Context: an optimization exercise on an open-source flow, tuned for a short achievable clock period and few clock cycles. The choices shown serve that exercise and are no tape-out recipe. Function was checked by simulation only, so behaviour that the tests miss may differ from the original. Some runs may be left out. An edit can pass the tests and still lose a function that they never use. Power and IR drop assume default switching activity.

Run 1, signal metal coverage by tile:
28 x 28 tiles, from black (low) to pale yellow (high), scaled to the fullest tile. Values are wire area over tile area, all layers added.
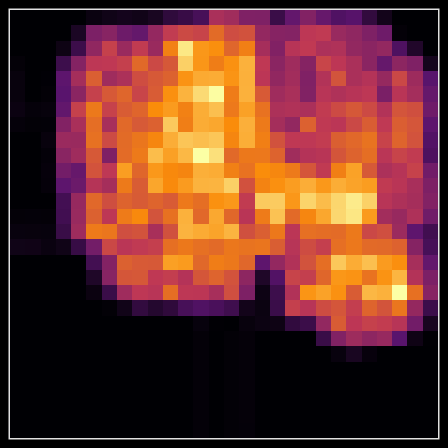
Run 1, cell area per tile:
28 x 28 tiles, from black (low) to pale yellow (high), 0 to 100% covered.
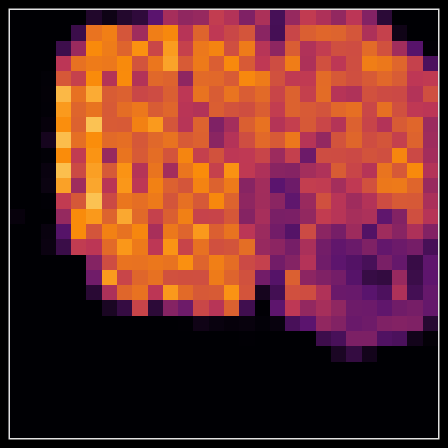
Run 1, routing congestion map:
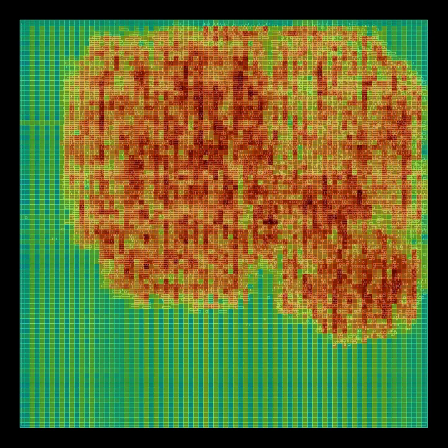
[design/flow/design.v]
module sm_register
#(
    parameter WIDTH = 1
)
(
    input                        clk,
    input      [ WIDTH - 1 : 0 ] d,
    output reg [ WIDTH - 1 : 0 ] q
);
    always @ (posedge clk)
        q <= d;
endmodule
module sm_register_c
#(
    parameter WIDTH = 1
)
(
    input                        clk,
    input                        rst_n,
    input      [ WIDTH - 1 : 0 ] d,
    output reg [ WIDTH - 1 : 0 ] q
);
    localparam RESET = { WIDTH { 1'b0 } };
    always @ (posedge clk or negedge rst_n)
        if(~rst_n)
            q <= RESET;
        else
            q <= d;
endmodule
module sm_register_we
#(
    parameter WIDTH = 1
)
(
    input                        clk,
    input                        rst_n,
    input                        we,
    input      [ WIDTH - 1 : 0 ] d,
    output reg [ WIDTH - 1 : 0 ] q
);
    localparam RESET = { WIDTH { 1'b0 } };
    always @ (posedge clk or negedge rst_n)
        if(~rst_n)
            q <= RESET;
        else
            if(we) q <= d;
endmodule
module sm_register_cs
#(
    parameter WIDTH = 1
)
(
    input                        clk,
    input                        rst_n,
    input                        clr_n,
    input      [ WIDTH - 1 : 0 ] d,
    output     [ WIDTH - 1 : 0 ] q
);
    localparam RESET = { WIDTH { 1'b0 } };
    wire [ WIDTH - 1 : 0 ] dc = ~clr_n ? RESET : d;
    sm_register_c #(WIDTH) r_cs (clk, rst_n, dc, q);
endmodule
module sm_register_wes
#(
    parameter WIDTH = 1
)
(
    input                        clk,
    input                        rst_n,
    input                        clr_n,
    input                        we,
    input      [ WIDTH - 1 : 0 ] d,
    output     [ WIDTH - 1 : 0 ] q
);
    localparam RESET = { WIDTH { 1'b0 } };
    wire [ WIDTH - 1 : 0 ] dc = ~clr_n ? RESET : d;
    sm_register_we #(WIDTH) r_cs (clk, rst_n, we, dc, q);
endmodule
module sm_cpu
(
    input           clk,         
    input           rst_n,       
    input   [ 4:0]  regAddr,     
    output  [31:0]  regData,     
    output  [31:0]  imAddr,      
    input   [31:0]  imData,      
    output  [31:0]  dmAddr,      
    output          dmWe,        
    output  [31:0]  dmWData,     
    output          dmValid,     
    input           dmReady,     
    input   [31:0]  dmRData      
);
    wire        pcSrc;
    wire [ 1:0] pcExc;
    wire        regDst;
    wire        regWrite;
    wire        aluSrc;
    wire        aluZero;
    wire [ 2:0] aluControl;
    wire        memToReg;
    wire        memWrite;
    wire        memAccess;
    wire        hz_stall;
    wire        hz_mem_en;
    wire [31:0] pc;
    wire [31:0] pcBranch;
    wire [31:0] pcNext  = pc + 4;
    wire [31:0] pc_new;
    wire [31:0] pc_flow = ~pcSrc ? pcNext : pcBranch;
    sm_register_we #(32) r_pc(clk ,rst_n, ~hz_stall, pc_new, pc);
    assign imAddr = pc >> 2;   
    wire [31:0] instr = imData;
    wire [31:0] rd0;
    assign regData = (regAddr != 0) ? rd0 : pc;
    wire [ 4:0] a3  = regDst ? instr[15:11] : instr[20:16];
    wire [31:0] rd1;
    wire [31:0] rd2;
    wire [31:0] wd3;
    sm_register_file rf
    (
        .clk        ( clk          ),
        .a0         ( regAddr      ),
        .a1         ( instr[25:21] ),
        .a2         ( instr[20:16] ),
        .a3         ( a3           ),
        .rd0        ( rd0          ),
        .rd1        ( rd1          ),
        .rd2        ( rd2          ),
        .wd3        ( wd3          ),
        .we3        ( regWrite     )
    );
    wire [31:0] signImm = { {16 { instr[15] }}, instr[15:0] };
    assign pcBranch = pcNext + (signImm << 2);
    wire [31:0] aluResult;
    wire [31:0] srcB = aluSrc ? signImm : rd2;
    sm_alu alu
    (
        .srcA       ( rd1          ),
        .srcB       ( srcB         ),
        .oper       ( aluControl   ),
        .shift      ( instr[10:6 ] ),
        .zero       ( aluZero      ),
        .result     ( aluResult    )
    );
    assign dmWe = memWrite;
    assign dmAddr = aluResult;
    assign dmWData = rd2;
    assign dmValid = hz_mem_en;
    wire        cw_cpzToReg;
    wire        cw_cpzRegWrite;
    wire        cp0_ExcAsync;        
    wire        cp0_ExcSync;         
    wire        cw_cpzExcEret;       
    wire        excRiFound;          
    wire        cw_epcSrc;
    wire        cw_branch;           
    sm_control sm_control
    (
        .cmdOper    ( instr[31:26] ),
        .cmdRegS    ( instr[25:21] ),
        .cmdFunk    ( instr[ 5:0 ] ),
        .aluZero    ( aluZero      ),
        .pcSrc      ( pcSrc        ),
        .pcExc      ( pcExc        ),
        .regDst     ( regDst       ),
        .regWrite   ( regWrite     ),
        .aluSrc     ( aluSrc       ),
        .aluControl ( aluControl   ),
        .memWrite   ( memWrite     ),
        .memToReg   ( memToReg     ),
        .memAccess  ( memAccess    ),
        .branch     ( cw_branch    ),
        .cw_cpzToReg    ( cw_cpzToReg    ),
        .cw_cpzRegWrite ( cw_cpzRegWrite ),
        .cw_cpzExcEret  ( cw_cpzExcEret  ),
        .excAsync       ( cp0_ExcAsync   ),
        .excSync        ( cp0_ExcSync    ),
        .cw_epcSrc      ( cw_epcSrc      ),
        .excRiFound     ( excRiFound     )
    );
    wire [31:0] cp0_EPC;                     
    wire [31:0] cp0_ExcHandler;              
    wire [ 4:0] cp0_regNum = instr[15:11];   
    wire [ 2:0] cp0_regSel = instr[ 2:0 ];   
    wire [31:0] cp0_regRD;                   
    wire [31:0] cp0_regWD   = rd2;           
    wire        cp0_TI;                      
    wire [ 5:0] cp0_ExcIP = { cp0_TI, 5'b0 };  
    wire        cp0_ExcRI   = excRiFound;    
    wire        cp0_ExcOv   = 1'b0;          
    wire        cp0_ExcAsyncRq;              
    wire [31:0] cp0_PC = cw_epcSrc ? pc : pc_flow;
    sm_cpz sm_cpz
    (
        .clk            ( clk            ),
        .rst_n          ( rst_n          ),
        .cp0_PC         ( cp0_PC         ),
        .cp0_EPC        ( cp0_EPC        ),
        .cp0_ExcHandler ( cp0_ExcHandler ),
        .cp0_ExcAsyncReq( cp0_ExcAsyncRq ),
        .cp0_ExcAsyncAck( cp0_ExcAsyncRq ),
        .cp0_ExcAsync   ( cp0_ExcAsync   ),
        .cp0_ExcSync    ( cp0_ExcSync    ),
        .cp0_ExcEret    ( cw_cpzExcEret  ),
        .cp0_regNum     ( cp0_regNum     ),
        .cp0_regSel     ( cp0_regSel     ),
        .cp0_regRD      ( cp0_regRD      ),
        .cp0_regWD      ( cp0_regWD      ),
        .cp0_regWE      ( cw_cpzRegWrite ),
        .cp0_ExcIP      ( cp0_ExcIP      ),
        .cp0_ExcRI      ( cp0_ExcRI      ),
        .cp0_ExcOv      ( cp0_ExcOv      ),
        .cp0_TI         ( cp0_TI         )
    );
    assign wd3 = memToReg    ? dmRData   :
                ( cw_cpzToReg ? cp0_regRD : aluResult );
    assign pc_new = pcExc == 2'b01  ?  cp0_ExcHandler :
                    pcExc == 2'b10 ?  cp0_EPC        :
                   pc_flow;
    wire memWait;
    wire memAccessStart    = ~memWait &  memAccess;
    wire memAccessDone     =  memWait &  dmReady;
    wire memAccessProgress =  memWait & ~dmReady;
    wire memWait_new = memAccessStart ? 1 :  
                       memAccessDone  ? 0 :  
                       memWait;
    sm_register_c r_memWait(clk ,rst_n, memWait_new, memWait);
    assign hz_stall  = memAccessStart | memAccessProgress;
    assign hz_mem_en = memAccessStart;
endmodule
module sm_control
(
    input      [5:0] cmdOper,
    input      [4:0] cmdRegS,
    input      [5:0] cmdFunk,
    input            aluZero,
    output           pcSrc,
    output     [1:0] pcExc,
    output reg       regDst,
    output reg       regWrite,
    output reg       aluSrc,
    output reg [2:0] aluControl,
    output reg       memWrite,
    output reg       memToReg,
    output reg       memAccess,
    output reg       branch,
    output reg       cw_cpzToReg,
    output reg       cw_cpzRegWrite,
    output reg       cw_cpzExcEret,
    input            excAsync,
    input            excSync,
    output           cw_epcSrc,
    output reg       excRiFound      
);
    reg          condZero;
    assign pcSrc = branch & (aluZero == condZero);
    assign cw_epcSrc = excSync;
    wire   exception = excAsync | excSync;
    assign pcExc = exception      ? 2'b01  :
                   cw_cpzExcEret  ? 2'b10 : 2'b00;
    always @ (*) begin
        branch      = 1'b0;
        condZero    = 1'b0;
        regDst      = 1'b0;
        regWrite    = 1'b0;
        aluSrc      = 1'b0;
        aluControl  = 3'b000;
        memWrite    = 1'b0;
        memToReg    = 1'b0;
        memAccess   = 1'b0;
        cw_cpzToReg    = 1'b0;
        cw_cpzRegWrite = 1'b0;
        cw_cpzExcEret  = 1'b0;
        excRiFound  = 1'b0;
        casez( {cmdOper,cmdFunk, cmdRegS} )
            default               : excRiFound = 1'b1;
            { 6'b000000,  6'b100001, 5'b????? } : begin regDst = 1'b1; regWrite = 1'b1; aluControl = 3'b000;  end
            { 6'b000000,  6'b100101,   5'b????? } : begin regDst = 1'b1; regWrite = 1'b1; aluControl = 3'b001;   end
            { 6'b000000,  6'b000010,  5'b????? } : begin regDst = 1'b1; regWrite = 1'b1; aluControl = 3'b011;  end
            { 6'b000000,  6'b000000,  5'b????? } : begin regDst = 1'b1; regWrite = 1'b1; aluControl = 3'b110;  end
            { 6'b000000,  6'b101011, 5'b????? } : begin regDst = 1'b1; regWrite = 1'b1; aluControl = 3'b100; end
            { 6'b000000,  6'b100011, 5'b????? } : begin regDst = 1'b1; regWrite = 1'b1; aluControl = 3'b101; end
            { 6'b001001, 6'b??????,  5'b????? } : begin regWrite = 1'b1; aluSrc = 1'b1; aluControl = 3'b000;  end
            { 6'b001111,   6'b??????,  5'b????? } : begin regWrite = 1'b1; aluSrc = 1'b1; aluControl = 3'b010;  end
            { 6'b100011,    6'b??????,  5'b????? } : begin regWrite = 1'b1; aluSrc = 1'b1; aluControl = 3'b000; 
                                                  memToReg = 1'b1; memAccess = 1'b1; end
            { 6'b101011,    6'b??????,  5'b????? } : begin memWrite = 1'b1; aluSrc = 1'b1; aluControl = 3'b000; 
                                                  memAccess = 1'b1; end
            { 6'b000100,   6'b??????,  5'b????? } : begin branch = 1'b1; condZero = 1'b1; aluControl = 3'b101; end
            { 6'b000101,   6'b??????,  5'b????? } : begin branch = 1'b1; aluControl = 3'b101; end
            { 6'b010000, 6'b??????, 5'b00000 } : begin cw_cpzToReg = 1'b1; regWrite = 1'b1; end
            { 6'b010000, 6'b??????, 5'b00100 } : begin cw_cpzRegWrite = 1'b1; end
            { 6'b010000, 6'b011000, 5'b10000   } : begin cw_cpzExcEret  = 1'b1; end
            { 6'b000000,  6'b000000,  5'b00000    } : ;
        endcase
    end
endmodule
module sm_alu
(
    input  [31:0] srcA,
    input  [31:0] srcB,
    input  [ 2:0] oper,
    input  [ 4:0] shift,
    output        zero,
    output reg [31:0] result
);
    always @ (*) begin
        case (oper)
            default   : result = srcA + srcB;
            3'b000  : result = srcA + srcB;
            3'b001   : result = srcA | srcB;
            3'b010  : result = (srcB << 16);
            3'b011  : result = srcB >> shift;
            3'b110  : result = srcB << shift;
            3'b100 : result = (srcA < srcB) ? 1 : 0;
            3'b101 : result = srcA - srcB;
        endcase
    end
    assign zero   = (result == 0);
endmodule
module sm_register_file
(
    input         clk,
    input  [ 4:0] a0,
    input  [ 4:0] a1,
    input  [ 4:0] a2,
    input  [ 4:0] a3,
    output [31:0] rd0,
    output [31:0] rd1,
    output [31:0] rd2,
    input  [31:0] wd3,
    input         we3
);
    reg [31:0] rf [31:0];
        assign rd0 = ( a0 == 5'b0      ) ? 32'b0 :
                     ( a0 == a3 && we3 ) ? wd3   : rf [a0];
        assign rd1 = ( a1 == 5'b0      ) ? 32'b0 :
                     ( a1 == a3 && we3 ) ? wd3   : rf [a1];
        assign rd2 = ( a2 == 5'b0      ) ? 32'b0 :
                     ( a2 == a3 && we3 ) ? wd3   : rf [a2];
    always @ (posedge clk)
        if(we3) rf [a3] <= wd3;
endmodule
module sm_cpz
(
    input         clk,
    input         rst_n,
    input  [31:0] cp0_PC,            
    output [31:0] cp0_EPC,           
    output [31:0] cp0_ExcHandler,    
    output        cp0_ExcAsyncReq,  
    input         cp0_ExcAsyncAck,
    output        cp0_ExcAsync,   
    output        cp0_ExcSync,    
    input         cp0_ExcEret,       
    input  [ 4:0] cp0_regNum,        
    input  [ 2:0] cp0_regSel,        
    output [31:0] cp0_regRD,         
    input  [31:0] cp0_regWD,         
    input         cp0_regWE,         
    input  [ 5:0] cp0_ExcIP,         
    input         cp0_ExcRI,         
    input         cp0_ExcOv,         
    output        cp0_TI             
);
    assign cp0_ExcHandler = 32'h100;
    wire [31:0] cp0_Status;          
    wire [ 7:0] cp0_StatusIM;        
    wire        cp0_StatusEXL;       
    wire        cp0_StatusIE;        
    wire [31:0] cp0_Cause;           
    wire        cp0_CauseTI;         
    wire        cp0_CauseDC;         
    wire [ 7:0] cp0_CauseIP;         
    wire [ 4:0] cp0_CauseExcCode;    
    wire [31:0] cp0_Compare;         
    wire [31:0] cp0_Count;           
    assign cp0_Status = {   16'b0,
                            cp0_StatusIM, 
                            6'b0, 
                            cp0_StatusEXL, 
                            cp0_StatusIE 
                        };
    assign cp0_Cause  = {   1'b0, 
                            cp0_CauseTI, 
                            2'b0, 
                            cp0_CauseDC, 
                            11'b0, 
                            cp0_CauseIP, 
                            1'b0, 
                            cp0_CauseExcCode, 
                            2'b0 
                        };
    wire cp0_Status_sel  =  (cp0_regNum == 5'd12)
                         && (cp0_regSel == 3'd0);
    wire cp0_Cause_sel   =  (cp0_regNum == 5'd13)
                         && (cp0_regSel == 3'd0);
    wire cp0_EPC_sel     =  (cp0_regNum == 5'd14)
                         && (cp0_regSel == 3'd0);
    wire cp0_Compare_sel =  (cp0_regNum == 5'd11)
                         && (cp0_regSel == 3'd0);
    wire cp0_Count_sel   =  (cp0_regNum == 5'd9)
                         && (cp0_regSel == 3'd0);
    assign cp0_regRD =  cp0_Compare_sel ? cp0_Compare : (
                        cp0_Count_sel   ? cp0_Count   : (
                        cp0_Status_sel  ? cp0_Status  : (
                        cp0_Cause_sel   ? cp0_Cause   : (
                        cp0_EPC_sel     ? cp0_EPC     : 32'b0 ))));
    wire        cp0_Compare_load  = cp0_Compare_sel & cp0_regWE;
    sm_register_we #(32) r_cp0_Compare(clk, rst_n, cp0_Compare_load, cp0_regWD, cp0_Compare);
    wire        cp0_Count_load  = cp0_Count_sel  & cp0_regWE;
    wire [31:0] cp0_Count_new   = cp0_Count_load ? cp0_regWD : cp0_Count + 1;
    wire        cp0_Count_we    = cp0_Count_load | ~cp0_CauseDC;
    sm_register_we #(32) r_cp0_Count(clk, rst_n, cp0_Count_we, cp0_Count_new, cp0_Count);
    wire cp0_Status_load = (cp0_regWE && cp0_Status_sel);
    wire cp0_StatusIE_new = cp0_regWD [0];
    sm_register_we r_cp0_StatusIE(clk, rst_n, cp0_Status_load, cp0_StatusIE_new, cp0_StatusIE);
    wire [ 7:0] cp0_StatusIM_new = cp0_regWD [15:8];
    sm_register_we #(8) r_cp0_StatusIM(clk, rst_n, cp0_Status_load, cp0_StatusIM_new, cp0_StatusIM);
    assign cp0_ExcAsyncReq =  |(cp0_CauseIP & cp0_StatusIM) & ~cp0_StatusEXL;
    wire cp0_RequestForSync  = cp0_ExcRI | cp0_ExcOv;
    wire cp0_StatusEXL_new = cp0_Status_load ? cp0_regWD [1] :
                             cp0_ExcEret     ? 1'b0          :
                             cp0_StatusEXL | cp0_ExcAsyncAck | cp0_RequestForSync;
    sm_register_c  r_cp0_StatusEXL(clk, rst_n, cp0_StatusEXL_new, cp0_StatusEXL);
    assign cp0_ExcAsync = cp0_ExcAsyncAck     & ~cp0_StatusEXL;
    assign cp0_ExcSync  = cp0_RequestForSync  & ~cp0_StatusEXL;
    wire cp0_ExcRequest = cp0_ExcAsync | cp0_ExcSync;
    wire cp0_Cause_load = (cp0_regWE && cp0_Cause_sel);
    wire cp0_CauseDC_next = cp0_regWD [27];
    sm_register_we r_cp0_CauseDC(clk, rst_n, cp0_Cause_load, cp0_CauseDC_next, cp0_CauseDC);
    assign cp0_TI = cp0_CauseTI;
    wire cp0_CauseTI_next = cp0_Compare_load ? 1'b0 :
                            cp0_CauseTI      ? 1'b1 :
                            cp0_StatusIE & ~cp0_CauseDC & (cp0_Compare == cp0_Count);
    sm_register_c r_cp0_CauseTI(clk, rst_n, cp0_CauseTI_next, cp0_CauseTI);
    wire [ 7:0] cp0_CauseIP_next;
    assign cp0_CauseIP_next [1:0] = cp0_Cause_load ? cp0_regWD [9:8] : cp0_CauseIP [1:0];
    assign cp0_CauseIP_next [7:2] = cp0_ExcEret   ? 6'b0              :
                                    cp0_StatusEXL ? cp0_CauseIP [7:2] :
                                    cp0_StatusIE  ? cp0_ExcIP         : cp0_CauseIP [7:2];
    sm_register_c #(8) r_cp0_CauseIP(clk, rst_n, cp0_CauseIP_next, cp0_CauseIP);
    wire [ 4:0] cp0_CauseExcCode_next = cp0_ExcRI ? 5'h0a : (
                                        cp0_ExcOv ? 5'h0c : 5'h00 );
    sm_register_we #(5) r_cp0_CauseExcCode(clk, rst_n, cp0_ExcRequest, cp0_CauseExcCode_next, cp0_CauseExcCode);
    wire cp0_EPC_load = (cp0_regWE && cp0_EPC_sel);
    wire [31:0] cp0_EPC_next = cp0_EPC_load   ? cp0_regWD : 
                               cp0_ExcRequest ? cp0_PC    : cp0_EPC;
    sm_register_c #(32) r_cp0_epc(clk, rst_n, cp0_EPC_next, cp0_EPC);
endmodule
module sm_pcpu
(
    input           clk,         
    input           rst_n,       
    input   [ 4:0]  regAddr,     
    output  [31:0]  regData,     
    output  [31:0]  imAddr,      
    input   [31:0]  imData,      
    output  [31:0]  dmAddr,      
    output          dmWe,        
    output  [31:0]  dmWData,     
    output          dmValid,     
    input           dmReady,     
    input   [31:0]  dmRData      
);
    wire cw_pcSrc_D;
    wire [ 1:0] cw_pcExc_D;
    wire hz_stall_n_F;
    wire hz_cancel_branch_F;
    wire hz_stall_n_D;
    wire hz_flush_n_D;    
    wire [1:0] hz_forwardEPC_F;
    wire [31:0] pc_F;
    wire [31:0] pcBranch_D;
    wire [31:0] pcNext_F  = pc_F + 4;
    wire [31:0] pcFlow_F  = cw_pcSrc_D & ~hz_cancel_branch_F ? pcBranch_D : pcNext_F;
    wire [31:0] cp0_ExcHandler_M;
    wire [31:0] cp0_EPC_M;
    wire [31:0] writeData_E;
    wire [31:0] writeData_M;
    wire [31:0] EPC_F     = ( hz_forwardEPC_F == 2'b10 ) ? writeData_E :
                            ( hz_forwardEPC_F == 2'b01 ) ? writeData_M :
                             cp0_EPC_M;
    wire [31:0] pcNew_F   = cw_pcExc_D == 2'b01  ?  cp0_ExcHandler_M :
                            cw_pcExc_D == 2'b10 ?  EPC_F            :
                           pcFlow_F;
    sm_register_we #(32) r_pc_f (clk ,rst_n, hz_stall_n_F, pcNew_F, pc_F);
    assign imAddr = pc_F >> 2;   
    wire [31:0] instr_F = imData;
    wire [31:0] pc_D;
    wire [31:0] pcNext_D;
    wire [31:0] instr_D;
    sm_register_wes #(32) r_pc_D (clk, rst_n, hz_flush_n_D, hz_stall_n_D, pc_F, pc_D);
    sm_register_wes #(32) r_pcNext_D (clk, rst_n, hz_flush_n_D, hz_stall_n_D, pcNext_F, pcNext_D);
    sm_register_wes #(32) r_instr_D  (clk, rst_n, hz_flush_n_D, hz_stall_n_D, instr_F, instr_D);
    wire [31:0] regData0_D;
    assign regData = (regAddr != 0) ? regData0_D : pc_F;
    wire cw_regWrite_W;
    wire cw_branch_D;
    wire hz_forwardA_D;   
    wire hz_forwardB_D;   
    wire hz_irq_disable_D;
    wire hz_flush_n_E;
    wire hz_stall_n_E;
    wire [ 5:0] instrOp_D  = instr_D[31:26];
    wire [ 5:0] instrFn_D  = instr_D[ 5:0 ];
    wire [ 4:0] instrRs_D  = instr_D[25:21];
    wire [ 4:0] instrRt_D  = instr_D[20:16];
    wire [ 4:0] instrRd_D  = instr_D[15:11];
    wire [15:0] instrImm_D = instr_D[15:0 ];
    wire [ 4:0] instrSa_D  = instr_D[10:6 ];
    wire [ 2:0] instrSel_D = instr_D[ 2:0 ];
    wire [ 4:0] writeReg_W;
    wire [31:0] regData1_D;
    wire [31:0] regData2_D;
    wire [31:0] writeData_W;
    sm_register_file rf
    (
        .clk        ( clk           ),
        .a0         ( regAddr       ),
        .a1         ( instrRs_D     ),
        .a2         ( instrRt_D     ),
        .a3         ( writeReg_W    ),
        .rd0        ( regData0_D    ),
        .rd1        ( regData1_D    ),
        .rd2        ( regData2_D    ),
        .wd3        ( writeData_W   ),
        .we3        ( cw_regWrite_W )
    );
    wire [31:0] signImm_D = { {16 { instrImm_D[15] }}, instrImm_D };
    assign pcBranch_D = pcNext_D + (signImm_D << 2);
    wire [31:0] aluResult_M;
    wire [31:0] regData1F_D = hz_forwardA_D ? aluResult_M : regData1_D;
    wire [31:0] regData2F_D = hz_forwardB_D ? aluResult_M : regData2_D;
    wire        aluZero_D = ( regData1F_D == regData2F_D );
    wire        cw_regDst_D;
    wire        cw_regWrite_D;
    wire        cw_aluSrc_D;
    wire [ 2:0] cw_aluCtrl_D;
    wire        cw_memWrite_D;
    wire        cw_memToReg_D;
    wire        cw_memAccess_D;
    wire        cw_cpzToReg_D;
    wire        cw_cpzRegWrite_D;
    wire        cw_cpzExcEret_D;
    wire        excRiFound_D;
    wire        cp0_ExcAsyncReq_M;
    wire        irqRequest_D  = cp0_ExcAsyncReq_M & ~hz_irq_disable_D;  
    wire        excSync_D     = excRiFound_D;
    wire        cw_epcSrc_D;
    wire [31:0] epcNext_D =  cw_epcSrc_D ? pc_D : pcFlow_F;
    sm_control sm_control
    (
        .cmdOper    ( instrOp_D       ),
        .cmdRegS    ( instrRs_D       ),
        .cmdFunk    ( instrFn_D       ),
        .aluZero    ( aluZero_D       ),
        .pcSrc      ( cw_pcSrc_D      ),
        .pcExc      ( cw_pcExc_D      ),
        .regDst     ( cw_regDst_D     ),
        .regWrite   ( cw_regWrite_D   ),
        .aluSrc     ( cw_aluSrc_D     ),
        .aluControl ( cw_aluCtrl_D    ),
        .memWrite   ( cw_memWrite_D   ),
        .memToReg   ( cw_memToReg_D   ),
        .memAccess  ( cw_memAccess_D  ),
        .branch     ( cw_branch_D     ),
        .cw_cpzToReg    ( cw_cpzToReg_D    ),
        .cw_cpzRegWrite ( cw_cpzRegWrite_D ),
        .cw_cpzExcEret  ( cw_cpzExcEret_D  ),
        .excAsync       ( irqRequest_D     ),
        .excSync        ( excSync_D        ),
        .cw_epcSrc      ( cw_epcSrc_D      ),
        .excRiFound     ( excRiFound_D     ) 
    );
    wire [31:0] epcNext_E;
    wire [31:0] regData1_E;
    wire [31:0] regData2_E;
    wire [31:0] signImm_E;
    wire [ 4:0] instrRs_E;
    wire [ 4:0] instrRt_E;
    wire [ 4:0] instrRd_E;
    wire [ 4:0] instrSa_E;
    wire [ 2:0] instrSel_E;
    wire        excRiFound_E;
    wire        irqRequest_E;
    sm_register_wes #(32) r_epcNext_E    (clk, rst_n, hz_flush_n_E, hz_stall_n_E, epcNext_D,    epcNext_E);
    sm_register_wes #(32) r_regData1_E   (clk, rst_n, hz_flush_n_E, hz_stall_n_E, regData1_D,   regData1_E);
    sm_register_wes #(32) r_regData2_E   (clk, rst_n, hz_flush_n_E, hz_stall_n_E, regData2_D,   regData2_E);
    sm_register_wes #(32) r_signImm_E    (clk, rst_n, hz_flush_n_E, hz_stall_n_E, signImm_D,    signImm_E);
    sm_register_wes #( 5) r_instrRs_E    (clk, rst_n, hz_flush_n_E, hz_stall_n_E, instrRs_D,    instrRs_E);
    sm_register_wes #( 5) r_instrRt_E    (clk, rst_n, hz_flush_n_E, hz_stall_n_E, instrRt_D,    instrRt_E);
    sm_register_wes #( 5) r_instrRd_E    (clk, rst_n, hz_flush_n_E, hz_stall_n_E, instrRd_D,    instrRd_E);
    sm_register_wes #( 5) r_instrSa_E    (clk, rst_n, hz_flush_n_E, hz_stall_n_E, instrSa_D,    instrSa_E);
    sm_register_wes #( 3) r_instrSel_E   (clk, rst_n, hz_flush_n_E, hz_stall_n_E, instrSel_D,   instrSel_E);
    sm_register_wes       r_excRiFound_E (clk, rst_n, hz_flush_n_E, hz_stall_n_E, excRiFound_D, excRiFound_E);
    sm_register_wes       r_irqRequest_E (clk, rst_n, hz_flush_n_E, hz_stall_n_E, irqRequest_D, irqRequest_E);
    wire        cw_regWrite_E;
    wire        cw_regDst_E;
    wire        cw_aluSrc_E;
    wire [2:0]  cw_aluCtrl_E;
    wire        cw_memWrite_E;
    wire        cw_memToReg_E;
    wire        cw_memAccess_E;
    wire        cw_cpzRegWrite_E;
    wire        cw_cpzExcEret_E;
    wire        cw_cpzToReg_E;
    sm_register_wes      r_cw_regWrite_E    (clk, rst_n, hz_flush_n_E, hz_stall_n_E, cw_regWrite_D, cw_regWrite_E);
    sm_register_wes      r_cw_regDst_E      (clk, rst_n, hz_flush_n_E, hz_stall_n_E, cw_regDst_D,   cw_regDst_E);
    sm_register_wes      r_cw_aluSrc_E      (clk, rst_n, hz_flush_n_E, hz_stall_n_E, cw_aluSrc_D,   cw_aluSrc_E);
    sm_register_wes #(3) r_cw_aluCtrl_E     (clk, rst_n, hz_flush_n_E, hz_stall_n_E, cw_aluCtrl_D,  cw_aluCtrl_E);
    sm_register_wes      r_cw_memWrite_E    (clk, rst_n, hz_flush_n_E, hz_stall_n_E, cw_memWrite_D, cw_memWrite_E);
    sm_register_wes      r_cw_memToReg_E    (clk, rst_n, hz_flush_n_E, hz_stall_n_E, cw_memToReg_D, cw_memToReg_E);
    sm_register_wes      r_cw_memAccess_E   (clk, rst_n, hz_flush_n_E, hz_stall_n_E, cw_memAccess_D,   cw_memAccess_E);
    sm_register_wes      r_cw_cpzRegWrite_E (clk, rst_n, hz_flush_n_E, hz_stall_n_E, cw_cpzRegWrite_D, cw_cpzRegWrite_E);
    sm_register_wes      r_cw_cpzExcEret_E  (clk, rst_n, hz_flush_n_E, hz_stall_n_E, cw_cpzExcEret_D,  cw_cpzExcEret_E);
    sm_register_wes      r_cw_cpzToReg_E    (clk, rst_n, hz_flush_n_E, hz_stall_n_E, cw_cpzToReg_D,    cw_cpzToReg_E);
    wire [31:0] instr_E;
    sm_register_wes #(32) r_instr_E  (clk, rst_n, hz_flush_n_E, hz_stall_n_E, instr_D, instr_E);
    wire [ 1:0] hz_forwardA_E;   
    wire [ 1:0] hz_forwardB_E;   
    wire        hz_forwardEPC_E;
    wire        hz_stall_n_M;
    wire [31:0] aluSrcA_E = ( hz_forwardA_E == 2'b01 ) ? writeData_W : (
                            ( hz_forwardA_E == 2'b10 ) ? aluResult_M : regData1_E );
    assign      writeData_E = ( hz_forwardB_E == 2'b01 ) ? writeData_W : (
                              ( hz_forwardB_E == 2'b10 ) ? aluResult_M : regData2_E );
    wire [31:0] aluSrcB_E =   cw_aluSrc_E ? signImm_E : writeData_E;
    wire        aluZero_E;       
    wire [31:0] aluResult_E;
    sm_alu alu
    (
        .srcA       ( aluSrcA_E    ),
        .srcB       ( aluSrcB_E    ),
        .oper       ( cw_aluCtrl_E ),
        .shift      ( instrSa_E    ),
        .zero       ( aluZero_E    ),
        .result     ( aluResult_E  ) 
    );
    wire [ 4:0] writeReg_E = cw_regDst_E ? instrRd_E : instrRt_E;
    wire [31:0] epcNext_f_E = hz_forwardEPC_E ? pcBranch_D : epcNext_E;
    wire [31:0] epcNext_M;
    wire [ 4:0] writeReg_M;
    wire [ 4:0] instrRd_M;
    wire [ 2:0] instrSel_M;
    wire        excRiFound_M;
    wire        irqRequest_M;
    sm_register_we #(32) r_epcNext_M    (clk, rst_n, hz_stall_n_M, epcNext_f_E,   epcNext_M);
    sm_register_we #(32) r_aluResult_M  (clk, rst_n, hz_stall_n_M, aluResult_E, aluResult_M);
    sm_register_we #(32) r_writeData_M  (clk, rst_n, hz_stall_n_M, writeData_E, writeData_M);
    sm_register_we #( 5) r_writeReg_M   (clk, rst_n, hz_stall_n_M, writeReg_E,  writeReg_M);
    sm_register_we #( 5) r_instrRd_M    (clk, rst_n, hz_stall_n_M, instrRd_E,   instrRd_M);
    sm_register_we #( 3) r_instrSel_M   (clk, rst_n, hz_stall_n_M, instrSel_E,  instrSel_M);
    sm_register_we       r_excRiFound_M (clk, rst_n, hz_stall_n_M, excRiFound_E, excRiFound_M);
    sm_register_we       r_irqRequest_M (clk, rst_n, hz_stall_n_M, irqRequest_E,  irqRequest_M);
    wire          cw_regWrite_M;
    wire          cw_memWrite_M;
    wire          cw_memToReg_M;
    wire          cw_memAccess_M;
    wire          cw_cpzRegWrite_M;
    wire          cw_cpzExcEret_M;
    wire          cw_cpzToReg_M;
    sm_register_we r_cw_regWrite_M    (clk, rst_n, hz_stall_n_M, cw_regWrite_E, cw_regWrite_M);
    sm_register_we r_cw_memWrite_M    (clk, rst_n, hz_stall_n_M, cw_memWrite_E, cw_memWrite_M);
    sm_register_we r_cw_memToReg_M    (clk, rst_n, hz_stall_n_M, cw_memToReg_E, cw_memToReg_M);
    sm_register_we r_cw_memAccess_M   (clk, rst_n, hz_stall_n_M, cw_memAccess_E,   cw_memAccess_M);
    sm_register_we r_cw_cpzRegWrite_M (clk, rst_n, hz_stall_n_M, cw_cpzRegWrite_E, cw_cpzRegWrite_M);
    sm_register_we r_cw_cpzExcEret_M  (clk, rst_n, hz_stall_n_M, cw_cpzExcEret_E,  cw_cpzExcEret_M);
    sm_register_we r_cw_cpzToReg_M    (clk, rst_n, hz_stall_n_M, cw_cpzToReg_E,    cw_cpzToReg_M);
    wire [31:0] instr_M;
    sm_register_we #(32) r_instr_M  (clk, rst_n, hz_stall_n_M, instr_E, instr_M);
    wire hz_stall_n_W;
    assign dmWe    = cw_memWrite_M;
    assign dmAddr  = aluResult_M;
    assign dmWData = writeData_M;
    assign dmValid = cw_memAccess_M;
    wire cp0_ExcSync_M;          
    wire cp0_ExcAsync_M;         
    wire cp0_ExcOv_M  = 1'b0;    
    wire [31:0] cp0_Data_M;
    wire cp0_TI_M;
    wire [5:0] cp0_ExcIP_M = { cp0_TI_M, 5'b0 };
    sm_cpz sm_cpz
    (
        .clk            ( clk              ),
        .rst_n          ( rst_n            ),
        .cp0_PC         ( epcNext_M        ),
        .cp0_EPC        ( cp0_EPC_M        ),
        .cp0_ExcHandler ( cp0_ExcHandler_M ),
        .cp0_ExcAsyncReq ( cp0_ExcAsyncReq_M ),
        .cp0_ExcAsyncAck ( irqRequest_M    ),
        .cp0_ExcAsync   ( cp0_ExcAsync_M   ),
        .cp0_ExcSync    ( cp0_ExcSync_M    ),
        .cp0_ExcEret    ( cw_cpzExcEret_M  ),
        .cp0_regNum     ( instrRd_M        ),
        .cp0_regSel     ( instrSel_M       ),
        .cp0_regRD      ( cp0_Data_M       ),
        .cp0_regWD      ( writeData_M      ),
        .cp0_regWE      ( cw_cpzRegWrite_M ),
        .cp0_ExcIP      ( cp0_ExcIP_M      ),
        .cp0_ExcRI      ( excRiFound_M     ),
        .cp0_ExcOv      ( cp0_ExcOv_M      ),
        .cp0_TI         ( cp0_TI_M         )
    );
    wire [31:0] aluResult_W;
    wire [31:0] cp0_Data_W;
    sm_register_we #(32) r_aluResult_W (clk, rst_n, hz_stall_n_W, aluResult_M, aluResult_W);
    sm_register_we #(32) r_cp0_Data_W  (clk, rst_n, hz_stall_n_W, cp0_Data_M,  cp0_Data_W);
    sm_register_we #(5)  r_writeReg_W  (clk, rst_n, hz_stall_n_W, writeReg_M,  writeReg_W);
    wire          cw_memToReg_W;
    wire          cw_cpzToReg_W;
    sm_register_we r_cw_memToReg_W (clk, rst_n, hz_stall_n_W, cw_memToReg_M, cw_memToReg_W);
    sm_register_we r_cw_cpzToReg_W (clk, rst_n, hz_stall_n_W, cw_cpzToReg_M, cw_cpzToReg_W);
    sm_register_we r_cw_regWrite_W (clk, rst_n, hz_stall_n_W, cw_regWrite_M, cw_regWrite_W);
    wire [31:0] instr_W;
    sm_register_we #(32) r_instr_W (clk, rst_n, hz_stall_n_W, instr_M, instr_W);
    wire [31:0] readData_W =  dmRData;
    wire         memBusy_W = ~dmReady;
    assign writeData_W = cw_memToReg_W ? readData_W : 
                         cw_cpzToReg_W ? cp0_Data_W : aluResult_W;
    sm_hazard_unit sm_hazard_unit
    (
        .instrRs_E      ( instrRs_E     ),
        .instrRt_E      ( instrRt_E     ),
        .writeReg_M     ( writeReg_M    ),
        .writeReg_W     ( writeReg_W    ),
        .cw_regWrite_M  ( cw_regWrite_M ),
        .cw_regWrite_W  ( cw_regWrite_W ),
        .hz_forwardA_E  ( hz_forwardA_E ),
        .hz_forwardB_E  ( hz_forwardB_E ),
        .instrRs_D      ( instrRs_D     ),
        .instrRt_D      ( instrRt_D     ),
        .writeReg_E     ( writeReg_E    ),
        .cw_memToReg_E  ( cw_memToReg_E ),
        .hz_stall_n_F   ( hz_stall_n_F  ),
        .hz_stall_n_D   ( hz_stall_n_D  ),
        .hz_flush_n_E   ( hz_flush_n_E  ),
        .memBusy_W      ( memBusy_W     ),
        .cw_memWrite_M  ( cw_memWrite_M ),
        .hz_stall_n_E   ( hz_stall_n_E  ),
        .hz_stall_n_M   ( hz_stall_n_M  ),
        .hz_stall_n_W   ( hz_stall_n_W  ),
        .cw_branch_D    ( cw_branch_D   ),
        .cw_regWrite_E  ( cw_regWrite_E ),
        .cw_memToReg_M  ( cw_memToReg_M ),
        .cw_cpzToReg_M  ( cw_cpzToReg_M ),
        .hz_forwardA_D  ( hz_forwardA_D ),
        .hz_forwardB_D  ( hz_forwardB_D ),
        .cw_cpzToReg_E      ( cw_cpzToReg_E      ),
        .cw_pcSrc_D         ( cw_pcSrc_D         ),
        .irqRequest_E       ( irqRequest_E       ),
        .irqRequest_M       ( irqRequest_M       ),
        .hz_flush_n_D       ( hz_flush_n_D       ),
        .cw_cpzExcEret_D    ( cw_cpzExcEret_D    ),
        .excSync_D          ( excSync_D          ),
        .hz_cancel_branch_F ( hz_cancel_branch_F ),
        .hz_forwardEPC_E    ( hz_forwardEPC_E    ),
        .hz_irq_disable_D   ( hz_irq_disable_D   ),
        .hz_forwardEPC_F    ( hz_forwardEPC_F    ),
        .cw_cpzRegWrite_E   ( cw_cpzRegWrite_E   ),
        .cw_cpzRegWrite_M   ( cw_cpzRegWrite_M   ),
        .instrRd_E          ( instrRd_E          ),
        .instrRd_M          ( instrRd_M          ),
        .instrSel_E         ( instrSel_E         ),
        .instrSel_M         ( instrSel_M         )
    );
endmodule
module sm_hazard_unit
(
    input   [ 4:0]  instrRs_E,
    input   [ 4:0]  instrRt_E,
    input   [ 4:0]  writeReg_M,
    input   [ 4:0]  writeReg_W,
    input           cw_regWrite_M,
    input           cw_regWrite_W,
    output  [ 1:0]  hz_forwardA_E,   
    output  [ 1:0]  hz_forwardB_E,   
    input   [ 4:0]  instrRs_D,
    input   [ 4:0]  instrRt_D,
    input   [ 4:0]  writeReg_E,
    input           cw_memToReg_E,
    output          hz_stall_n_F,    
    output          hz_stall_n_D,    
    output          hz_flush_n_E,    
    input           memBusy_W,
    input           cw_memWrite_M,
    output          hz_stall_n_E,
    output          hz_stall_n_M,
    output          hz_stall_n_W,
    input           cw_branch_D,
    input           cw_regWrite_E,
    input           cw_memToReg_M,
    input           cw_cpzToReg_M,
    output          hz_forwardA_D,   
    output          hz_forwardB_D,   
    input           cw_cpzToReg_E,
    input           cw_pcSrc_D,
    input           irqRequest_E,
    input           irqRequest_M,
    output          hz_flush_n_D,       
    input           cw_cpzExcEret_D,
    input           excSync_D,
    output          hz_cancel_branch_F,
    output          hz_forwardEPC_E,
    output          hz_irq_disable_D,
    output   [ 1:0] hz_forwardEPC_F,
    input           cw_cpzRegWrite_E,
    input           cw_cpzRegWrite_M,
    input   [ 4:0]  instrRd_E,
    input   [ 4:0]  instrRd_M,
    input   [ 2:0]  instrSel_E,
    input   [ 2:0]  instrSel_M
);
    assign hz_forwardA_E =  ( instrRs_E == 5'b0                        ) ? 2'b00 : (
                            ( instrRs_E == writeReg_M && cw_regWrite_M ) ? 2'b10   : (
                            ( instrRs_E == writeReg_W && cw_regWrite_W ) ? 2'b01   : 2'b00 ));
    assign hz_forwardB_E =  ( instrRt_E == 5'b0                        ) ? 2'b00 : (
                            ( instrRt_E == writeReg_M && cw_regWrite_M ) ? 2'b10   : (
                            ( instrRt_E == writeReg_W && cw_regWrite_W ) ? 2'b01   : 2'b00 ));
    wire hz_mem_stall = ( cw_cpzToReg_E || cw_memToReg_E ) && ( instrRs_D == writeReg_E || instrRt_D == writeReg_E );
    assign hz_forwardA_D = ( instrRs_D != 5'b0 && instrRs_D == writeReg_M && cw_regWrite_M );
    assign hz_forwardB_D = ( instrRt_D != 5'b0 && instrRt_D == writeReg_M && cw_regWrite_M );
    wire hz_branch_stall =  cw_branch_D && (
                             ( cw_regWrite_E && ( instrRs_D == writeReg_E || instrRt_D == writeReg_E ))
                          || ( (cw_memToReg_M || cw_cpzToReg_M) && ( instrRs_D == writeReg_M || instrRt_D == writeReg_M ))
                            );
    wire hz_stall_prior_to_E = hz_mem_stall || hz_branch_stall;
    wire   hz_branch_after_irq = cw_pcSrc_D & irqRequest_E;      
    assign hz_cancel_branch_F  = hz_branch_after_irq;            
    assign hz_forwardEPC_E     = hz_branch_after_irq;            
    assign hz_irq_disable_D = irqRequest_E | irqRequest_M;
    assign hz_flush_n_D = ~((cw_pcSrc_D & ~irqRequest_E)  
                           | cw_cpzExcEret_D              
                           | excSync_D );                 
    assign hz_forwardEPC_F = ( cw_cpzExcEret_D && cw_cpzRegWrite_E && 
                               instrRd_E  == 5'd14 && 
                               instrSel_E == 3'd0 ) ? 2'b10 :
                             ( cw_cpzExcEret_D && cw_cpzRegWrite_M && 
                               instrRd_M  == 5'd14 && 
                               instrSel_M == 3'd0 ) ? 2'b01 : 2'b00;
    wire hz_stall_prior_to_W = memBusy_W;
    assign hz_stall_n_F = ~hz_stall_prior_to_E & ~hz_stall_prior_to_W;
    assign hz_stall_n_D = ~hz_stall_prior_to_E & ~hz_stall_prior_to_W;
    assign hz_flush_n_E = ~hz_stall_prior_to_E;
    assign hz_stall_n_E = ~hz_stall_prior_to_W;
    assign hz_stall_n_M = ~hz_stall_prior_to_W;
    assign hz_stall_n_W = ~hz_stall_prior_to_W;
endmodule
[design/flow/run.sh]
#!/bin/bash
# synth_recipe.tcl (not shown) runs the flow's synth.tcl, then flattens the netlist and writes it again
# the make line also repeats each setting of config.mk as NAME=value (left out here)
make -C /OpenROAD-flow-scripts/flow DESIGN_CONFIG=/design/flow/config.mk WORK_HOME=/design/flow/orfs CLKGATE_MAP_FILE= SYNTH_SCRIPT=/design/flow/synth_recipe.tcl finish
[design/flow/config.mk]
export PLATFORM = sky130hd
export DESIGN_NAME = sm_pcpu
export DESIGN_NICKNAME = sm_pcpu
export VERILOG_FILES = /design/flow/design.v
export SDC_FILE = /design/flow/constraint.sdc
export NUM_CORES = 4
export LEC_CHECK = 0
export CAP_MARGIN = 20
export CORE_MARGIN = 2
export CORE_UTILIZATION = 30
export SETUP_SLACK_MARGIN = 0.3
export SLEW_MARGIN = 20
[design/flow/constraint.sdc]
create_clock -name core_clock -period 6.5 [get_ports {clk}]
set_input_delay 1.3000 -clock core_clock [delete_from_list [all_inputs] [get_ports {clk}]]
set_output_delay 1.3000 -clock core_clock [all_outputs]
set_load 0.01 [all_outputs]
==> out/metrics.csv, run 1 <==
metric;value;unit
max_stage_delay;0.84;ns
ir_drop;0.410;mV
final-max-slew-violation-count;0;
synth.most_common_cell;edfxtp_1;
final.period_utilization;95.0;%
crit_path_frequent_cell;buf_4;
num_io_pins;202;
yosysTopAreaCell;edfxtp_1;
cts_buffers;171;
grt_pass1_wl;588000;um
clock_buffers;219;
sequentialPowerShare;30.7;%
synth_ff_type;edfxtp_1;
grt_pass1_vias;73728;
drt_iter0_markers;11871;
combPwrFrac;48.0;%
syn_inst;7505;
dominant_cells;multi-input gates;
yosysWarningCount;12;
comb_power;0.0224;W
worst-path-buf-inv;6;
critPathTopFamily;simple AND/OR/NAND/NOR gates;
multi_input_area;0.0474;mm^2
worst_slew_pin_slew;1.33;ns
die_w;567;um
viasPerCell;6.30;
fin_worst_skew;0.0645;ns
grt_setup_unrepaired;true;
top_power_group;combinational logic;
synth_edf_count;1024;
nFlopsAndLatches;1588;
r2r_setup_slack;0.33;ns
clk_pin_slew_worst_paths;0.06;ns
slew_headroom;10.5;%
finalHoldViolations;0;
antenna_left;0;
status;timing/DRC/antenna clean;
antenna_cells;14;
wl_met3;54700;um
n_all_inverters;200;
clock_insertion_delay_worst_skew;0.88;ns
clkPwrFrac;21.2;%
cts-root-buf;clkbuf_16;
fillers;30524;
worst_slack;0.328;ns
end_kind;register;
final_common_cell;edfxtp_1;
grt_overflow;0;
drt_pass1_iterations;8;
worstPathCellList;buf_4, nor2_4, nand4_1, buf_4, o21a_2, buf_4, nand3_1, and2_1, a2111oi_1, nand4_1, nor4_1, o2111ai_1, nor3_2, buf_4, mux2i_4, buf_12, buf_4, mux2i_1, mux2i_1, o2bb2ai_1;
multi_input_area_share;42.7;%
seq_area_frac_synth;47.1;%
drc;0;
final-setup-viol-count;0;
p_leak;39.5;nW
wl_met2;184000;um
initial_core_util;30.2;%
cp_max_fo;19;
multi_input_cells;5090;
numPortBuffers;199;
Testbench counts for the RTL of run 1, summed over its fixed seeds: cycles 99,369.
Notes on 'signal metal coverage by tile' above:
emptiest ninth of the die: bottom left
nearly empty tiles: 35%
mean over tiles: 0.23
tiles over half the peak: 37%
drt total wl: 426000 um
Routed WL per cell: 35.1 um
vias post-DR: 76505
gr usage total: 25.7%

Notes on 'cell area per tile' above:
mean over tiles: 33%
nearly empty tiles: 35%
tiles over 75% full: 3.7%

Notes on 'routing congestion map' above:
Core Util, Final: 35.2%
grt met3 use: 8.19%
most used routing layer: met2

run 1: final timing paths:
kind / depth (start not counted) / start / endpoint
max in group asynchronous: 2 / rst_n / sm_cpz.r_cp0_Compare.q[18]
worst min-delay path: 1 / rst_n / r_aluResult_W.q[9]
min in group core_clock: 2 / r_epcNext_M.q[4] / r_epcNext_M.q[4]
worst max register to register: 20 / r_instr_D.r_cs.q[19] / r_epcNext_E.r_cs.q[18]
worst min register to register: 2 / r_epcNext_M.q[4] / r_epcNext_M.q[4]
worst max-delay path: 20 / r_instr_D.r_cs.q[19] / r_epcNext_E.r_cs.q[18]
run 1: what timing repair did:
action / CTS / global route
setup endpoints to repair: 0 / 166
gates resized for setup: 0 / 11
setup buffers: 0 / 13
run 1: cells by family after synthesis:
group / synth area share [%]
mux: 25.3
simple gates: 7.08
compound gates: 12.7
flops: 47.1
fa+ha+maj: 1.72
xor+xnor: 2.11
buf+inv: 3.88
other cells: 0.00394
run 1: per-stage QoR:
stage	instances	total power (W)	instance area [um^2]
final	12151	0.0467	111000
after CTS	12123	0.0458	111000
after floorplan	7506	0.0254	95200
after detailed placement	11811	0.0359	105000
after global routing	12138	0.0478	111000
after global placement	11803	0.0358	105000
## Run 2: files that changed since run 1, shown whole
==> design/flow/design.v <==
module sm_register
#(
    parameter WIDTH = 1
)
(
    input                        clk,
    input      [ WIDTH - 1 : 0 ] d,
    output reg [ WIDTH - 1 : 0 ] q
);
    always @ (posedge clk)
        q <= d;
endmodule
module sm_register_c
#(
    parameter WIDTH = 1
)
(
    input                        clk,
    input                        rst_n,
    input      [ WIDTH - 1 : 0 ] d,
    output reg [ WIDTH - 1 : 0 ] q
);
    localparam RESET = { WIDTH { 1'b0 } };
    always @ (posedge clk or negedge rst_n)
        if(~rst_n)
            q <= RESET;
        else
            q <= d;
endmodule
module sm_register_we
#(
    parameter WIDTH = 1
)
(
    input                        clk,
    input                        rst_n,
    input                        we,
    input      [ WIDTH - 1 : 0 ] d,
    output reg [ WIDTH - 1 : 0 ] q
);
    localparam RESET = { WIDTH { 1'b0 } };
    always @ (posedge clk or negedge rst_n)
        if(~rst_n)
            q <= RESET;
        else
            if(we) q <= d;
endmodule
module sm_register_cs
#(
    parameter WIDTH = 1
)
(
    input                        clk,
    input                        rst_n,
    input                        clr_n,
    input      [ WIDTH - 1 : 0 ] d,
    output     [ WIDTH - 1 : 0 ] q
);
    localparam RESET = { WIDTH { 1'b0 } };
    wire [ WIDTH - 1 : 0 ] dc = ~clr_n ? RESET : d;
    sm_register_c #(WIDTH) r_cs (clk, rst_n, dc, q);
endmodule
module sm_register_wes
#(
    parameter WIDTH = 1
)
(
    input                        clk,
    input                        rst_n,
    input                        clr_n,
    input                        we,
    input      [ WIDTH - 1 : 0 ] d,
    output     [ WIDTH - 1 : 0 ] q
);
    localparam RESET = { WIDTH { 1'b0 } };
    wire [ WIDTH - 1 : 0 ] dc = ~clr_n ? RESET : d;
    sm_register_we #(WIDTH) r_cs (clk, rst_n, we, dc, q);
endmodule
module sm_cpu
(
    input           clk,         
    input           rst_n,       
    input   [ 4:0]  regAddr,     
    output  [31:0]  regData,     
    output  [31:0]  imAddr,      
    input   [31:0]  imData,      
    output  [31:0]  dmAddr,      
    output          dmWe,        
    output  [31:0]  dmWData,     
    output          dmValid,     
    input           dmReady,     
    input   [31:0]  dmRData      
);
    wire        pcSrc;
    wire [ 1:0] pcExc;
    wire        regDst;
    wire        regWrite;
    wire        aluSrc;
    wire        aluZero;
    wire [ 2:0] aluControl;
    wire        memToReg;
    wire        memWrite;
    wire        memAccess;
    wire        hz_stall;
    wire        hz_mem_en;
    wire [31:0] pc;
    wire [31:0] pcBranch;
    wire [31:0] pcNext  = pc + 4;
    wire [31:0] pc_new;
    wire [31:0] pc_flow = ~pcSrc ? pcNext : pcBranch;
    sm_register_we #(32) r_pc(clk ,rst_n, ~hz_stall, pc_new, pc);
    assign imAddr = pc >> 2;   
    wire [31:0] instr = imData;
    wire [31:0] rd0;
    assign regData = (regAddr != 0) ? rd0 : pc;
    wire [ 4:0] a3  = regDst ? instr[15:11] : instr[20:16];
    wire [31:0] rd1;
    wire [31:0] rd2;
    wire [31:0] wd3;
    sm_register_file rf
    (
        .clk        ( clk          ),
        .a0         ( regAddr      ),
        .a1         ( instr[25:21] ),
        .a2         ( instr[20:16] ),
        .a3         ( a3           ),
        .rd0        ( rd0          ),
        .rd1        ( rd1          ),
        .rd2        ( rd2          ),
        .wd3        ( wd3          ),
        .we3        ( regWrite     )
    );
    wire [31:0] signImm = { {16 { instr[15] }}, instr[15:0] };
    assign pcBranch = pcNext + (signImm << 2);
    wire [31:0] aluResult;
    wire [31:0] srcB = aluSrc ? signImm : rd2;
    sm_alu alu
    (
        .srcA       ( rd1          ),
        .srcB       ( srcB         ),
        .oper       ( aluControl   ),
        .shift      ( instr[10:6 ] ),
        .zero       ( aluZero      ),
        .result     ( aluResult    )
    );
    assign dmWe = memWrite;
    assign dmAddr = aluResult;
    assign dmWData = rd2;
    assign dmValid = hz_mem_en;
    wire        cw_cpzToReg;
    wire        cw_cpzRegWrite;
    wire        cp0_ExcAsync;        
    wire        cp0_ExcSync;         
    wire        cw_cpzExcEret;       
    wire        excRiFound;          
    wire        cw_epcSrc;
    wire        cw_branch;           
    sm_control sm_control
    (
        .cmdOper    ( instr[31:26] ),
        .cmdRegS    ( instr[25:21] ),
        .cmdFunk    ( instr[ 5:0 ] ),
        .aluZero    ( aluZero      ),
        .pcSrc      ( pcSrc        ),
        .pcExc      ( pcExc        ),
        .regDst     ( regDst       ),
        .regWrite   ( regWrite     ),
        .aluSrc     ( aluSrc       ),
        .aluControl ( aluControl   ),
        .memWrite   ( memWrite     ),
        .memToReg   ( memToReg     ),
        .memAccess  ( memAccess    ),
        .branch     ( cw_branch    ),
        .cw_cpzToReg    ( cw_cpzToReg    ),
        .cw_cpzRegWrite ( cw_cpzRegWrite ),
        .cw_cpzExcEret  ( cw_cpzExcEret  ),
        .excAsync       ( cp0_ExcAsync   ),
        .excSync        ( cp0_ExcSync    ),
        .cw_epcSrc      ( cw_epcSrc      ),
        .excRiFound     ( excRiFound     )
    );
    wire [31:0] cp0_EPC;                     
    wire [31:0] cp0_ExcHandler;              
    wire [ 4:0] cp0_regNum = instr[15:11];   
    wire [ 2:0] cp0_regSel = instr[ 2:0 ];   
    wire [31:0] cp0_regRD;                   
    wire [31:0] cp0_regWD   = rd2;           
    wire        cp0_TI;                      
    wire [ 5:0] cp0_ExcIP = { cp0_TI, 5'b0 };  
    wire        cp0_ExcRI   = excRiFound;    
    wire        cp0_ExcOv   = 1'b0;          
    wire        cp0_ExcAsyncRq;              
    wire [31:0] cp0_PC = cw_epcSrc ? pc : pc_flow;
    sm_cpz sm_cpz
    (
        .clk            ( clk            ),
        .rst_n          ( rst_n          ),
        .cp0_PC         ( cp0_PC         ),
        .cp0_EPC        ( cp0_EPC        ),
        .cp0_ExcHandler ( cp0_ExcHandler ),
        .cp0_ExcAsyncReq( cp0_ExcAsyncRq ),
        .cp0_ExcAsyncAck( cp0_ExcAsyncRq ),
        .cp0_ExcAsync   ( cp0_ExcAsync   ),
        .cp0_ExcSync    ( cp0_ExcSync    ),
        .cp0_ExcEret    ( cw_cpzExcEret  ),
        .cp0_regNum     ( cp0_regNum     ),
        .cp0_regSel     ( cp0_regSel     ),
        .cp0_regRD      ( cp0_regRD      ),
        .cp0_regWD      ( cp0_regWD      ),
        .cp0_regWE      ( cw_cpzRegWrite ),
        .cp0_ExcIP      ( cp0_ExcIP      ),
        .cp0_ExcRI      ( cp0_ExcRI      ),
        .cp0_ExcOv      ( cp0_ExcOv      ),
        .cp0_TI         ( cp0_TI         )
    );
    assign wd3 = memToReg    ? dmRData   :
                ( cw_cpzToReg ? cp0_regRD : aluResult );
    assign pc_new = pcExc == 2'b01  ?  cp0_ExcHandler :
                    pcExc == 2'b10 ?  cp0_EPC        :
                   pc_flow;
    wire memWait;
    wire memAccessStart    = ~memWait &  memAccess;
    wire memAccessDone     =  memWait &  dmReady;
    wire memAccessProgress =  memWait & ~dmReady;
    wire memWait_new = memAccessStart ? 1 :  
                       memAccessDone  ? 0 :  
                       memWait;
    sm_register_c r_memWait(clk ,rst_n, memWait_new, memWait);
    assign hz_stall  = memAccessStart | memAccessProgress;
    assign hz_mem_en = memAccessStart;
endmodule
module sm_control
(
    input      [5:0] cmdOper,
    input      [4:0] cmdRegS,
    input      [5:0] cmdFunk,
    input            aluZero,
    output           pcSrc,
    output     [1:0] pcExc,
    output reg       regDst,
    output reg       regWrite,
    output reg       aluSrc,
    output reg [2:0] aluControl,
    output reg       memWrite,
    output reg       memToReg,
    output reg       memAccess,
    output reg       branch,
    output reg       cw_cpzToReg,
    output reg       cw_cpzRegWrite,
    output reg       cw_cpzExcEret,
    input            excAsync,
    input            excSync,
    output           cw_epcSrc,
    output reg       excRiFound      
);
    reg          condZero;
    assign pcSrc = branch & (aluZero == condZero);
    assign cw_epcSrc = excSync;
    wire   exception = excAsync | excSync;
    assign pcExc = exception      ? 2'b01  :
                   cw_cpzExcEret  ? 2'b10 : 2'b00;
    always @ (*) begin
        branch      = 1'b0;
        condZero    = 1'b0;
        regDst      = 1'b0;
        regWrite    = 1'b0;
        aluSrc      = 1'b0;
        aluControl  = 3'b000;
        memWrite    = 1'b0;
        memToReg    = 1'b0;
        memAccess   = 1'b0;
        cw_cpzToReg    = 1'b0;
        cw_cpzRegWrite = 1'b0;
        cw_cpzExcEret  = 1'b0;
        excRiFound  = 1'b0;
        casez( {cmdOper,cmdFunk, cmdRegS} )
            default               : excRiFound = 1'b1;
            { 6'b000000,  6'b100001, 5'b????? } : begin regDst = 1'b1; regWrite = 1'b1; aluControl = 3'b000;  end
            { 6'b000000,  6'b100101,   5'b????? } : begin regDst = 1'b1; regWrite = 1'b1; aluControl = 3'b001;   end
            { 6'b000000,  6'b000010,  5'b????? } : begin regDst = 1'b1; regWrite = 1'b1; aluControl = 3'b011;  end
            { 6'b000000,  6'b000000,  5'b????? } : begin regDst = 1'b1; regWrite = 1'b1; aluControl = 3'b110;  end
            { 6'b000000,  6'b101011, 5'b????? } : begin regDst = 1'b1; regWrite = 1'b1; aluControl = 3'b100; end
            { 6'b000000,  6'b100011, 5'b????? } : begin regDst = 1'b1; regWrite = 1'b1; aluControl = 3'b101; end
            { 6'b001001, 6'b??????,  5'b????? } : begin regWrite = 1'b1; aluSrc = 1'b1; aluControl = 3'b000;  end
            { 6'b001111,   6'b??????,  5'b????? } : begin regWrite = 1'b1; aluSrc = 1'b1; aluControl = 3'b010;  end
            { 6'b100011,    6'b??????,  5'b????? } : begin regWrite = 1'b1; aluSrc = 1'b1; aluControl = 3'b000; 
                                                  memToReg = 1'b1; memAccess = 1'b1; end
            { 6'b101011,    6'b??????,  5'b????? } : begin memWrite = 1'b1; aluSrc = 1'b1; aluControl = 3'b000; 
                                                  memAccess = 1'b1; end
            { 6'b000100,   6'b??????,  5'b????? } : begin branch = 1'b1; condZero = 1'b1; aluControl = 3'b101; end
            { 6'b000101,   6'b??????,  5'b????? } : begin branch = 1'b1; aluControl = 3'b101; end
            { 6'b010000, 6'b??????, 5'b00000 } : begin cw_cpzToReg = 1'b1; regWrite = 1'b1; end
            { 6'b010000, 6'b??????, 5'b00100 } : begin cw_cpzRegWrite = 1'b1; end
            { 6'b010000, 6'b011000, 5'b10000   } : begin cw_cpzExcEret  = 1'b1; end
            { 6'b000000,  6'b000000,  5'b00000    } : ;
        endcase
    end
endmodule
module sm_alu
(
    input  [31:0] srcA,
    input  [31:0] srcB,
    input  [ 2:0] oper,
    input  [ 4:0] shift,
    output        zero,
    output reg [31:0] result
);
    always @ (*) begin
        case (oper)
            default   : result = srcA + srcB;
            3'b000  : result = srcA + srcB;
            3'b001   : result = srcA | srcB;
            3'b010  : result = (srcB << 16);
            3'b011  : result = srcB >> shift;
            3'b110  : result = srcB << shift;
            3'b100 : result = (srcA < srcB) ? 1 : 0;
            3'b101 : result = srcA - srcB;
        endcase
    end
    assign zero   = (result == 0);
endmodule
module sm_register_file
(
    input         clk,
    input  [ 4:0] a0,
    input  [ 4:0] a1,
    input  [ 4:0] a2,
    input  [ 4:0] a3,
    output [31:0] rd0,
    output [31:0] rd1,
    output [31:0] rd2,
    input  [31:0] wd3,
    input         we3
);
    reg [31:0] rf [31:0];
        assign rd0 = ( a0 == 5'b0      ) ? 32'b0 :
                     ( a0 == a3 && we3 ) ? wd3   : rf [a0];
        assign rd1 = ( a1 == 5'b0      ) ? 32'b0 :
                     ( a1 == a3 && we3 ) ? wd3   : rf [a1];
        assign rd2 = ( a2 == 5'b0      ) ? 32'b0 :
                     ( a2 == a3 && we3 ) ? wd3   : rf [a2];
    always @ (posedge clk)
        if(we3) rf [a3] <= wd3;
endmodule
module sm_cpz
(
    input         clk,
    input         rst_n,
    input  [31:0] cp0_PC,            
    output [31:0] cp0_EPC,           
    output [31:0] cp0_ExcHandler,    
    output        cp0_ExcAsyncReq,  
    input         cp0_ExcAsyncAck,
    output        cp0_ExcAsync,   
    output        cp0_ExcSync,    
    input         cp0_ExcEret,       
    input  [ 4:0] cp0_regNum,        
    input  [ 2:0] cp0_regSel,        
    output [31:0] cp0_regRD,         
    input  [31:0] cp0_regWD,         
    input         cp0_regWE,         
    input  [ 5:0] cp0_ExcIP,         
    input         cp0_ExcRI,         
    input         cp0_ExcOv,         
    output        cp0_TI             
);
    assign cp0_ExcHandler = 32'h100;
    wire [31:0] cp0_Status;          
    wire [ 7:0] cp0_StatusIM;        
    wire        cp0_StatusEXL;       
    wire        cp0_StatusIE;        
    wire [31:0] cp0_Cause;           
    wire        cp0_CauseTI;         
    wire        cp0_CauseDC;         
    wire [ 7:0] cp0_CauseIP;         
    wire [ 4:0] cp0_CauseExcCode;    
    wire [31:0] cp0_Compare;         
    wire [31:0] cp0_Count;           
    assign cp0_Status = {   16'b0,
                            cp0_StatusIM, 
                            6'b0, 
                            cp0_StatusEXL, 
                            cp0_StatusIE 
                        };
    assign cp0_Cause  = {   1'b0, 
                            cp0_CauseTI, 
                            2'b0, 
                            cp0_CauseDC, 
                            11'b0, 
                            cp0_CauseIP, 
                            1'b0, 
                            cp0_CauseExcCode, 
                            2'b0 
                        };
    wire cp0_Status_sel  =  (cp0_regNum == 5'd12)
                         && (cp0_regSel == 3'd0);
    wire cp0_Cause_sel   =  (cp0_regNum == 5'd13)
                         && (cp0_regSel == 3'd0);
    wire cp0_EPC_sel     =  (cp0_regNum == 5'd14)
                         && (cp0_regSel == 3'd0);
    wire cp0_Compare_sel =  (cp0_regNum == 5'd11)
                         && (cp0_regSel == 3'd0);
    wire cp0_Count_sel   =  (cp0_regNum == 5'd9)
                         && (cp0_regSel == 3'd0);
    assign cp0_regRD =  cp0_Compare_sel ? cp0_Compare : (
                        cp0_Count_sel   ? cp0_Count   : (
                        cp0_Status_sel  ? cp0_Status  : (
                        cp0_Cause_sel   ? cp0_Cause   : (
                        cp0_EPC_sel     ? cp0_EPC     : 32'b0 ))));
    wire        cp0_Compare_load  = cp0_Compare_sel & cp0_regWE;
    sm_register_we #(32) r_cp0_Compare(clk, rst_n, cp0_Compare_load, cp0_regWD, cp0_Compare);
    wire        cp0_Count_load  = cp0_Count_sel  & cp0_regWE;
    wire [31:0] cp0_Count_new   = cp0_Count_load ? cp0_regWD : cp0_Count + 1;
    wire        cp0_Count_we    = cp0_Count_load | ~cp0_CauseDC;
    sm_register_we #(32) r_cp0_Count(clk, rst_n, cp0_Count_we, cp0_Count_new, cp0_Count);
    wire cp0_Status_load = (cp0_regWE && cp0_Status_sel);
    wire cp0_StatusIE_new = cp0_regWD [0];
    sm_register_we r_cp0_StatusIE(clk, rst_n, cp0_Status_load, cp0_StatusIE_new, cp0_StatusIE);
    wire [ 7:0] cp0_StatusIM_new = cp0_regWD [15:8];
    sm_register_we #(8) r_cp0_StatusIM(clk, rst_n, cp0_Status_load, cp0_StatusIM_new, cp0_StatusIM);
    assign cp0_ExcAsyncReq =  |(cp0_CauseIP & cp0_StatusIM) & ~cp0_StatusEXL;
    wire cp0_RequestForSync  = cp0_ExcRI | cp0_ExcOv;
    wire cp0_StatusEXL_new = cp0_Status_load ? cp0_regWD [1] :
                             cp0_ExcEret     ? 1'b0          :
                             cp0_StatusEXL | cp0_ExcAsyncAck | cp0_RequestForSync;
    sm_register_c  r_cp0_StatusEXL(clk, rst_n, cp0_StatusEXL_new, cp0_StatusEXL);
    assign cp0_ExcAsync = cp0_ExcAsyncAck     & ~cp0_StatusEXL;
    assign cp0_ExcSync  = cp0_RequestForSync  & ~cp0_StatusEXL;
    wire cp0_ExcRequest = cp0_ExcAsync | cp0_ExcSync;
    wire cp0_Cause_load = (cp0_regWE && cp0_Cause_sel);
    wire cp0_CauseDC_next = cp0_regWD [27];
    sm_register_we r_cp0_CauseDC(clk, rst_n, cp0_Cause_load, cp0_CauseDC_next, cp0_CauseDC);
    assign cp0_TI = cp0_CauseTI;
    wire cp0_CauseTI_next = cp0_Compare_load ? 1'b0 :
                            cp0_CauseTI      ? 1'b1 :
                            cp0_StatusIE & ~cp0_CauseDC & (cp0_Compare == cp0_Count);
    sm_register_c r_cp0_CauseTI(clk, rst_n, cp0_CauseTI_next, cp0_CauseTI);
    wire [ 7:0] cp0_CauseIP_next;
    assign cp0_CauseIP_next [1:0] = cp0_Cause_load ? cp0_regWD [9:8] : cp0_CauseIP [1:0];
    assign cp0_CauseIP_next [7:2] = cp0_ExcEret   ? 6'b0              :
                                    cp0_StatusEXL ? cp0_CauseIP [7:2] :
                                    cp0_StatusIE  ? cp0_ExcIP         : cp0_CauseIP [7:2];
    sm_register_c #(8) r_cp0_CauseIP(clk, rst_n, cp0_CauseIP_next, cp0_CauseIP);
    wire [ 4:0] cp0_CauseExcCode_next = cp0_ExcRI ? 5'h0a : (
                                        cp0_ExcOv ? 5'h0c : 5'h00 );
    sm_register_we #(5) r_cp0_CauseExcCode(clk, rst_n, cp0_ExcRequest, cp0_CauseExcCode_next, cp0_CauseExcCode);
    wire cp0_EPC_load = (cp0_regWE && cp0_EPC_sel);
    wire [31:0] cp0_EPC_next = cp0_EPC_load   ? cp0_regWD : 
                               cp0_ExcRequest ? cp0_PC    : cp0_EPC;
    sm_register_c #(32) r_cp0_epc(clk, rst_n, cp0_EPC_next, cp0_EPC);
endmodule
module sm_pcpu
(
    input           clk,         
    input           rst_n,       
    input   [ 4:0]  regAddr,     
    output  [31:0]  regData,     
    output  [31:0]  imAddr,      
    input   [31:0]  imData,      
    output  [31:0]  dmAddr,      
    output          dmWe,        
    output  [31:0]  dmWData,     
    output          dmValid,     
    input           dmReady,     
    input   [31:0]  dmRData      
);
    localparam BHT_IW = 6;
    localparam BHT_N  = 1 << BHT_IW;
    localparam RS_ADD = 0, RS_SUB = 1, RS_OR = 2, RS_SLTU = 3,
               RS_SLL = 4, RS_SRL = 5, RS_IMM = 6, RS_CP0 = 7;
    reg  [31:0] pc_F;
    reg         v_E;
    reg  [31:0] pc_E;
    reg  [31:0] pcp4_E;
    reg  [31:0] btgt_E;
    reg         pred_E;
    reg  [31:0] opA_E;
    reg  [31:0] opB_E;
    reg  [31:0] opI_E;       
    reg         fwdA_E;      
    reg         fwdB_E;      
    reg         fwdI_E;
    reg         fwdWA_E;     
    reg         fwdWB_E;     
    reg         fwdWI_E;
    reg  [31:0] imm_E;
    reg  [ 4:0] sa_E;
    reg  [ 7:0] rsel_E;
    reg  [ 4:0] dst_E;
    reg         rw_E;
    reg         ld_E;
    reg         st_E;
    reg         br_E;
    reg         bne_E;
    reg         mtc0_E;
    reg         eret_E;
    reg         ri_E;
    reg  [ 4:0] cp0sel_E;    
    reg         v_M;
    reg  [31:0] res_M;
    reg  [31:0] wd_M;
    reg  [ 4:0] dst_M;
    reg         rw_M;
    reg         ld_M;
    reg         req_M;       
    reg         we_M;        
    reg  [31:0] cp0_Count;
    reg  [31:0] cp0_Compare;
    reg  [ 7:0] cp0_StatusIM;
    reg         cp0_StatusEXL;
    reg         cp0_StatusIE;
    reg         cp0_CauseDC;
    reg         cp0_CauseTI;
    reg  [ 7:0] cp0_CauseIP;
    reg  [ 4:0] cp0_CauseExcCode;
    reg  [31:0] cp0_EPC;
    reg         v_W;
    reg  [ 4:0] dst_W;
    reg         rw_W;
    reg         ld_W;
    wire hz_F;
    wire redirect_E;
    wire selBT_E, selP4_E, selH_E, selEPC_E;
    wire stall_W = v_W & ld_W & ~dmReady;
    wire stall_M = stall_W | (req_M & ~dmReady);
    wire stall_E = stall_M;
    wire stall_F = stall_E | hz_F;
    assign imAddr = pc_F >> 2;
    wire [31:0] instr_F = imData;
    wire [ 5:0] op_F  = instr_F[31:26];
    wire [ 4:0] rs_F  = instr_F[25:21];
    wire [ 4:0] rt_F  = instr_F[20:16];
    wire [ 4:0] rd_F  = instr_F[15:11];
    wire [ 4:0] sa_F  = instr_F[10:6 ];
    wire [ 5:0] fn_F  = instr_F[ 5:0 ];
    wire [15:0] imm_F = instr_F[15:0 ];
    wire [ 2:0] sel_F = instr_F[ 2:0 ];
    wire spec_F  = (op_F == 6'b000000);
    wire addu_F  = spec_F & (fn_F == 6'b100001);
    wire or_F    = spec_F & (fn_F == 6'b100101  );
    wire srl_F   = spec_F & (fn_F == 6'b000010 );
    wire sll_F   = spec_F & (fn_F == 6'b000000 );
    wire sltu_F  = spec_F & (fn_F == 6'b101011);
    wire subu_F  = spec_F & (fn_F == 6'b100011);
    wire addiu_F = (op_F == 6'b001001);
    wire lui_F   = (op_F == 6'b001111  );
    wire lw_F    = (op_F == 6'b100011   );
    wire sw_F    = (op_F == 6'b101011   );
    wire beq_F   = (op_F == 6'b000100  );
    wire bne_F   = (op_F == 6'b000101  );
    wire cop0_F  = (op_F == 6'b010000 );
    wire mfc0_F  = cop0_F & (rs_F == 5'b00000);
    wire mtc0_F  = cop0_F & (rs_F == 5'b00100);
    wire eret_F  = cop0_F & (rs_F == 5'b10000) & (fn_F == 6'b011000);
    wire rtype_F = addu_F | or_F | srl_F | sll_F | sltu_F | subu_F;
    wire br_F    = beq_F | bne_F;
    wire ri_F    = ~(rtype_F | addiu_F | lui_F | lw_F | sw_F | br_F
                   | mfc0_F | mtc0_F | eret_F);
    wire        useRs_F = addu_F | or_F | sltu_F | subu_F | addiu_F | lw_F | sw_F | br_F;
    wire        useRt_F = rtype_F | sw_F | br_F | mtc0_F;
    wire [ 4:0] dst_F   = rtype_F ? rd_F : rt_F;
    wire        wr_F    = rtype_F | addiu_F | lui_F | lw_F | mfc0_F;
    wire        rw_F    = wr_F & (dst_F != 5'b0);
    wire [ 7:0] rsel_F;
    assign rsel_F[RS_ADD ] = addu_F | addiu_F | lw_F | sw_F;
    assign rsel_F[RS_SUB ] = subu_F;
    assign rsel_F[RS_OR  ] = or_F;
    assign rsel_F[RS_SLTU] = sltu_F;
    assign rsel_F[RS_SLL ] = sll_F;
    assign rsel_F[RS_SRL ] = srl_F;
    assign rsel_F[RS_IMM ] = lui_F;
    assign rsel_F[RS_CP0 ] = mfc0_F;
    wire        immSel_F = addiu_F | lui_F | lw_F | sw_F;
    wire [31:0] sext_F   = { {16 { imm_F[15] }}, imm_F };
    wire [31:0] immv_F   = lui_F ? { imm_F, 16'b0 } : sext_F;
    wire [ 4:0] cp0sel_F;
    assign cp0sel_F[0] = (rd_F == 5'd9  ) & (sel_F == 3'd0  );
    assign cp0sel_F[1] = (rd_F == 5'd11) & (sel_F == 3'd0);
    assign cp0sel_F[2] = (rd_F == 5'd12 ) & (sel_F == 3'd0 );
    assign cp0sel_F[3] = (rd_F == 5'd13  ) & (sel_F == 3'd0  );
    assign cp0sel_F[4] = (rd_F == 5'd14    ) & (sel_F == 3'd0    );
    reg  [ 1:0] bht [0:BHT_N-1];
    wire [31:0] pcp4_F = { pc_F[31:2] + 30'd1, pc_F[1:0] };
    wire [29:0] btgtW_F;
    wire        btgtCo_F;
    sm_ks_add #(30) tgt_F (.a(pc_F[31:2]), .b(sext_F[29:0]), .ci(1'b1), .s(btgtW_F), .co(btgtCo_F));
    wire [31:0] btgt_F = { btgtW_F, pc_F[1:0] };
    wire        pred_F = br_F & bht[pc_F[BHT_IW+1:2]][1];
    wire        weM = v_M & rw_M & ~ld_M;
    wire        weW = v_W & rw_W & ld_W & dmReady;
    wire [31:0] rf [0:31];
    assign rf[0] = 32'b0;
    genvar g;
    generate
        for (g = 1; g < 32; g = g + 1) begin : gpr
            reg [31:0] q;
            always @ (posedge clk)
                if (weM && dst_M == g)
                    q <= res_M;
                else if (weW && dst_W == g)
                    q <= dmRData;
            assign rf[g] = q;
        end
    endgenerate
    wire bypMA_F = weM & (dst_M == rs_F);
    wire bypMB_F = weM & (dst_M == rt_F);
    wire bypWA_F = v_W & rw_W & ld_W & (dst_W == rs_F);
    wire bypWB_F = v_W & rw_W & ld_W & (dst_W == rt_F);
    wire [31:0] opA_F = bypMA_F ? res_M : bypWA_F ? dmRData : rf[rs_F];
    wire [31:0] opB_F = bypMB_F ? res_M : bypWB_F ? dmRData : rf[rt_F];
    wire fwdA_F  = v_E & rw_E & ~ld_E & (dst_E == rs_F);
    wire fwdB_F  = v_E & rw_E & ~ld_E & (dst_E == rt_F);
    wire fwdWA_F = ~fwdA_F & v_M & rw_M & ld_M & (dst_M == rs_F);
    wire fwdWB_F = ~fwdB_F & v_M & rw_M & ld_M & (dst_M == rt_F);
    assign hz_F = v_E & ld_E & rw_E & ((useRs_F & (rs_F == dst_E)) | (useRt_F & (rt_F == dst_E)));
    wire [31:0] pcSeq_F  = stall_F ? pc_F : (pred_F ? btgt_F : pcp4_F);
    wire [31:0] pcNext_F = ({32{selBT_E }} & btgt_E )
                         | ({32{selP4_E }} & pcp4_E )
                         | ({32{selH_E  }} & 32'h100)
                         | ({32{selEPC_E}} & cp0_EPC)
                         | ({32{~redirect_E}} & pcSeq_F);
    always @ (posedge clk or negedge rst_n)
        if (~rst_n)
            pc_F <= 32'b0;
        else
            pc_F <= pcNext_F;
    always @ (posedge clk or negedge rst_n)
        if (~rst_n)
            v_E <= 1'b0;
        else if (~stall_E)
            v_E <= ~hz_F & ~redirect_E;
    always @ (posedge clk)
        if (~stall_E) begin
            pc_E     <= pc_F;
            pcp4_E   <= pcp4_F;
            btgt_E   <= btgt_F;
            pred_E   <= pred_F;
            opA_E    <= opA_F;
            opB_E    <= opB_F;
            opI_E    <= immSel_F ? immv_F : opB_F;
            fwdA_E   <= fwdA_F;
            fwdB_E   <= fwdB_F;
            fwdI_E   <= fwdB_F & ~immSel_F;
            fwdWA_E  <= fwdWA_F;
            fwdWB_E  <= fwdWB_F;
            fwdWI_E  <= fwdWB_F & ~immSel_F;
            imm_E    <= immv_F;
            sa_E     <= sa_F;
            rsel_E   <= rsel_F;
            dst_E    <= dst_F;
            rw_E     <= rw_F;
            ld_E     <= lw_F;
            st_E     <= sw_F;
            br_E     <= br_F;
            bne_E    <= bne_F;
            mtc0_E   <= mtc0_F;
            eret_E   <= eret_F;
            ri_E     <= ri_F;
            cp0sel_E <= cp0sel_F;
        end
    wire [31:0] a_E  = fwdA_E ? res_M : fwdWA_E ? dmRData : opA_E;
    wire [31:0] b_E  = fwdB_E ? res_M : fwdWB_E ? dmRData : opB_E;
    wire [31:0] bi_E = fwdI_E ? res_M : fwdWI_E ? dmRData : opI_E;
    wire [31:0] sum_E;
    wire [31:0] dif_E;
    wire        sumCo_E;
    wire        difCo_E;
    sm_ks_add add_E (.a(a_E), .b(bi_E), .ci(1'b0), .s(sum_E), .co(sumCo_E));
    sm_ks_add sub_E (.a(a_E), .b(~b_E), .ci(1'b1), .s(dif_E), .co(difCo_E));
    wire [31:0] sll_E  = b_E << sa_E;
    wire [31:0] srl_E  = b_E >> sa_E;
    wire [31:0] cp0_Status = { 16'b0, cp0_StatusIM, 6'b0, cp0_StatusEXL, cp0_StatusIE };
    wire [31:0] cp0_Cause  = { 1'b0, cp0_CauseTI, 2'b0, cp0_CauseDC, 11'b0,
                               cp0_CauseIP, 1'b0, cp0_CauseExcCode, 2'b0 };
    wire [31:0] cp0rd_E = ({32{cp0sel_E[0]}} & cp0_Count  )
                        | ({32{cp0sel_E[1]}} & cp0_Compare)
                        | ({32{cp0sel_E[2]}} & cp0_Status )
                        | ({32{cp0sel_E[3]}} & cp0_Cause  )
                        | ({32{cp0sel_E[4]}} & cp0_EPC    );
    wire [31:0] res_E = ({32{rsel_E[RS_ADD ]}} & sum_E)
                      | ({32{rsel_E[RS_SUB ]}} & dif_E)
                      | ({32{rsel_E[RS_OR  ]}} & (a_E | b_E))
                      | ({32{rsel_E[RS_SLTU]}} & { 31'b0, ~difCo_E })
                      | ({32{rsel_E[RS_SLL ]}} & sll_E)
                      | ({32{rsel_E[RS_SRL ]}} & srl_E)
                      | ({32{rsel_E[RS_IMM ]}} & imm_E)
                      | ({32{rsel_E[RS_CP0 ]}} & cp0rd_E);
    wire eqRR_E    = (opA_E == opB_E);
    wire eqMR_E    = (res_M == opB_E);
    wire eqRM_E    = (opA_E == res_M);
    wire eqWR_E    = (dmRData == opB_E);
    wire eqRW_E    = (opA_E == dmRData);
    wire eqMW_E    = (res_M == dmRData);
    wire aR_E      = ~fwdA_E & ~fwdWA_E;
    wire bR_E      = ~fwdB_E & ~fwdWB_E;
    wire eq_E      = (aR_E    & bR_E    & eqRR_E)
                   | (aR_E    & fwdB_E  & eqRM_E)
                   | (aR_E    & fwdWB_E & eqRW_E)
                   | (fwdA_E  & bR_E    & eqMR_E)
                   | (fwdA_E  & fwdB_E)
                   | (fwdA_E  & fwdWB_E & eqMW_E)
                   | (fwdWA_E & bR_E    & eqWR_E)
                   | (fwdWA_E & fwdB_E  & eqMW_E)
                   | (fwdWA_E & fwdWB_E);
    wire cond_E    = eq_E ^ bne_E;
    wire taken_E   = br_E & cond_E;
    wire irqReq    = |(cp0_CauseIP & cp0_StatusIM) & ~cp0_StatusEXL;
    wire go_E      = v_E & ~stall_E;             
    wire ex_E      = go_E & ~irqReq;             
    wire irq_E     = go_E & irqReq;              
    wire ri_go_E   = ex_E & ri_E;
    wire eret_go_E = ex_E & eret_E;
    wire mtc0_go_E = ex_E & mtc0_E;
    wire excReq_E  = (irq_E | ri_go_E) & ~cp0_StatusEXL;
    assign selH_E    = irq_E | ri_go_E;
    assign selEPC_E  = eret_go_E;
    assign selBT_E   = ex_E & br_E & ~pred_E & cond_E;
    assign selP4_E   = ex_E & br_E &  pred_E & ~cond_E;
    assign redirect_E = selH_E | selEPC_E | selBT_E | selP4_E;
    wire cp0_Count_load   = mtc0_go_E & cp0sel_E[0];
    wire cp0_Compare_load = mtc0_go_E & cp0sel_E[1];
    wire cp0_Status_load  = mtc0_go_E & cp0sel_E[2];
    wire cp0_Cause_load   = mtc0_go_E & cp0sel_E[3];
    wire cp0_EPC_load     = mtc0_go_E & cp0sel_E[4];
    always @ (posedge clk or negedge rst_n)
        if (~rst_n) begin
            cp0_Count        <= 32'b0;
            cp0_Compare      <= 32'b0;
            cp0_StatusIM     <= 8'b0;
            cp0_StatusEXL    <= 1'b0;
            cp0_StatusIE     <= 1'b0;
            cp0_CauseDC      <= 1'b0;
            cp0_CauseTI      <= 1'b0;
            cp0_CauseIP      <= 8'b0;
            cp0_CauseExcCode <= 5'b0;
            cp0_EPC          <= 32'b0;
        end else begin
            if (cp0_Count_load)
                cp0_Count <= b_E;
            else if (~cp0_CauseDC)
                cp0_Count <= cp0_Count + 32'd1;
            if (cp0_Compare_load)
                cp0_Compare <= b_E;
            if (cp0_Status_load) begin
                cp0_StatusIE <= b_E[0];
                cp0_StatusIM <= b_E[15:8];
            end
            cp0_StatusEXL <= cp0_Status_load ? b_E[1] :
                             eret_go_E       ? 1'b0   :
                             cp0_StatusEXL | irq_E | ri_go_E;
            if (cp0_Cause_load)
                cp0_CauseDC <= b_E[27];
            cp0_CauseTI <= cp0_Compare_load ? 1'b0 :
                           cp0_CauseTI      ? 1'b1 :
                           cp0_StatusIE & ~cp0_CauseDC & (cp0_Compare == cp0_Count);
            if (cp0_Cause_load)
                cp0_CauseIP[1:0] <= b_E[9:8];
            cp0_CauseIP[7:2] <= eret_go_E     ? 6'b0 :
                                cp0_StatusEXL ? cp0_CauseIP[7:2] :
                                cp0_StatusIE  ? { cp0_CauseTI, 5'b0 } : cp0_CauseIP[7:2];
            if (excReq_E)
                cp0_CauseExcCode <= ri_go_E ? 5'h0a : 5'h00;
            if (cp0_EPC_load)
                cp0_EPC <= b_E;
            else if (excReq_E)
                cp0_EPC <= pc_E;
        end
    reg               bu_br;
    reg               bu_taken;
    reg  [BHT_IW-1:0] bu_idx;
    always @ (posedge clk or negedge rst_n)
        if (~rst_n)
            bu_br <= 1'b0;
        else
            bu_br <= ex_E & br_E;
    always @ (posedge clk) begin
        bu_taken <= cond_E;
        bu_idx   <= pc_E[BHT_IW+1:2];
    end
    wire [1:0] bu_cnt = bht[bu_idx];
    integer i;
    always @ (posedge clk or negedge rst_n)
        if (~rst_n) begin
            for (i = 0; i < BHT_N; i = i + 1)
                bht[i] <= 2'b10;
        end else if (bu_br)
            bht[bu_idx] <= bu_taken ? (bu_cnt == 2'b11 ? 2'b11 : bu_cnt + 2'b01)
                                    : (bu_cnt == 2'b00 ? 2'b00 : bu_cnt - 2'b01);
    always @ (posedge clk or negedge rst_n)
        if (~rst_n) begin
            v_M   <= 1'b0;
            req_M <= 1'b0;
            we_M  <= 1'b0;
        end else if (~stall_M) begin
            v_M   <= v_E & ~irqReq;
            req_M <= v_E & ~irqReq & (ld_E | st_E);
            we_M  <= v_E & ~irqReq & st_E;
        end
    always @ (posedge clk)
        if (~stall_M) begin
            res_M <= res_E;
            wd_M  <= b_E;
            dst_M <= dst_E;
            rw_M  <= rw_E;
            ld_M  <= ld_E;
        end
    assign dmValid = req_M;
    assign dmWe    = we_M;
    assign dmAddr  = res_M;
    assign dmWData = wd_M;
    always @ (posedge clk or negedge rst_n)
        if (~rst_n)
            v_W <= 1'b0;
        else if (~stall_W)
            v_W <= v_M & ~stall_M;
    always @ (posedge clk)
        if (~stall_W) begin
            dst_W <= dst_M;
            rw_W  <= rw_M;
            ld_W  <= ld_M;
        end
    reg [ 4:0] regAddr_q;
    reg [31:0] regData_q;
    always @ (posedge clk) begin
        regAddr_q <= regAddr;
        regData_q <= (regAddr_q != 5'b0) ? rf[regAddr_q] : pc_F;
    end
    assign regData = regData_q;
endmodule
module sm_ks_add
#(
    parameter W = 32,
    parameter L = 5          
)
(
    input  [W-1:0] a,
    input  [W-1:0] b,
    input          ci,
    output [W-1:0] s,
    output         co
);
    wire [W-1:0] p0 = a ^ b;
    wire [W-1:0] g0 = a & b;
    wire [W-1:0] gl [0:L];
    wire [W-1:0] pl [0:L];
    assign gl[0] = { g0[W-1:1], g0[0] | (p0[0] & ci) };
    assign pl[0] = p0;
    genvar l, k;
    generate
        for (l = 0; l < L; l = l + 1) begin : lvl
            for (k = 0; k < W; k = k + 1) begin : bitk
                if (k >= (1 << l)) begin : comb
                    assign gl[l+1][k] = gl[l][k] | (pl[l][k] & gl[l][k - (1 << l)]);
                    assign pl[l+1][k] = pl[l][k] & pl[l][k - (1 << l)];
                end else begin : pass
                    assign gl[l+1][k] = gl[l][k];
                    assign pl[l+1][k] = pl[l][k];
                end
            end
        end
    endgenerate
    wire [W:0] c = { gl[L], ci };
    assign s  = p0 ^ c[W-1:0];
    assign co = c[W];
endmodule
==> design/flow/config.mk <==
export PLATFORM = sky130hd
export DESIGN_NAME = sm_pcpu
export DESIGN_NICKNAME = sm_pcpu
export VERILOG_FILES = /design/flow/design.v
export SDC_FILE = /design/flow/constraint.sdc
export NUM_CORES = 4
export LEC_CHECK = 0
export ABC_CLOCK_PERIOD_IN_PS = 1000
export CAP_MARGIN = 20
export CORE_MARGIN = 2
export CORE_UTILIZATION = 25
export SETUP_SLACK_MARGIN = 3.0
export SLEW_MARGIN = 20
export TNS_END_PERCENT = 5
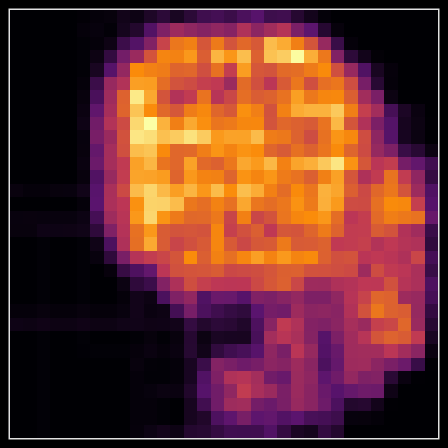
Run 2: signal metal coverage by tile
32 x 32 tiles, from black (low) to pale yellow (high), scaled to the fullest tile. Values are wire area over tile area, all layers added.
mean over tiles: 0.33
fullest tile: 1.0
nearly empty tiles: 28%

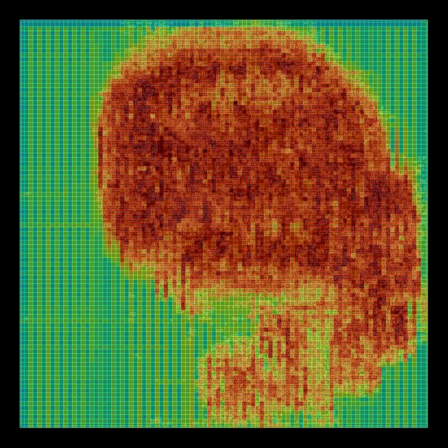
Run 2: routing congestion map
gr usage total: 33.7%
Core Util, Final: 30.9%

==> run 2 against run 1 <==
Routed wire length rose by 72%. Clock power is about 20% higher. Non-clock buffer count rose by 300. Combinational power is essentially flat. Via count rose by 38%. Power increased by 7.1%. Sequential share of layout area is 2.6 points lower. Count of clock-buffer cells in the layout up 29. Synthesized cell count rose by 28%. First-iteration DRC count grew 88%. Highest routed layer unchanged.
==> out/metrics.csv, run 2 <==
metric;value;unit;change
status;timing/DRC/antenna clean;;unchanged
clock_power;0.0119;W;was 0.00991 W
worst_slew_pin_slew;1.44;ns;was 1.33 ns
powerDensity;395;mW/mm^2;was 420 mW/mm^2
row_count;235;;was 206
grt_pass1_wl;945000;um;was 588000 um
synth_edf_count;1328;;was 1024
synth-async-reset-ratio;16.8;%;was 35.5%
clock_insertion_delay_worst_skew;1.02;ns;was 0.88 ns
final_common_cell;edfxtp_1;;unchanged
drc;0;;unchanged
total_power;0.0500;W;was 0.0467 W
drt_iter0_markers;22345;;was 11871
sequentialPowerShare;31.1;%;was 30.7%
ctsResizeCount;569;;was 0
routedWlPerCell;47.0;um;was 35.1 um
antenna_cells;95;;was 14
vias;105389;;was 76505
ys_ff_latch;1650;;was 1588
synth_cell_types;106;;was 101
multi_input_cells;6826;;was 5090
numPortBuffers;199;;unchanged
finalHoldViolations;0;;unchanged
cp_max_fo;16;;was 19
slew_headroom;4.28;%;was 10.5%
final_cell_count_no_fill;15592;;was 12151
final.period_utilization;64.5;%;was 95.0%
syn_inst;9571;;was 7505
rr_startpoint;regAddr_q[0];;was r_instr_D.r_cs.q[19]
synth_ff_type;edfxtp_1;;unchanged
seq_area_frac_synth;46.5;%;was 47.1%
worstPathCellList;nand2b_1, nor2_4, buf_4, a22o_1, a221oi_1, nand4_1, o32a_1;;was buf_4, nor2_4, nand4_1, buf_4, o21a_2, buf_4, nand3_1, and2_1, a2111oi_1, nand4_1, nor4_1, o2111ai_1, nor3_2, buf_4, mux2i_4, buf_12, buf_4, mux2i_1, mux2i_1, o2bb2ai_1
worst_slack;2.31;ns;was 0.328 ns
viasPerCell;6.76;;was 6.30
final-max-slew-violation-count;0;;unchanged
cts-root-buf;clkbuf_16;;unchanged
p_leak;44.3;nW;was 39.5 nW
p_switching;0.0220;W;was 0.0207 W
drt_wl_total;732000;um;was 426000 um
critPathTopFamily;simple AND/OR/NAND/NOR gates;;unchanged
yosysWarningCount;4;;was 12
ir_drop;0.435;mV;was 0.410 mV
multi_input_area;0.0539;mm^2;was 0.0474 mm^2
synth_area_leaders;edfxtp_1 (39%), mux2_2 (12%), a22oi_1 (6.3%), dfrtp_1 (5.2%), nand2_1 (3.0%);;was edfxtp_1 (32%), mux4_2 (18%), dfrtp_1 (15%), mux2i_1 (5.3%), nand2_1 (2.2%)
dominant_cells;multi-input gates;;unchanged
yosysTopAreaCell;edfxtp_1;;unchanged
fillers;41725;;was 30524
finalInstanceArea;0.126;mm^2;was 0.111 mm^2
place_area;0.114;mm^2;was 0.105 mm^2
h-tree-depth;4;;unchanged
drive_above_1_share;28.7;%;was 24.4%
final-setup-viol-count;0;;unchanged
worst-path-buf-inv;1;;was 6
grt_pass1_vias;95578;;was 73728
grt_overflow;0;;unchanged
dp_cells;14822;;was 11811
combPwrFrac;45.2;%;was 48.0%
comb_power;0.0226;W;was 0.0224 W
nFlopsAndLatches;1650;;was 1588
die_w;645;um;was 567 um
num_io_pins;202;;unchanged
grt_setup_unrepaired;true;;unchanged
cts_buffers;193;;was 171
synth.most_common_cell;edfxtp_1;;unchanged
end_kind;register;;unchanged
regMostFlops;gpr.q;;was rf.rf
drt_pass1_iterations;13;;was 8
multi_input_area_share;42.6;%;was 42.7%
clkPwrFrac;23.8;%;was 21.2%
cts_setup_buffers;266;;was 0
tritoncts;yes;;unchanged
nWellTaps;5451;;was 4160
fin_worst_skew;0.124;ns;was 0.0645 ns
max_stage_delay;1.00;ns;was 0.84 ns
initial_core_util;25.1;%;was 30.2%
n_all_inverters;127;;was 200
antenna_left;0;;unchanged
top_power_group;combinational logic;;unchanged
cp-startpoint;regAddr_q[0];;was r_instr_D.r_cs.q[19]
clock_buffers;248;;was 219
Testbench counts for the RTL of run 2, summed over its fixed seeds: cycles 73,081.
run 2: logic make-up (layout without fill, tap and decap cells):
logic type      after synthesis  count (layout)  synth area share [%]
compound gates             2845            2850                  20.0
simple gates               2127            2127                  9.79
flops                      1650            1650                  46.5
mux                        1322            1322                  14.5
buf+inv                    1101            1570                  4.19
xor+xnor                    393             393                  3.37
fa+ha+maj                   132             132                  1.63
other cells                   1              97               0.00365
run 2: routing by layer:
| layer | vias up | share of wire, % | track usage [%] |
|---|---|---|---|
| met5 | - | 0.10 | 0.844 |
| met4 | 56 | 11 | 27.6 |
| met3 | 3504 | 15 | 15.4 |
| met2 | 11266 | 39 | 45.9 |
| met1 | 52409 | 35 | 40.1 |
| li1 | 38154 | - | - |
run 2: worst paths after layout:
kind	depth (start not counted)	slack [ns]	to
min reg2reg	0	0.41	pc_E[0]
min in group core_clock	0	0.41	pc_E[0]
max in group asynchronous	2	4.85	pc_F[15]
max	7	2.31	regData_q[23]
max reg2reg	7	2.31	regData_q[23]
min	1	0.38	bht[22][0]
==> run 2 -> run 3 <==
--- a/design/flow/design.v
+++ b/design/flow/design.v
@@ -479,8 +479,5 @@
     reg  [31:0] opI_E;       
-    reg         fwdA_E;      
-    reg         fwdB_E;      
-    reg         fwdI_E;
-    reg         fwdWA_E;     
-    reg         fwdWB_E;     
-    reg         fwdWI_E;
+    reg  [ 5:0] srcA_E;
+    reg  [ 5:0] srcB_E;
+    reg  [ 5:0] srcI_E;
     reg  [31:0] imm_E;
@@ -488,2 +485,3 @@
     reg  [ 7:0] rsel_E;
+    reg  [ 3:0] kind_E;      
     reg  [ 4:0] dst_E;
@@ -499,3 +497,7 @@
     reg         v_M;
-    reg  [31:0] res_M;
+    reg  [31:0] sum_M;
+    reg  [31:0] dif_M;
+    reg         slt_M;
+    reg  [31:0] oth_M;
+    reg  [ 3:0] kind_M;
     reg  [31:0] wd_M;
@@ -517,2 +519,3 @@
     reg         v_W;
+    reg  [31:0] wb_W;
     reg  [ 4:0] dst_W;
@@ -572,2 +575,7 @@
     assign rsel_F[RS_CP0 ] = mfc0_F;
+    wire [ 3:0] kind_F;
+    assign kind_F[0] = rsel_F[RS_ADD];
+    assign kind_F[1] = rsel_F[RS_SUB];
+    assign kind_F[2] = rsel_F[RS_SLTU];
+    assign kind_F[3] = rsel_F[RS_OR] | rsel_F[RS_SLL] | rsel_F[RS_SRL] | rsel_F[RS_IMM] | rsel_F[RS_CP0];
     wire        immSel_F = addiu_F | lui_F | lw_F | sw_F;
@@ -583,9 +591,20 @@
     wire [31:0] pcp4_F = { pc_F[31:2] + 30'd1, pc_F[1:0] };
-    wire [29:0] btgtW_F;
-    wire        btgtCo_F;
-    sm_ks_add #(30) tgt_F (.a(pc_F[31:2]), .b(sext_F[29:0]), .ci(1'b1), .s(btgtW_F), .co(btgtCo_F));
-    wire [31:0] btgt_F = { btgtW_F, pc_F[1:0] };
+    wire [15:0] btgtL_F;
+    wire        btgtC_F;
+    sm_ks_add #(16, 4) tgt_F (.a(pc_F[17:2]), .b(imm_F), .ci(1'b1), .s(btgtL_F), .co(btgtC_F));
+    wire [13:0] pcH_F   = pc_F[31:18];
+    wire [13:0] pcHp1_F;
+    wire [13:0] pcHm1_F;
+    wire        pcHp1Co_F, pcHm1Co_F;
+    sm_ks_add #(14, 4) inc_F (.a(pcH_F), .b(14'h0000), .ci(1'b1), .s(pcHp1_F), .co(pcHp1Co_F));
+    sm_ks_add #(14, 4) dec_F (.a(pcH_F), .b(14'h3fff), .ci(1'b0), .s(pcHm1_F), .co(pcHm1Co_F));
+    wire [13:0] btgtH_F = (btgtC_F == imm_F[15]) ? pcH_F : (btgtC_F ? pcHp1_F : pcHm1_F);
+    wire [31:0] btgt_F  = { btgtH_F, btgtL_F, pc_F[1:0] };
     wire        pred_F = br_F & bht[pc_F[BHT_IW+1:2]][1];
-    wire        weM = v_M & rw_M & ~ld_M;
-    wire        weW = v_W & rw_W & ld_W & dmReady;
+    wire [31:0] res_M = ({32{kind_M[0]}} & sum_M)
+                      | ({32{kind_M[1]}} & dif_M)
+                      | ({32{kind_M[2]}} & { 31'b0, slt_M })
+                      | ({32{kind_M[3]}} & oth_M);
+    wire        weW = v_W & rw_W & (~ld_W | dmReady);
+    wire [31:0] wdW = ld_W ? dmRData : wb_W;
     wire [31:0] rf [0:31];
@@ -597,6 +616,4 @@
             always @ (posedge clk)
-                if (weM && dst_M == g)
-                    q <= res_M;
-                else if (weW && dst_W == g)
-                    q <= dmRData;
+                if (weW && dst_W == g)
+                    q <= wdW;
             assign rf[g] = q;
@@ -604,8 +621,10 @@
     endgenerate
-    wire bypMA_F = weM & (dst_M == rs_F);
-    wire bypMB_F = weM & (dst_M == rt_F);
-    wire bypWA_F = v_W & rw_W & ld_W & (dst_W == rs_F);
-    wire bypWB_F = v_W & rw_W & ld_W & (dst_W == rt_F);
-    wire [31:0] opA_F = bypMA_F ? res_M : bypWA_F ? dmRData : rf[rs_F];
-    wire [31:0] opB_F = bypMB_F ? res_M : bypWB_F ? dmRData : rf[rt_F];
+    wire        wrM     = v_M & rw_M & ~ld_M;
+    wire        wrW     = v_W & rw_W;
+    wire bypMA_F = wrM & (dst_M == rs_F);
+    wire bypMB_F = wrM & (dst_M == rt_F);
+    wire bypWA_F = wrW & (dst_W == rs_F);
+    wire bypWB_F = wrW & (dst_W == rt_F);
+    wire [31:0] opA_F = bypMA_F ? res_M : bypWA_F ? wdW : rf[rs_F];
+    wire [31:0] opB_F = bypMB_F ? res_M : bypWB_F ? wdW : rf[rt_F];
     wire fwdA_F  = v_E & rw_E & ~ld_E & (dst_E == rs_F);
@@ -614,2 +633,5 @@
     wire fwdWB_F = ~fwdB_F & v_M & rw_M & ld_M & (dst_M == rt_F);
+    wire [ 5:0] srcA_F = { ~fwdA_F & ~fwdWA_F, fwdWA_F, {4{fwdA_F}} & kind_E };
+    wire [ 5:0] srcB_F = { ~fwdB_F & ~fwdWB_F, fwdWB_F, {4{fwdB_F}} & kind_E };
+    wire [ 5:0] srcI_F = immSel_F ? 6'b100000 : srcB_F;
     assign hz_F = v_E & ld_E & rw_E & ((useRs_F & (rs_F == dst_E)) | (useRt_F & (rt_F == dst_E)));
@@ -640,8 +662,6 @@
             opI_E    <= immSel_F ? immv_F : opB_F;
-            fwdA_E   <= fwdA_F;
-            fwdB_E   <= fwdB_F;
-            fwdI_E   <= fwdB_F & ~immSel_F;
-            fwdWA_E  <= fwdWA_F;
-            fwdWB_E  <= fwdWB_F;
-            fwdWI_E  <= fwdWB_F & ~immSel_F;
+            srcA_E   <= srcA_F;
+            srcB_E   <= srcB_F;
+            srcI_E   <= srcI_F;
+            kind_E   <= kind_F;
             imm_E    <= immv_F;
@@ -660,5 +680,17 @@
         end
-    wire [31:0] a_E  = fwdA_E ? res_M : fwdWA_E ? dmRData : opA_E;
-    wire [31:0] b_E  = fwdB_E ? res_M : fwdWB_E ? dmRData : opB_E;
-    wire [31:0] bi_E = fwdI_E ? res_M : fwdWI_E ? dmRData : opI_E;
+    function [31:0] opsel;
+        input [ 5:0] src;
+        input [31:0] sum, dif;
+        input        slt;
+        input [31:0] oth, ld, op;
+        opsel = ({32{src[0]}} & sum)
+              | ({32{src[1]}} & dif)
+              | ({32{src[2]}} & { 31'b0, slt })
+              | ({32{src[3]}} & oth)
+              | ({32{src[4]}} & ld)
+              | ({32{src[5]}} & op);
+    endfunction
+    wire [31:0] a_E  = opsel(srcA_E, sum_M, dif_M, slt_M, oth_M, dmRData, opA_E);
+    wire [31:0] b_E  = opsel(srcB_E, sum_M, dif_M, slt_M, oth_M, dmRData, opB_E);
+    wire [31:0] bi_E = opsel(srcI_E, sum_M, dif_M, slt_M, oth_M, dmRData, opI_E);
     wire [31:0] sum_E;
@@ -679,6 +711,3 @@
                         | ({32{cp0sel_E[4]}} & cp0_EPC    );
-    wire [31:0] res_E = ({32{rsel_E[RS_ADD ]}} & sum_E)
-                      | ({32{rsel_E[RS_SUB ]}} & dif_E)
-                      | ({32{rsel_E[RS_OR  ]}} & (a_E | b_E))
-                      | ({32{rsel_E[RS_SLTU]}} & { 31'b0, ~difCo_E })
+    wire [31:0] oth_E = ({32{rsel_E[RS_OR  ]}} & (a_E | b_E))
                       | ({32{rsel_E[RS_SLL ]}} & sll_E)
@@ -687,19 +716,25 @@
                       | ({32{rsel_E[RS_CP0 ]}} & cp0rd_E);
-    wire eqRR_E    = (opA_E == opB_E);
-    wire eqMR_E    = (res_M == opB_E);
-    wire eqRM_E    = (opA_E == res_M);
-    wire eqWR_E    = (dmRData == opB_E);
-    wire eqRW_E    = (opA_E == dmRData);
-    wire eqMW_E    = (res_M == dmRData);
-    wire aR_E      = ~fwdA_E & ~fwdWA_E;
-    wire bR_E      = ~fwdB_E & ~fwdWB_E;
-    wire eq_E      = (aR_E    & bR_E    & eqRR_E)
-                   | (aR_E    & fwdB_E  & eqRM_E)
-                   | (aR_E    & fwdWB_E & eqRW_E)
-                   | (fwdA_E  & bR_E    & eqMR_E)
-                   | (fwdA_E  & fwdB_E)
-                   | (fwdA_E  & fwdWB_E & eqMW_E)
-                   | (fwdWA_E & bR_E    & eqWR_E)
-                   | (fwdWA_E & fwdB_E  & eqMW_E)
-                   | (fwdWA_E & fwdWB_E);
+    wire [31:0] srcV_E [0:6];
+    assign srcV_E[0] = sum_M;
+    assign srcV_E[1] = dif_M;
+    assign srcV_E[2] = { 31'b0, slt_M };
+    assign srcV_E[3] = oth_M;
+    assign srcV_E[4] = dmRData;
+    assign srcV_E[5] = opA_E;
+    assign srcV_E[6] = opB_E;
+    wire [35:0] eqm_E;
+    genvar ea, eb;
+    generate
+        for (ea = 0; ea < 6; ea = ea + 1) begin : geqa
+            for (eb = 0; eb < 6; eb = eb + 1) begin : geqb
+                if (ea == eb && ea < 5) begin : same
+                    assign eqm_E[ea * 6 + eb] = srcA_E[ea] & srcB_E[eb];
+                end else begin : cmp
+                    assign eqm_E[ea * 6 + eb] = srcA_E[ea] & srcB_E[eb]
+                                              & (srcV_E[ea] == srcV_E[eb == 5 ? 6 : eb]);
+                end
+            end
+        end
+    endgenerate
+    wire eq_E      = |eqm_E;
     wire cond_E    = eq_E ^ bne_E;
@@ -779,11 +814,12 @@
     end
-    wire [1:0] bu_cnt = bht[bu_idx];
-    integer i;
-    always @ (posedge clk or negedge rst_n)
-        if (~rst_n) begin
-            for (i = 0; i < BHT_N; i = i + 1)
-                bht[i] <= 2'b10;
-        end else if (bu_br)
-            bht[bu_idx] <= bu_taken ? (bu_cnt == 2'b11 ? 2'b11 : bu_cnt + 2'b01)
-                                    : (bu_cnt == 2'b00 ? 2'b00 : bu_cnt - 2'b01);
+    generate
+        for (g = 0; g < BHT_N; g = g + 1) begin : gbht
+            always @ (posedge clk or negedge rst_n)
+                if (~rst_n)
+                    bht[g] <= 2'b10;
+                else if (bu_br && bu_idx == g)
+                    bht[g] <= bu_taken ? (bht[g] == 2'b11 ? 2'b11 : bht[g] + 2'b01)
+                                       : (bht[g] == 2'b00 ? 2'b00 : bht[g] - 2'b01);
+        end
+    endgenerate
     always @ (posedge clk or negedge rst_n)
@@ -800,3 +836,7 @@
         if (~stall_M) begin
-            res_M <= res_E;
+            sum_M  <= sum_E;
+            dif_M  <= dif_E;
+            slt_M  <= ~difCo_E;
+            oth_M  <= oth_E;
+            kind_M <= kind_E;
             wd_M  <= b_E;
@@ -808,3 +848,3 @@
     assign dmWe    = we_M;
-    assign dmAddr  = res_M;
+    assign dmAddr  = sum_M;
     assign dmWData = wd_M;
@@ -817,2 +857,3 @@
         if (~stall_W) begin
+            wb_W  <= res_M;
             dst_W <= dst_M;
@@ -821,7 +862,18 @@
         end
-    reg [ 4:0] regAddr_q;
+    wire [31:0] dbg [0:31];
+    assign dbg[0] = pc_F;
+    generate
+        for (g = 1; g < 32; g = g + 1) begin : gdbg
+            assign dbg[g] = rf[g];
+        end
+    endgenerate
+    reg [ 2:0] regGrp_q;
+    reg [31:0] regPart_q [0:7];
     reg [31:0] regData_q;
+    integer j;
     always @ (posedge clk) begin
-        regAddr_q <= regAddr;
-        regData_q <= (regAddr_q != 5'b0) ? rf[regAddr_q] : pc_F;
+        regGrp_q <= regAddr[4:2];
+        for (j = 0; j < 8; j = j + 1)
+            regPart_q[j] <= dbg[{ j[2:0], regAddr[1:0] }];
+        regData_q <= regPart_q[regGrp_q];
     end
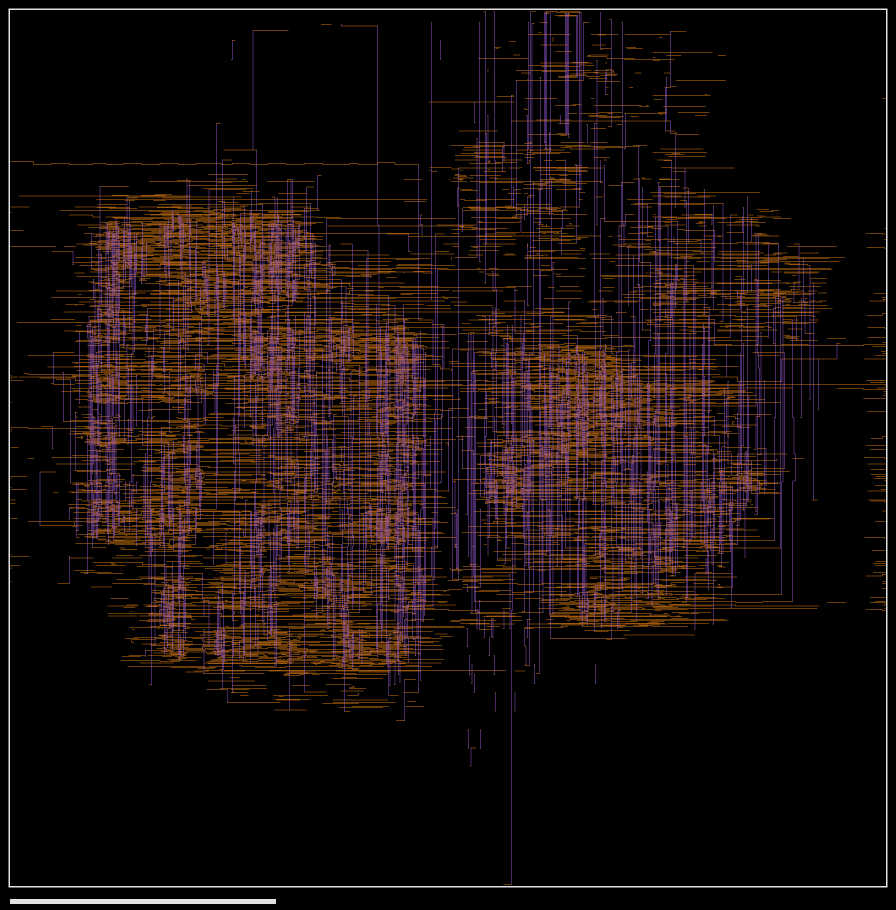
Run 3: routed metal, one color a layer
The bar under the picture is 200 um long. Two of the layers only.
legend:
  orange:
    layer: M3
    wire_length: 101 mm
  purple:
    layer: M4
    wire_length: 60.7 mm

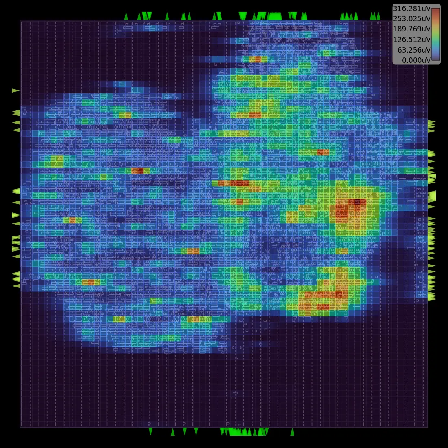
Run 3: IR drop over the die
final total power: 0.0623 W
Int Pwr: 0.0352 W
cell area power density: 466 mW/mm^2
Sw Pwr: 0.0270 W

==> run 3 against run 2 <==
Still clean. Maximum frequency decreased by 6.6%. Final area is 5.6% higher. Sequential power rose by 29%. Clock skew grew 0.011 ns. Register-to-register slack got worse by 0.29 ns. Routed wire length fell by 14%. Count of clock-buffer cells in the layout increased by 27. Power increased by 25%. Combinational power is 27% higher. Hold slack gained 0.0056 ns. Die area grew 4.1%. Clock power is 14% higher. Critical path type unchanged.
==> out/metrics.csv, run 3 <==
metric;value;unit;change
crit_arrival;5.16;ns;was 4.97 ns
multi_input_cells;6674;;was 6826
multi_input_area;0.0492;mm^2;was 0.0539 mm^2
yosysTopAreaCell;edfxtp_1;;unchanged
cap_viol_max_count;0;;unchanged
utilization;31.3;%;was 30.9%
globalRouteMet2Util;38.3;%;was 45.9%
timing.hold.ws;0.389;ns;was 0.383 ns
critPathKind;register to register;;unchanged
place_area;0.118;mm^2;was 0.114 mm^2
wl_met3;101000;um;was 111000 um
clock_insertion_delay_worst_skew;1.02;ns;about the same
rr_startpoint;srcI_E[1];;was regAddr_q[0]
ff2ff_path_depth;16;;was 7
nWellTaps;5687;;was 5451
synth-async-reset-ratio;13.8;%;was 16.8%
final_common_cell;edfxtp_1;;unchanged
ir_drop;0.307;mV;was 0.435 mV
grtUsageTotal;27.7;%;was 33.7%
final-setup-viol-count;0;;unchanged
syn_to_final_growth;24.8;%;was 23.0%
top_usage_layer;met2;;unchanged
drc;0;;unchanged
clock_buffers;275;;was 248
grt_overflow;0;;unchanged
worst_slew_pin_slew;1.31;ns;was 1.44 ns
seq_share;42.2;%;was 37.8%
wl_met2;250000;um;was 284000 um
crit_end;sum_M[30];;was regData_q[23]
synth_cell_types;92;;was 106
wl_met1;216000;um;was 259000 um
syn_area;0.107;mm^2;was 0.103 mm^2
comb_power;0.0287;W;was 0.0226 W
final_cell_mix;edfxtp_1 (1442), nand2_1 (964), buf_4 (829), a22oi_1 (818), nor2_1 (591);;was edfxtp_1 (1328), mux2_2 (1050), a22oi_1 (859), nand2_1 (792), buf_4 (670)
powerSeq;0.0200;W;was 0.0155 W
coreArea;0.427;mm^2;was 0.410 mm^2
top_layer_used;met5;;unchanged
final_net_count;10566;;was 10089
cp-startpoint;srcI_E[1];;was regAddr_q[0]
status;timing/DRC/antenna clean;;unchanged
die_y;658;um;was 645 um
dominant_cells;sequential cells;;was multi-input gates
clk_pin_slew_worst_paths;0.06;ns;was 0.07 ns
yosysTopAreaCellShare;40.5;%;was 38.8%
viasPerCell;6.20;;was 6.76
dp_cells;15268;;was 14822
crit_cells;16;;was 7
top_power_group;combinational logic;;unchanged
n_all_inverters;188;;was 127
place.gp.congestion;1.05;;was 1.08
cp_max_fo;6;;was 16
setup_tns;0;ns;unchanged
initial_core_util;25.1;%;about the same
grt_pass1_vias;92218;;was 95578
vias;101334;;was 105389
final-max-slew-violation-count;0;;unchanged
largestRegisters;gpr.q (992), regPart_q (256), bht (128);;was gpr.q (992), bht (128)
clock_power;0.0136;W;was 0.0119 W
critPathTopFamily;compound AO/OA/AOI/OAI gates;;was simple AND/OR/NAND/NOR gates
min-delay-start;pc_E[6];;
clkPwrFrac;21.8;%;was 23.8%
grt_max_degree;155;;was 145
tritoncts;yes;;unchanged
grt_setup_unrepaired;true;;unchanged
drt_wl_total;629000;um;was 732000 um
end_kind;register;;unchanged
routedWlPerCell;38.5;um;was 47.0 um
cts_buffers;218;;was 193
ys_ff_latch;2018;;was 1650
h-tree-depth;4;;unchanged
use_met1;33.1;%;was 40.1%
multi_input_area_share;36.8;%;was 42.6%
antenna_cells;87;;was 95
final.period_utilization;69.0;%;was 64.5%
synth_common_cells;edfxtp_1 (1442), nand2_1 (979), a22oi_1 (830);;was edfxtp_1 (1328), mux2_2 (1051), a22oi_1 (861)
slew_headroom;12.7;%;was 4.28%
antenna_left;0;;unchanged
synth_edf_count;1442;;was 1328
finalHoldViolations;0;;unchanged
reg2reg_to;sum_M[30];;was regData_q[23]
nFlopsAndLatches;2018;;was 1650
seq_area_frac_synth;52.6;%;was 46.5%
sequentialPowerShare;32.1;%;was 31.1%
worstPathCellList;buf_6, buf_6, buf_6, buf_4, a222oi_1, nand2_1, ha_4, a21boi_2, o41a_1, o211ai_1, buf_4, a22oi_2, a221o_1, o31ai_4, nor3_2, a311o_1;;was nand2b_1, nor2_4, buf_4, a22o_1, a221oi_1, nand4_1, o32a_1
synth.most_common_cell;edfxtp_1;;unchanged
syn_inst;9700;;was 9571
die_area;0.433;mm^2;was 0.416 mm^2
num_io_pins;202;;unchanged
crit_path_top_delay_cell;a222oi_1;;was nor2_4
worst_slack;2.01;ns;was 2.31 ns
n_all_buffers;1273;;was 1087
critPathLaunchType;register;;unchanged
max_stage_delay;0.60;ns;was 1.00 ns
drt_iter0_markers;21149;;was 22345
crit_path_frequent_cell;buf_6;;
clock_area_share;5.67;%;was 5.17%
row_count;240;;was 235
met3_usage;12.7;%;was 15.4%
synth_ff_type;edfxtp_1;;unchanged
synth_area_leaders;edfxtp_1 (40%), a22oi_1 (5.8%), mux4_2 (5.7%), dfxtp_1 (5.6%), dfrtp_1 (5.0%);;was edfxtp_1 (39%), mux2_2 (12%), a22oi_1 (6.3%), dfrtp_1 (5.2%), nand2_1 (3.0%)
p_sw_share;43.4;%;was 44.1%
drive_above_1_share;21.9;%;was 28.7%
layout_min_cycle_time;4.49;ns;was 4.19 ns
timing.fmax;223;MHz;was 239 MHz
fillers;42702;;was 41725
worst-path-buf-inv;5;;was 1
numPortBuffers;199;;unchanged
fin_worst_skew;0.135;ns;was 0.124 ns
regMostFlops;gpr.q;;unchanged
dp_hpwl;403000;um;was 482000 um
avgSynthCellArea;11.0;um^2;was 10.7 um^2
yosysWarningCount;6;;was 4
finalInstanceArea;0.134;mm^2;was 0.126 mm^2
cts-root-buf;clkbuf_16;;unchanged
ctsLongestPathBuffers;4;;unchanged
drt_pass1_iterations;17;;was 13
die_w;658;um;was 645 um
cp.required;7.18;ns;was 7.28 ns
final_cell_count_no_fill;16335;;was 15592
p_leak;48.1;nW;was 44.3 nW
combPwrFrac;46.1;%;was 45.2%
grt_pass1_wl;827000;um;was 945000 um
r2r_setup_slack;2.01;ns;was 2.31 ns
Testbench counts for the RTL of run 3, summed over its fixed seeds: cycles 73,081.
==> run 3: repair_timing <==
action | 4_1_cts | 5_1_grt
setup endpoints to repair | 921 | 616
hold buffers | 0 | 0
gates cloned | 17 | 0
resized for setup | 497 | 116
hold endpoints to repair | 0 | 0
pin swaps | 177 | 59
buffers inserted | 483 | 67
==> run 3: cells by family (layout without fill, tap and decap cells) <==
logic type | after synthesis | after routing | synth area share, %
flops | 2018 | 2018 | 52.6
mux | 474 | 474 | 7.68
simple gates | 2901 | 2904 | 12.7
other cells | 1 | 89 | 0.00350
compound gates | 2475 | 2477 | 16.1
fa+ha+maj | 121 | 121 | 1.44
buf+inv | 1014 | 1869 | 3.79
xor+xnor | 696 | 696 | 5.71
==> run 3: worst min-delay path by stage <==
stage,to,slack [ns],depth (start not counted)
final,bu_idx[4],0.39,0
after global routing,bu_idx[4],0.39,0
after CTS,bu_idx[4],0.39,0
after detailed placement,bu_idx[4],0.38,0
after global placement,bu_idx[4],0.37,0
after floorplan,bu_idx[0],0.35,0
==> run 3 -> run 4 <==
--- a/design/flow/design.v
+++ b/design/flow/design.v
@@ -482,2 +482,5 @@
     reg  [ 5:0] srcI_E;
+    reg  [ 5:0] srcAn_E;
+    reg  [ 5:0] srcBn_E;
+    reg  [ 5:0] srcIn_E;
     reg  [31:0] imm_E;
@@ -627,4 +630,16 @@
     wire bypWB_F = wrW & (dst_W == rt_F);
-    wire [31:0] opA_F = bypMA_F ? res_M : bypWA_F ? wdW : rf[rs_F];
-    wire [31:0] opB_F = bypMB_F ? res_M : bypWB_F ? wdW : rf[rt_F];
+    wire [31:0] rsHot_F = 32'b1 << rs_F;
+    wire [31:0] rtHot_F = 32'b1 << rt_F;
+    reg  [31:0] rfA_F, rfB_F;
+    integer r;
+    always @ (*) begin
+        rfA_F = 32'b0;
+        rfB_F = 32'b0;
+        for (r = 1; r < 32; r = r + 1) begin
+            rfA_F = rfA_F | ({32{rsHot_F[r]}} & rf[r]);
+            rfB_F = rfB_F | ({32{rtHot_F[r]}} & rf[r]);
+        end
+    end
+    wire [31:0] opA_F = bypMA_F ? res_M : bypWA_F ? wdW : rfA_F;
+    wire [31:0] opB_F = bypMB_F ? res_M : bypWB_F ? wdW : rfB_F;
     wire fwdA_F  = v_E & rw_E & ~ld_E & (dst_E == rs_F);
@@ -665,2 +680,5 @@
             srcI_E   <= srcI_F;
+            srcAn_E  <= ~srcA_F;
+            srcBn_E  <= ~srcB_F;
+            srcIn_E  <= ~srcI_F;
             kind_E   <= kind_F;
@@ -692,5 +710,11 @@
     endfunction
-    wire [31:0] a_E  = opsel(srcA_E, sum_M, dif_M, slt_M, oth_M, dmRData, opA_E);
-    wire [31:0] b_E  = opsel(srcB_E, sum_M, dif_M, slt_M, oth_M, dmRData, opB_E);
-    wire [31:0] bi_E = opsel(srcI_E, sum_M, dif_M, slt_M, oth_M, dmRData, opI_E);
+    wire [31:0] aL_E  = opsel( srcA_E,  sum_M, dif_M, slt_M, oth_M, dmRData, opA_E);
+    wire [31:0] bL_E  = opsel( srcB_E,  sum_M, dif_M, slt_M, oth_M, dmRData, opB_E);
+    wire [31:0] biL_E = opsel( srcI_E,  sum_M, dif_M, slt_M, oth_M, dmRData, opI_E);
+    wire [31:0] aH_E  = opsel(~srcAn_E, sum_M, dif_M, slt_M, oth_M, dmRData, opA_E);
+    wire [31:0] bH_E  = opsel(~srcBn_E, sum_M, dif_M, slt_M, oth_M, dmRData, opB_E);
+    wire [31:0] biH_E = opsel(~srcIn_E, sum_M, dif_M, slt_M, oth_M, dmRData, opI_E);
+    wire [31:0] a_E  = { aH_E[31:16],  aL_E[15:0]  };
+    wire [31:0] b_E  = { bH_E[31:16],  bL_E[15:0]  };
+    wire [31:0] bi_E = { biH_E[31:16], biL_E[15:0] };
     wire [31:0] sum_E;
==> design/flow/flow/run.sh (new file) <==
#!/bin/bash
# Own layout flow: the standard synthesis, unchanged, then the standard flow's
# standard layout (standard.sh) with two differences:
#  - the port buffers are inserted as sky130_fd_sc_hd__buf_4 instead of the
#    delay buffer that buffer_ports picks by default;
#  - delay cells (clkdlybuf4s*, dlygate4sd*, dlymetal6s*) are added to the
#    platform's don't-use list (flow/dont_use.txt repeats the platform's own
#    list first), so timing repair sizes with real buffers.
# Each make run's full output goes to its own log in the work folder; ORFS
# also keeps each tool's log under orfs/logs/.
set -euo pipefail
DU="$(cat flow/dont_use.txt)"
bash standard.sh synth > synth.log 2>&1
bash standard.sh "DONT_USE_CELLS=$DU" "BUFFER_PORTS_ARGS=-buffer_cell sky130_fd_sc_hd__buf_4" finish > layout.log 2>&1
test -s out/final.def
==> design/flow/flow/dont_use.txt (new file) <==
sky130_fd_sc_hd__probe_p_8 sky130_fd_sc_hd__probec_p_8 sky130_fd_sc_hd__lpflow_bleeder_1 sky130_fd_sc_hd__lpflow_clkbufkapwr_1 sky130_fd_sc_hd__lpflow_clkbufkapwr_16 sky130_fd_sc_hd__lpflow_clkbufkapwr_2 sky130_fd_sc_hd__lpflow_clkbufkapwr_4 sky130_fd_sc_hd__lpflow_clkbufkapwr_8 sky130_fd_sc_hd__lpflow_clkinvkapwr_1 sky130_fd_sc_hd__lpflow_clkinvkapwr_16 sky130_fd_sc_hd__lpflow_clkinvkapwr_2 sky130_fd_sc_hd__lpflow_clkinvkapwr_4 sky130_fd_sc_hd__lpflow_clkinvkapwr_8 sky130_fd_sc_hd__lpflow_decapkapwr_12 sky130_fd_sc_hd__lpflow_decapkapwr_3 sky130_fd_sc_hd__lpflow_decapkapwr_4 sky130_fd_sc_hd__lpflow_decapkapwr_6 sky130_fd_sc_hd__lpflow_decapkapwr_8 sky130_fd_sc_hd__lpflow_inputiso0n_1 sky130_fd_sc_hd__lpflow_inputiso0p_1 sky130_fd_sc_hd__lpflow_inputiso1n_1 sky130_fd_sc_hd__lpflow_inputiso1p_1 sky130_fd_sc_hd__lpflow_inputisolatch_1 sky130_fd_sc_hd__lpflow_isobufsrc_1 sky130_fd_sc_hd__lpflow_isobufsrc_16 sky130_fd_sc_hd__lpflow_isobufsrc_2 sky130_fd_sc_hd__lpflow_isobufsrc_4 sky130_fd_sc_hd__lpflow_isobufsrc_8 sky130_fd_sc_hd__lpflow_isobufsrckapwr_16 sky130_fd_sc_hd__lpflow_lsbuf_lh_hl_isowell_tap_1 sky130_fd_sc_hd__lpflow_lsbuf_lh_hl_isowell_tap_2 sky130_fd_sc_hd__lpflow_lsbuf_lh_hl_isowell_tap_4 sky130_fd_sc_hd__lpflow_lsbuf_lh_isowell_4 sky130_fd_sc_hd__lpflow_lsbuf_lh_isowell_tap_1 sky130_fd_sc_hd__lpflow_lsbuf_lh_isowell_tap_2 sky130_fd_sc_hd__lpflow_lsbuf_lh_isowell_tap_4 sky130_fd_sc_hd__clkdlybuf4s15_1 sky130_fd_sc_hd__clkdlybuf4s15_2 sky130_fd_sc_hd__clkdlybuf4s18_1 sky130_fd_sc_hd__clkdlybuf4s18_2 sky130_fd_sc_hd__clkdlybuf4s25_1 sky130_fd_sc_hd__clkdlybuf4s25_2 sky130_fd_sc_hd__clkdlybuf4s50_1 sky130_fd_sc_hd__clkdlybuf4s50_2 sky130_fd_sc_hd__dlygate4sd1_1 sky130_fd_sc_hd__dlygate4sd2_1 sky130_fd_sc_hd__dlygate4sd3_1 sky130_fd_sc_hd__dlymetal6s2s_1 sky130_fd_sc_hd__dlymetal6s4s_1 sky130_fd_sc_hd__dlymetal6s6s_1 
==> design/flow/standard.sh (new file) <==
#!/bin/bash
# synth_recipe.tcl (not shown) runs the flow's synth.tcl, then flattens the netlist and writes it again
# the make line also repeats each setting of config.mk as NAME=value (left out here)
make -C /OpenROAD-flow-scripts/flow DESIGN_CONFIG=/design/flow/config.mk WORK_HOME=/design/flow/orfs CLKGATE_MAP_FILE= SYNTH_SCRIPT=/design/flow/synth_recipe.tcl "${@:-finish}"
--- a/design/flow/config.mk
+++ b/design/flow/config.mk
@@ -10,5 +10,6 @@
 export CORE_MARGIN = 2
-export CORE_UTILIZATION = 25
+export CORE_UTILIZATION = 35
+export PLACE_DENSITY = 0.65
 export SETUP_SLACK_MARGIN = 3.0
 export SLEW_MARGIN = 20
-export TNS_END_PERCENT = 5
+export TNS_END_PERCENT = 100
removed: design/flow/run.sh
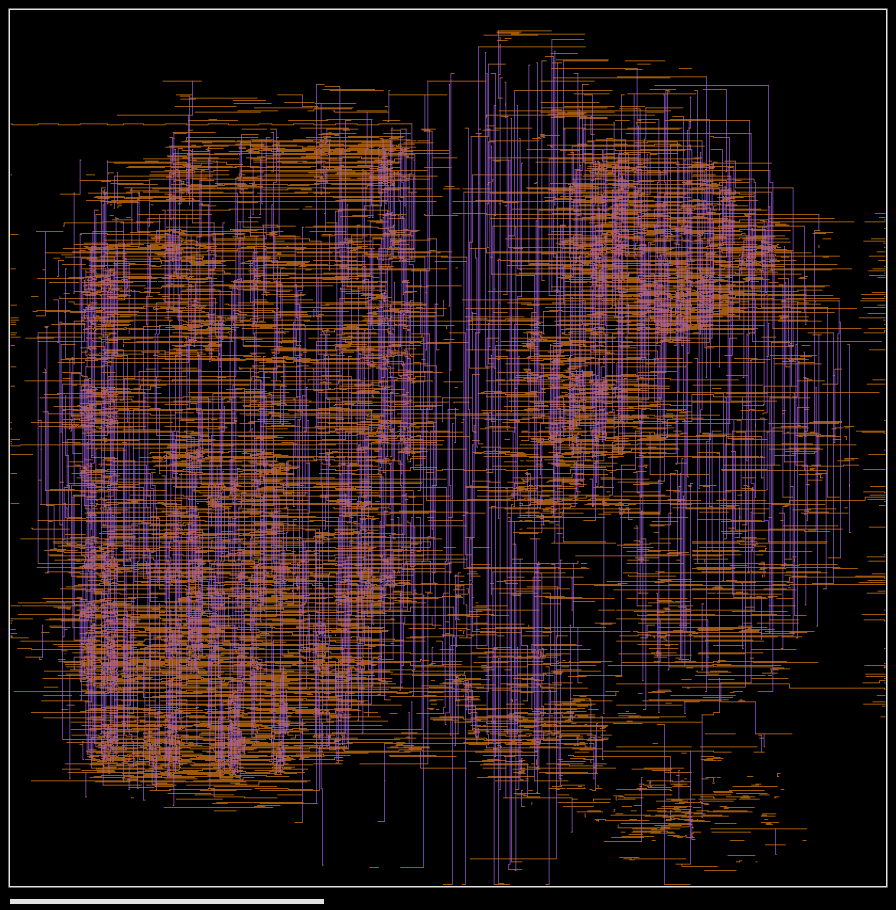
Run 4: routed metal, one color a layer
The bar under the picture is 200 um long. Two of the layers only.
legend:
  orange:
    layer: M3
    wire_length: 105 mm
  purple:
    layer: M4
    wire_length: 75.0 mm
drt total wl: 670000 um
Routed WL per cell: 44.4 um
gr usage total: 41.4%

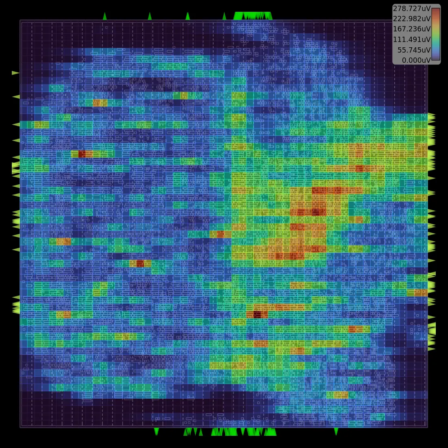
Run 4: IR drop over the die
Sw Pwr: 0.0264 W
final total power: 0.0615 W
Int Pwr: 0.0351 W
cell area power density: 456 mW/mm^2

==> run 4 against run 3 <==
Final area is 1.1% higher. Register-to-register slack improved by 0.49 ns. Sequential share of layout area is 0.097 points lower. Clock power about the same. Die area is 28% lower. Sequential power is essentially flat. Critical path type unchanged. Largest cell class unchanged.
==> out/metrics.csv, run 4 <==
metric;value;unit;change
die_area;0.312;mm^2;was 0.433 mm^2
antenna_left;0;;unchanged
globalRouteMet2Util;57.2;%;was 38.3%
top_layer_used;met5;;unchanged
die_y;558;um;was 658 um
yosysTopAreaCellShare;40.7;%;was 40.5%
synth_cell_types;100;;was 92
place.gp.congestion;1.10;;was 1.05
ctsResizeCount;531;;was 497
critPathKind;register to register;;unchanged
final_common_cell;edfxtp_1;;unchanged
synth_area_leaders;edfxtp_1 (41%), mux4_2 (5.7%), dfxtp_1 (5.5%), a22oi_1 (5.1%), dfrtp_1 (5.0%);;was edfxtp_1 (40%), a22oi_1 (5.8%), mux4_2 (5.7%), dfxtp_1 (5.6%), dfrtp_1 (5.0%)
synth_edf_count;1457;;was 1442
synth.most_common_cell;edfxtp_1;;unchanged
status;timing/DRC/antenna clean;;unchanged
cap_viol_max_count;0;;unchanged
fin_worst_skew;0.138;ns;was 0.135 ns
numPortBuffers;199;;unchanged
syn_area;0.108;mm^2;was 0.107 mm^2
final-max-slew-violation-count;0;;unchanged
syn_to_final_growth;25.5;%;was 24.8%
grt_pass1_vias;97235;;was 92218
cts-hold-fix-buffers;0;;unchanged
worst_slack;2.50;ns;was 2.01 ns
synth_compound_area_share;16.5;%;was 16.1%
cts-root-buf;clkbuf_16;;unchanged
ir_drop;0.255;mV;was 0.307 mV
crit_cells;11;;was 16
ff2ff_path_depth;11;;was 16
drt_iter0_markers;22634;;was 21149
place_area;0.115;mm^2;was 0.118 mm^2
final_net_count;10905;;was 10566
synth_fa_ha_area_share;1.43;%;was 1.44%
wl_met2;265000;um;was 250000 um
layout_min_cycle_time;4.00;ns;was 4.49 ns
p_leak;49.3;nW;was 48.1 nW
worst-path-buf-inv;3;;was 5
Testbench counts for the RTL of run 4, summed over its fixed seeds: cycles 73,081.
[run 4: cells by family after synthesis]
family                   Yosys count
AND/OR/NAND/NOR                 2598
AO/OA/AOI/OAI                   2455
flip-flops                      2033
buffers and inverters           1070
XOR/XNOR                         694
multiplexers                     530
adder cells (fa/ha/maj)          121
other                              1
[run 4: power breakdown]
part	total [W]	switching (W)	leakage (nW)	internal [W]
combinational	0.0282	0.0184	25.6	0.00972
clock	0.0137	0.00579	3.70	0.00787
sequential	0.0197	0.00220	20.0	0.0175
total	0.0615	0.0264	49.3	0.0351
[run 4: how the worst min path moves through the flow]
stage | start | slack (ns) | endpoint
floorplan | pc_E[2] | 0.35 | bu_idx[0]
global placement | pc_E[7] | 0.37 | bu_idx[5]
detailed placement | pc_E[7] | 0.36 | bu_idx[5]
CTS | pc_E[7] | 0.38 | bu_idx[5]
global route | pc_E[6] | 0.39 | bu_idx[4]
finish | rst_n | 0.36 | bht[16][0]
[run 4: area by class of cell]
type,instances,area share (%)
Inverter,264,0.828
Timing Repair Buffer,1772,9.81
Clock buffer,317,4.65
Clock inverter,103,1.00
Multi-Input combinational cell,6415,37.7
Antenna cell,69,0.128
Sequential cell,2033,42.1
Tap cell,4100,3.80

==> screenshots <==
Clock wires, drivers and flops.
(a)
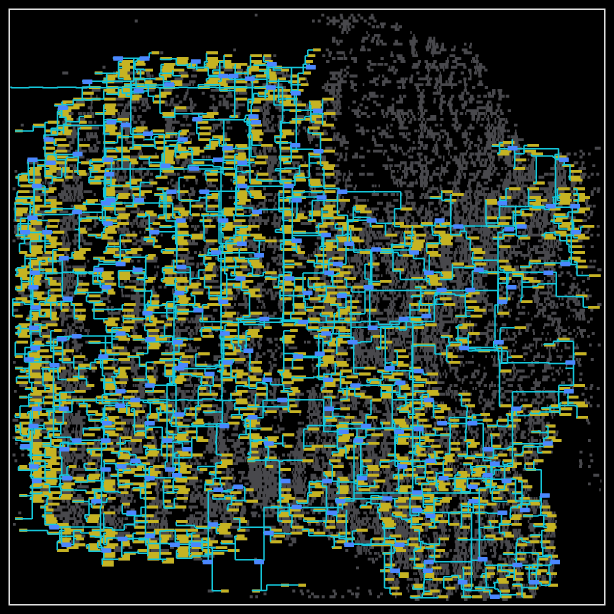
(b)
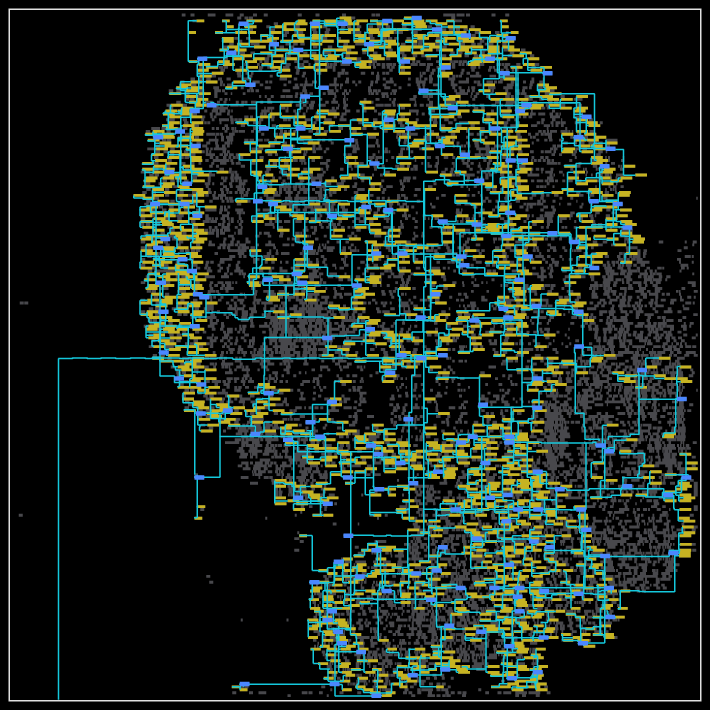
(c)
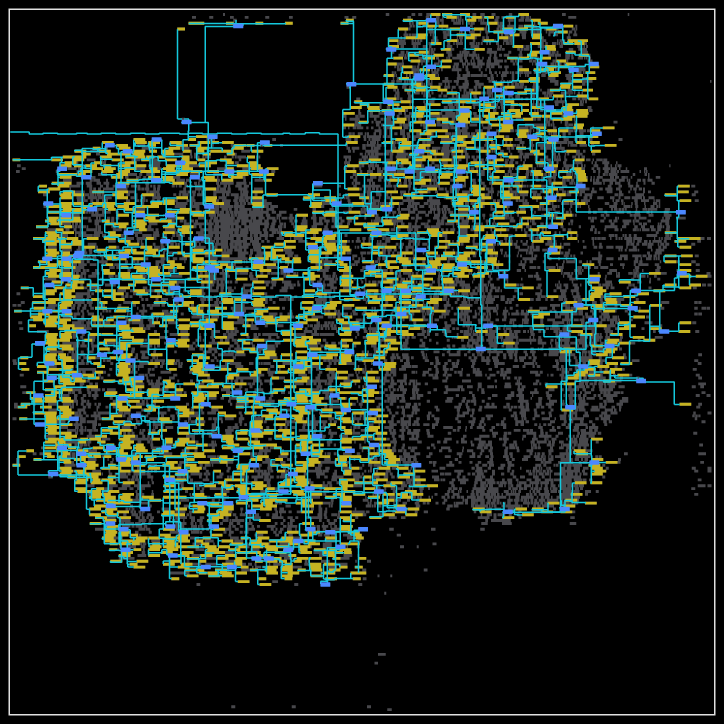
(d)
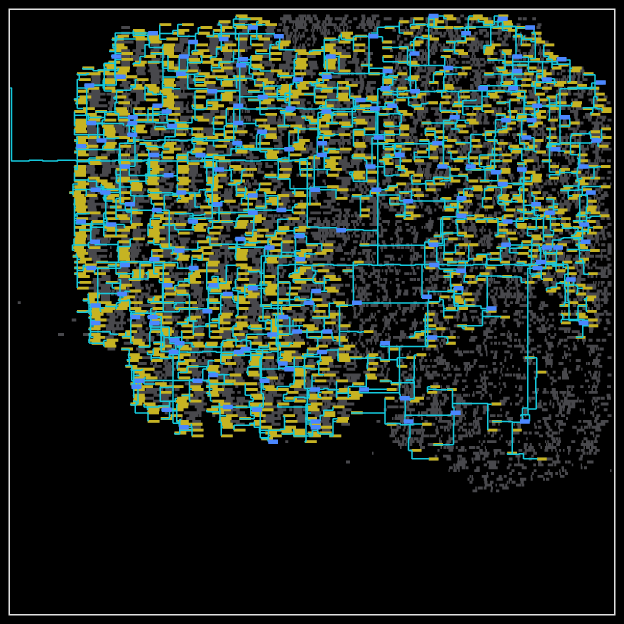
(d) comes from run 1.
(a) comes from run 4.
(c) comes from run 3.
(b) comes from run 2.

Key to (b):
legend:
  yellow:
    item: flip-flops
    count: 1650
  cyan:
    item: clock wires
    length: 26.9 mm
  blue:
    item: clock-net drivers
    count: 193
routed clock nets: 194


==> layout pictures side by side <==
Cell area per tile.
Plate I
32 x 32 tiles, from black (low) to pale yellow (high), 0 to 100% covered.
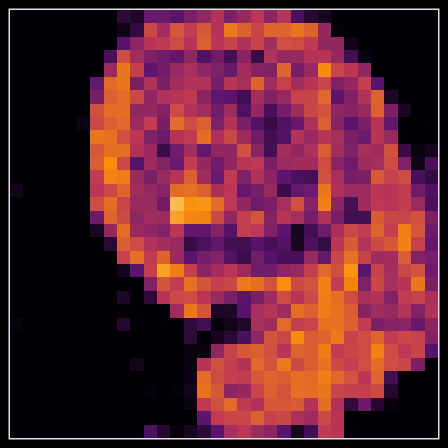
Plate II
33 x 33 tiles, from black (low) to pale yellow (high), 0 to 100% covered.
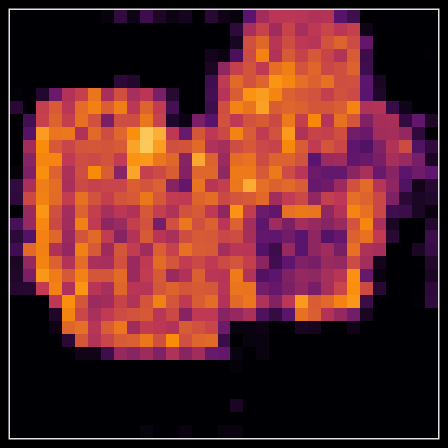
Plate III
28 x 28 tiles, from black (low) to pale yellow (high), 0 to 100% covered.
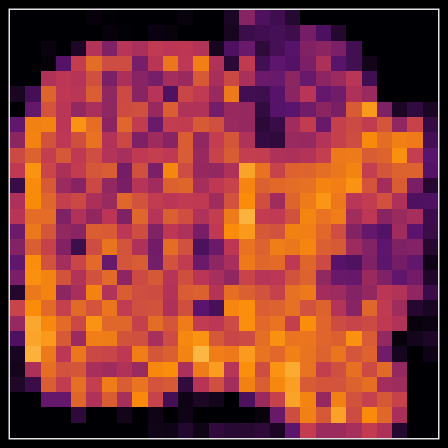
- highest utilization: Plate III
run 2 -> Plate I
run 3 -> Plate II
run 4 -> Plate III

Key to Plate III:
tiles over 75% full: 4.1%
nearly empty tiles: 14%
emptiest ninth of the die: top right
mean over tiles: 42%

-- separate check: timing with driven ports --
The flow's constraints put no driver on any port. The routed layouts listed below were extracted and timed again, unchanged, in two steps. Step 1: set_driving_cell puts a clkbuf_16 on clk and a buf_2 on each other input, an assumption about the parent block. Step 2 also shifts input and output timing later by t, the mid clock arrival at the registers, as if the neighbouring blocks saw the same clock. Slacks: no drivers / after step 1 / after step 2; pairs: no drivers / after step 1.
run	t (ns)	setup WS [ns]	hold slack, ns
run 1	0.943	0.328 / 0.311 / 0.029	0.418 / 0.374 / 0.488
run 2	1.063	2.309 / 2.309 / 1.492	0.383 / 0.332 / 0.413
run 3	1.038	2.014 / 2.014 / 1.242	0.389 / 0.389 / 0.389
run 4	1.034	2.504 / 2.504 / 1.735	0.363 / 0.359 / 0.390
After both steps setup and hold are still met in every run listed. The setup slack of run 2, which loses most, moves by 0.000 ns with the drivers and by -0.817 ns with both steps.
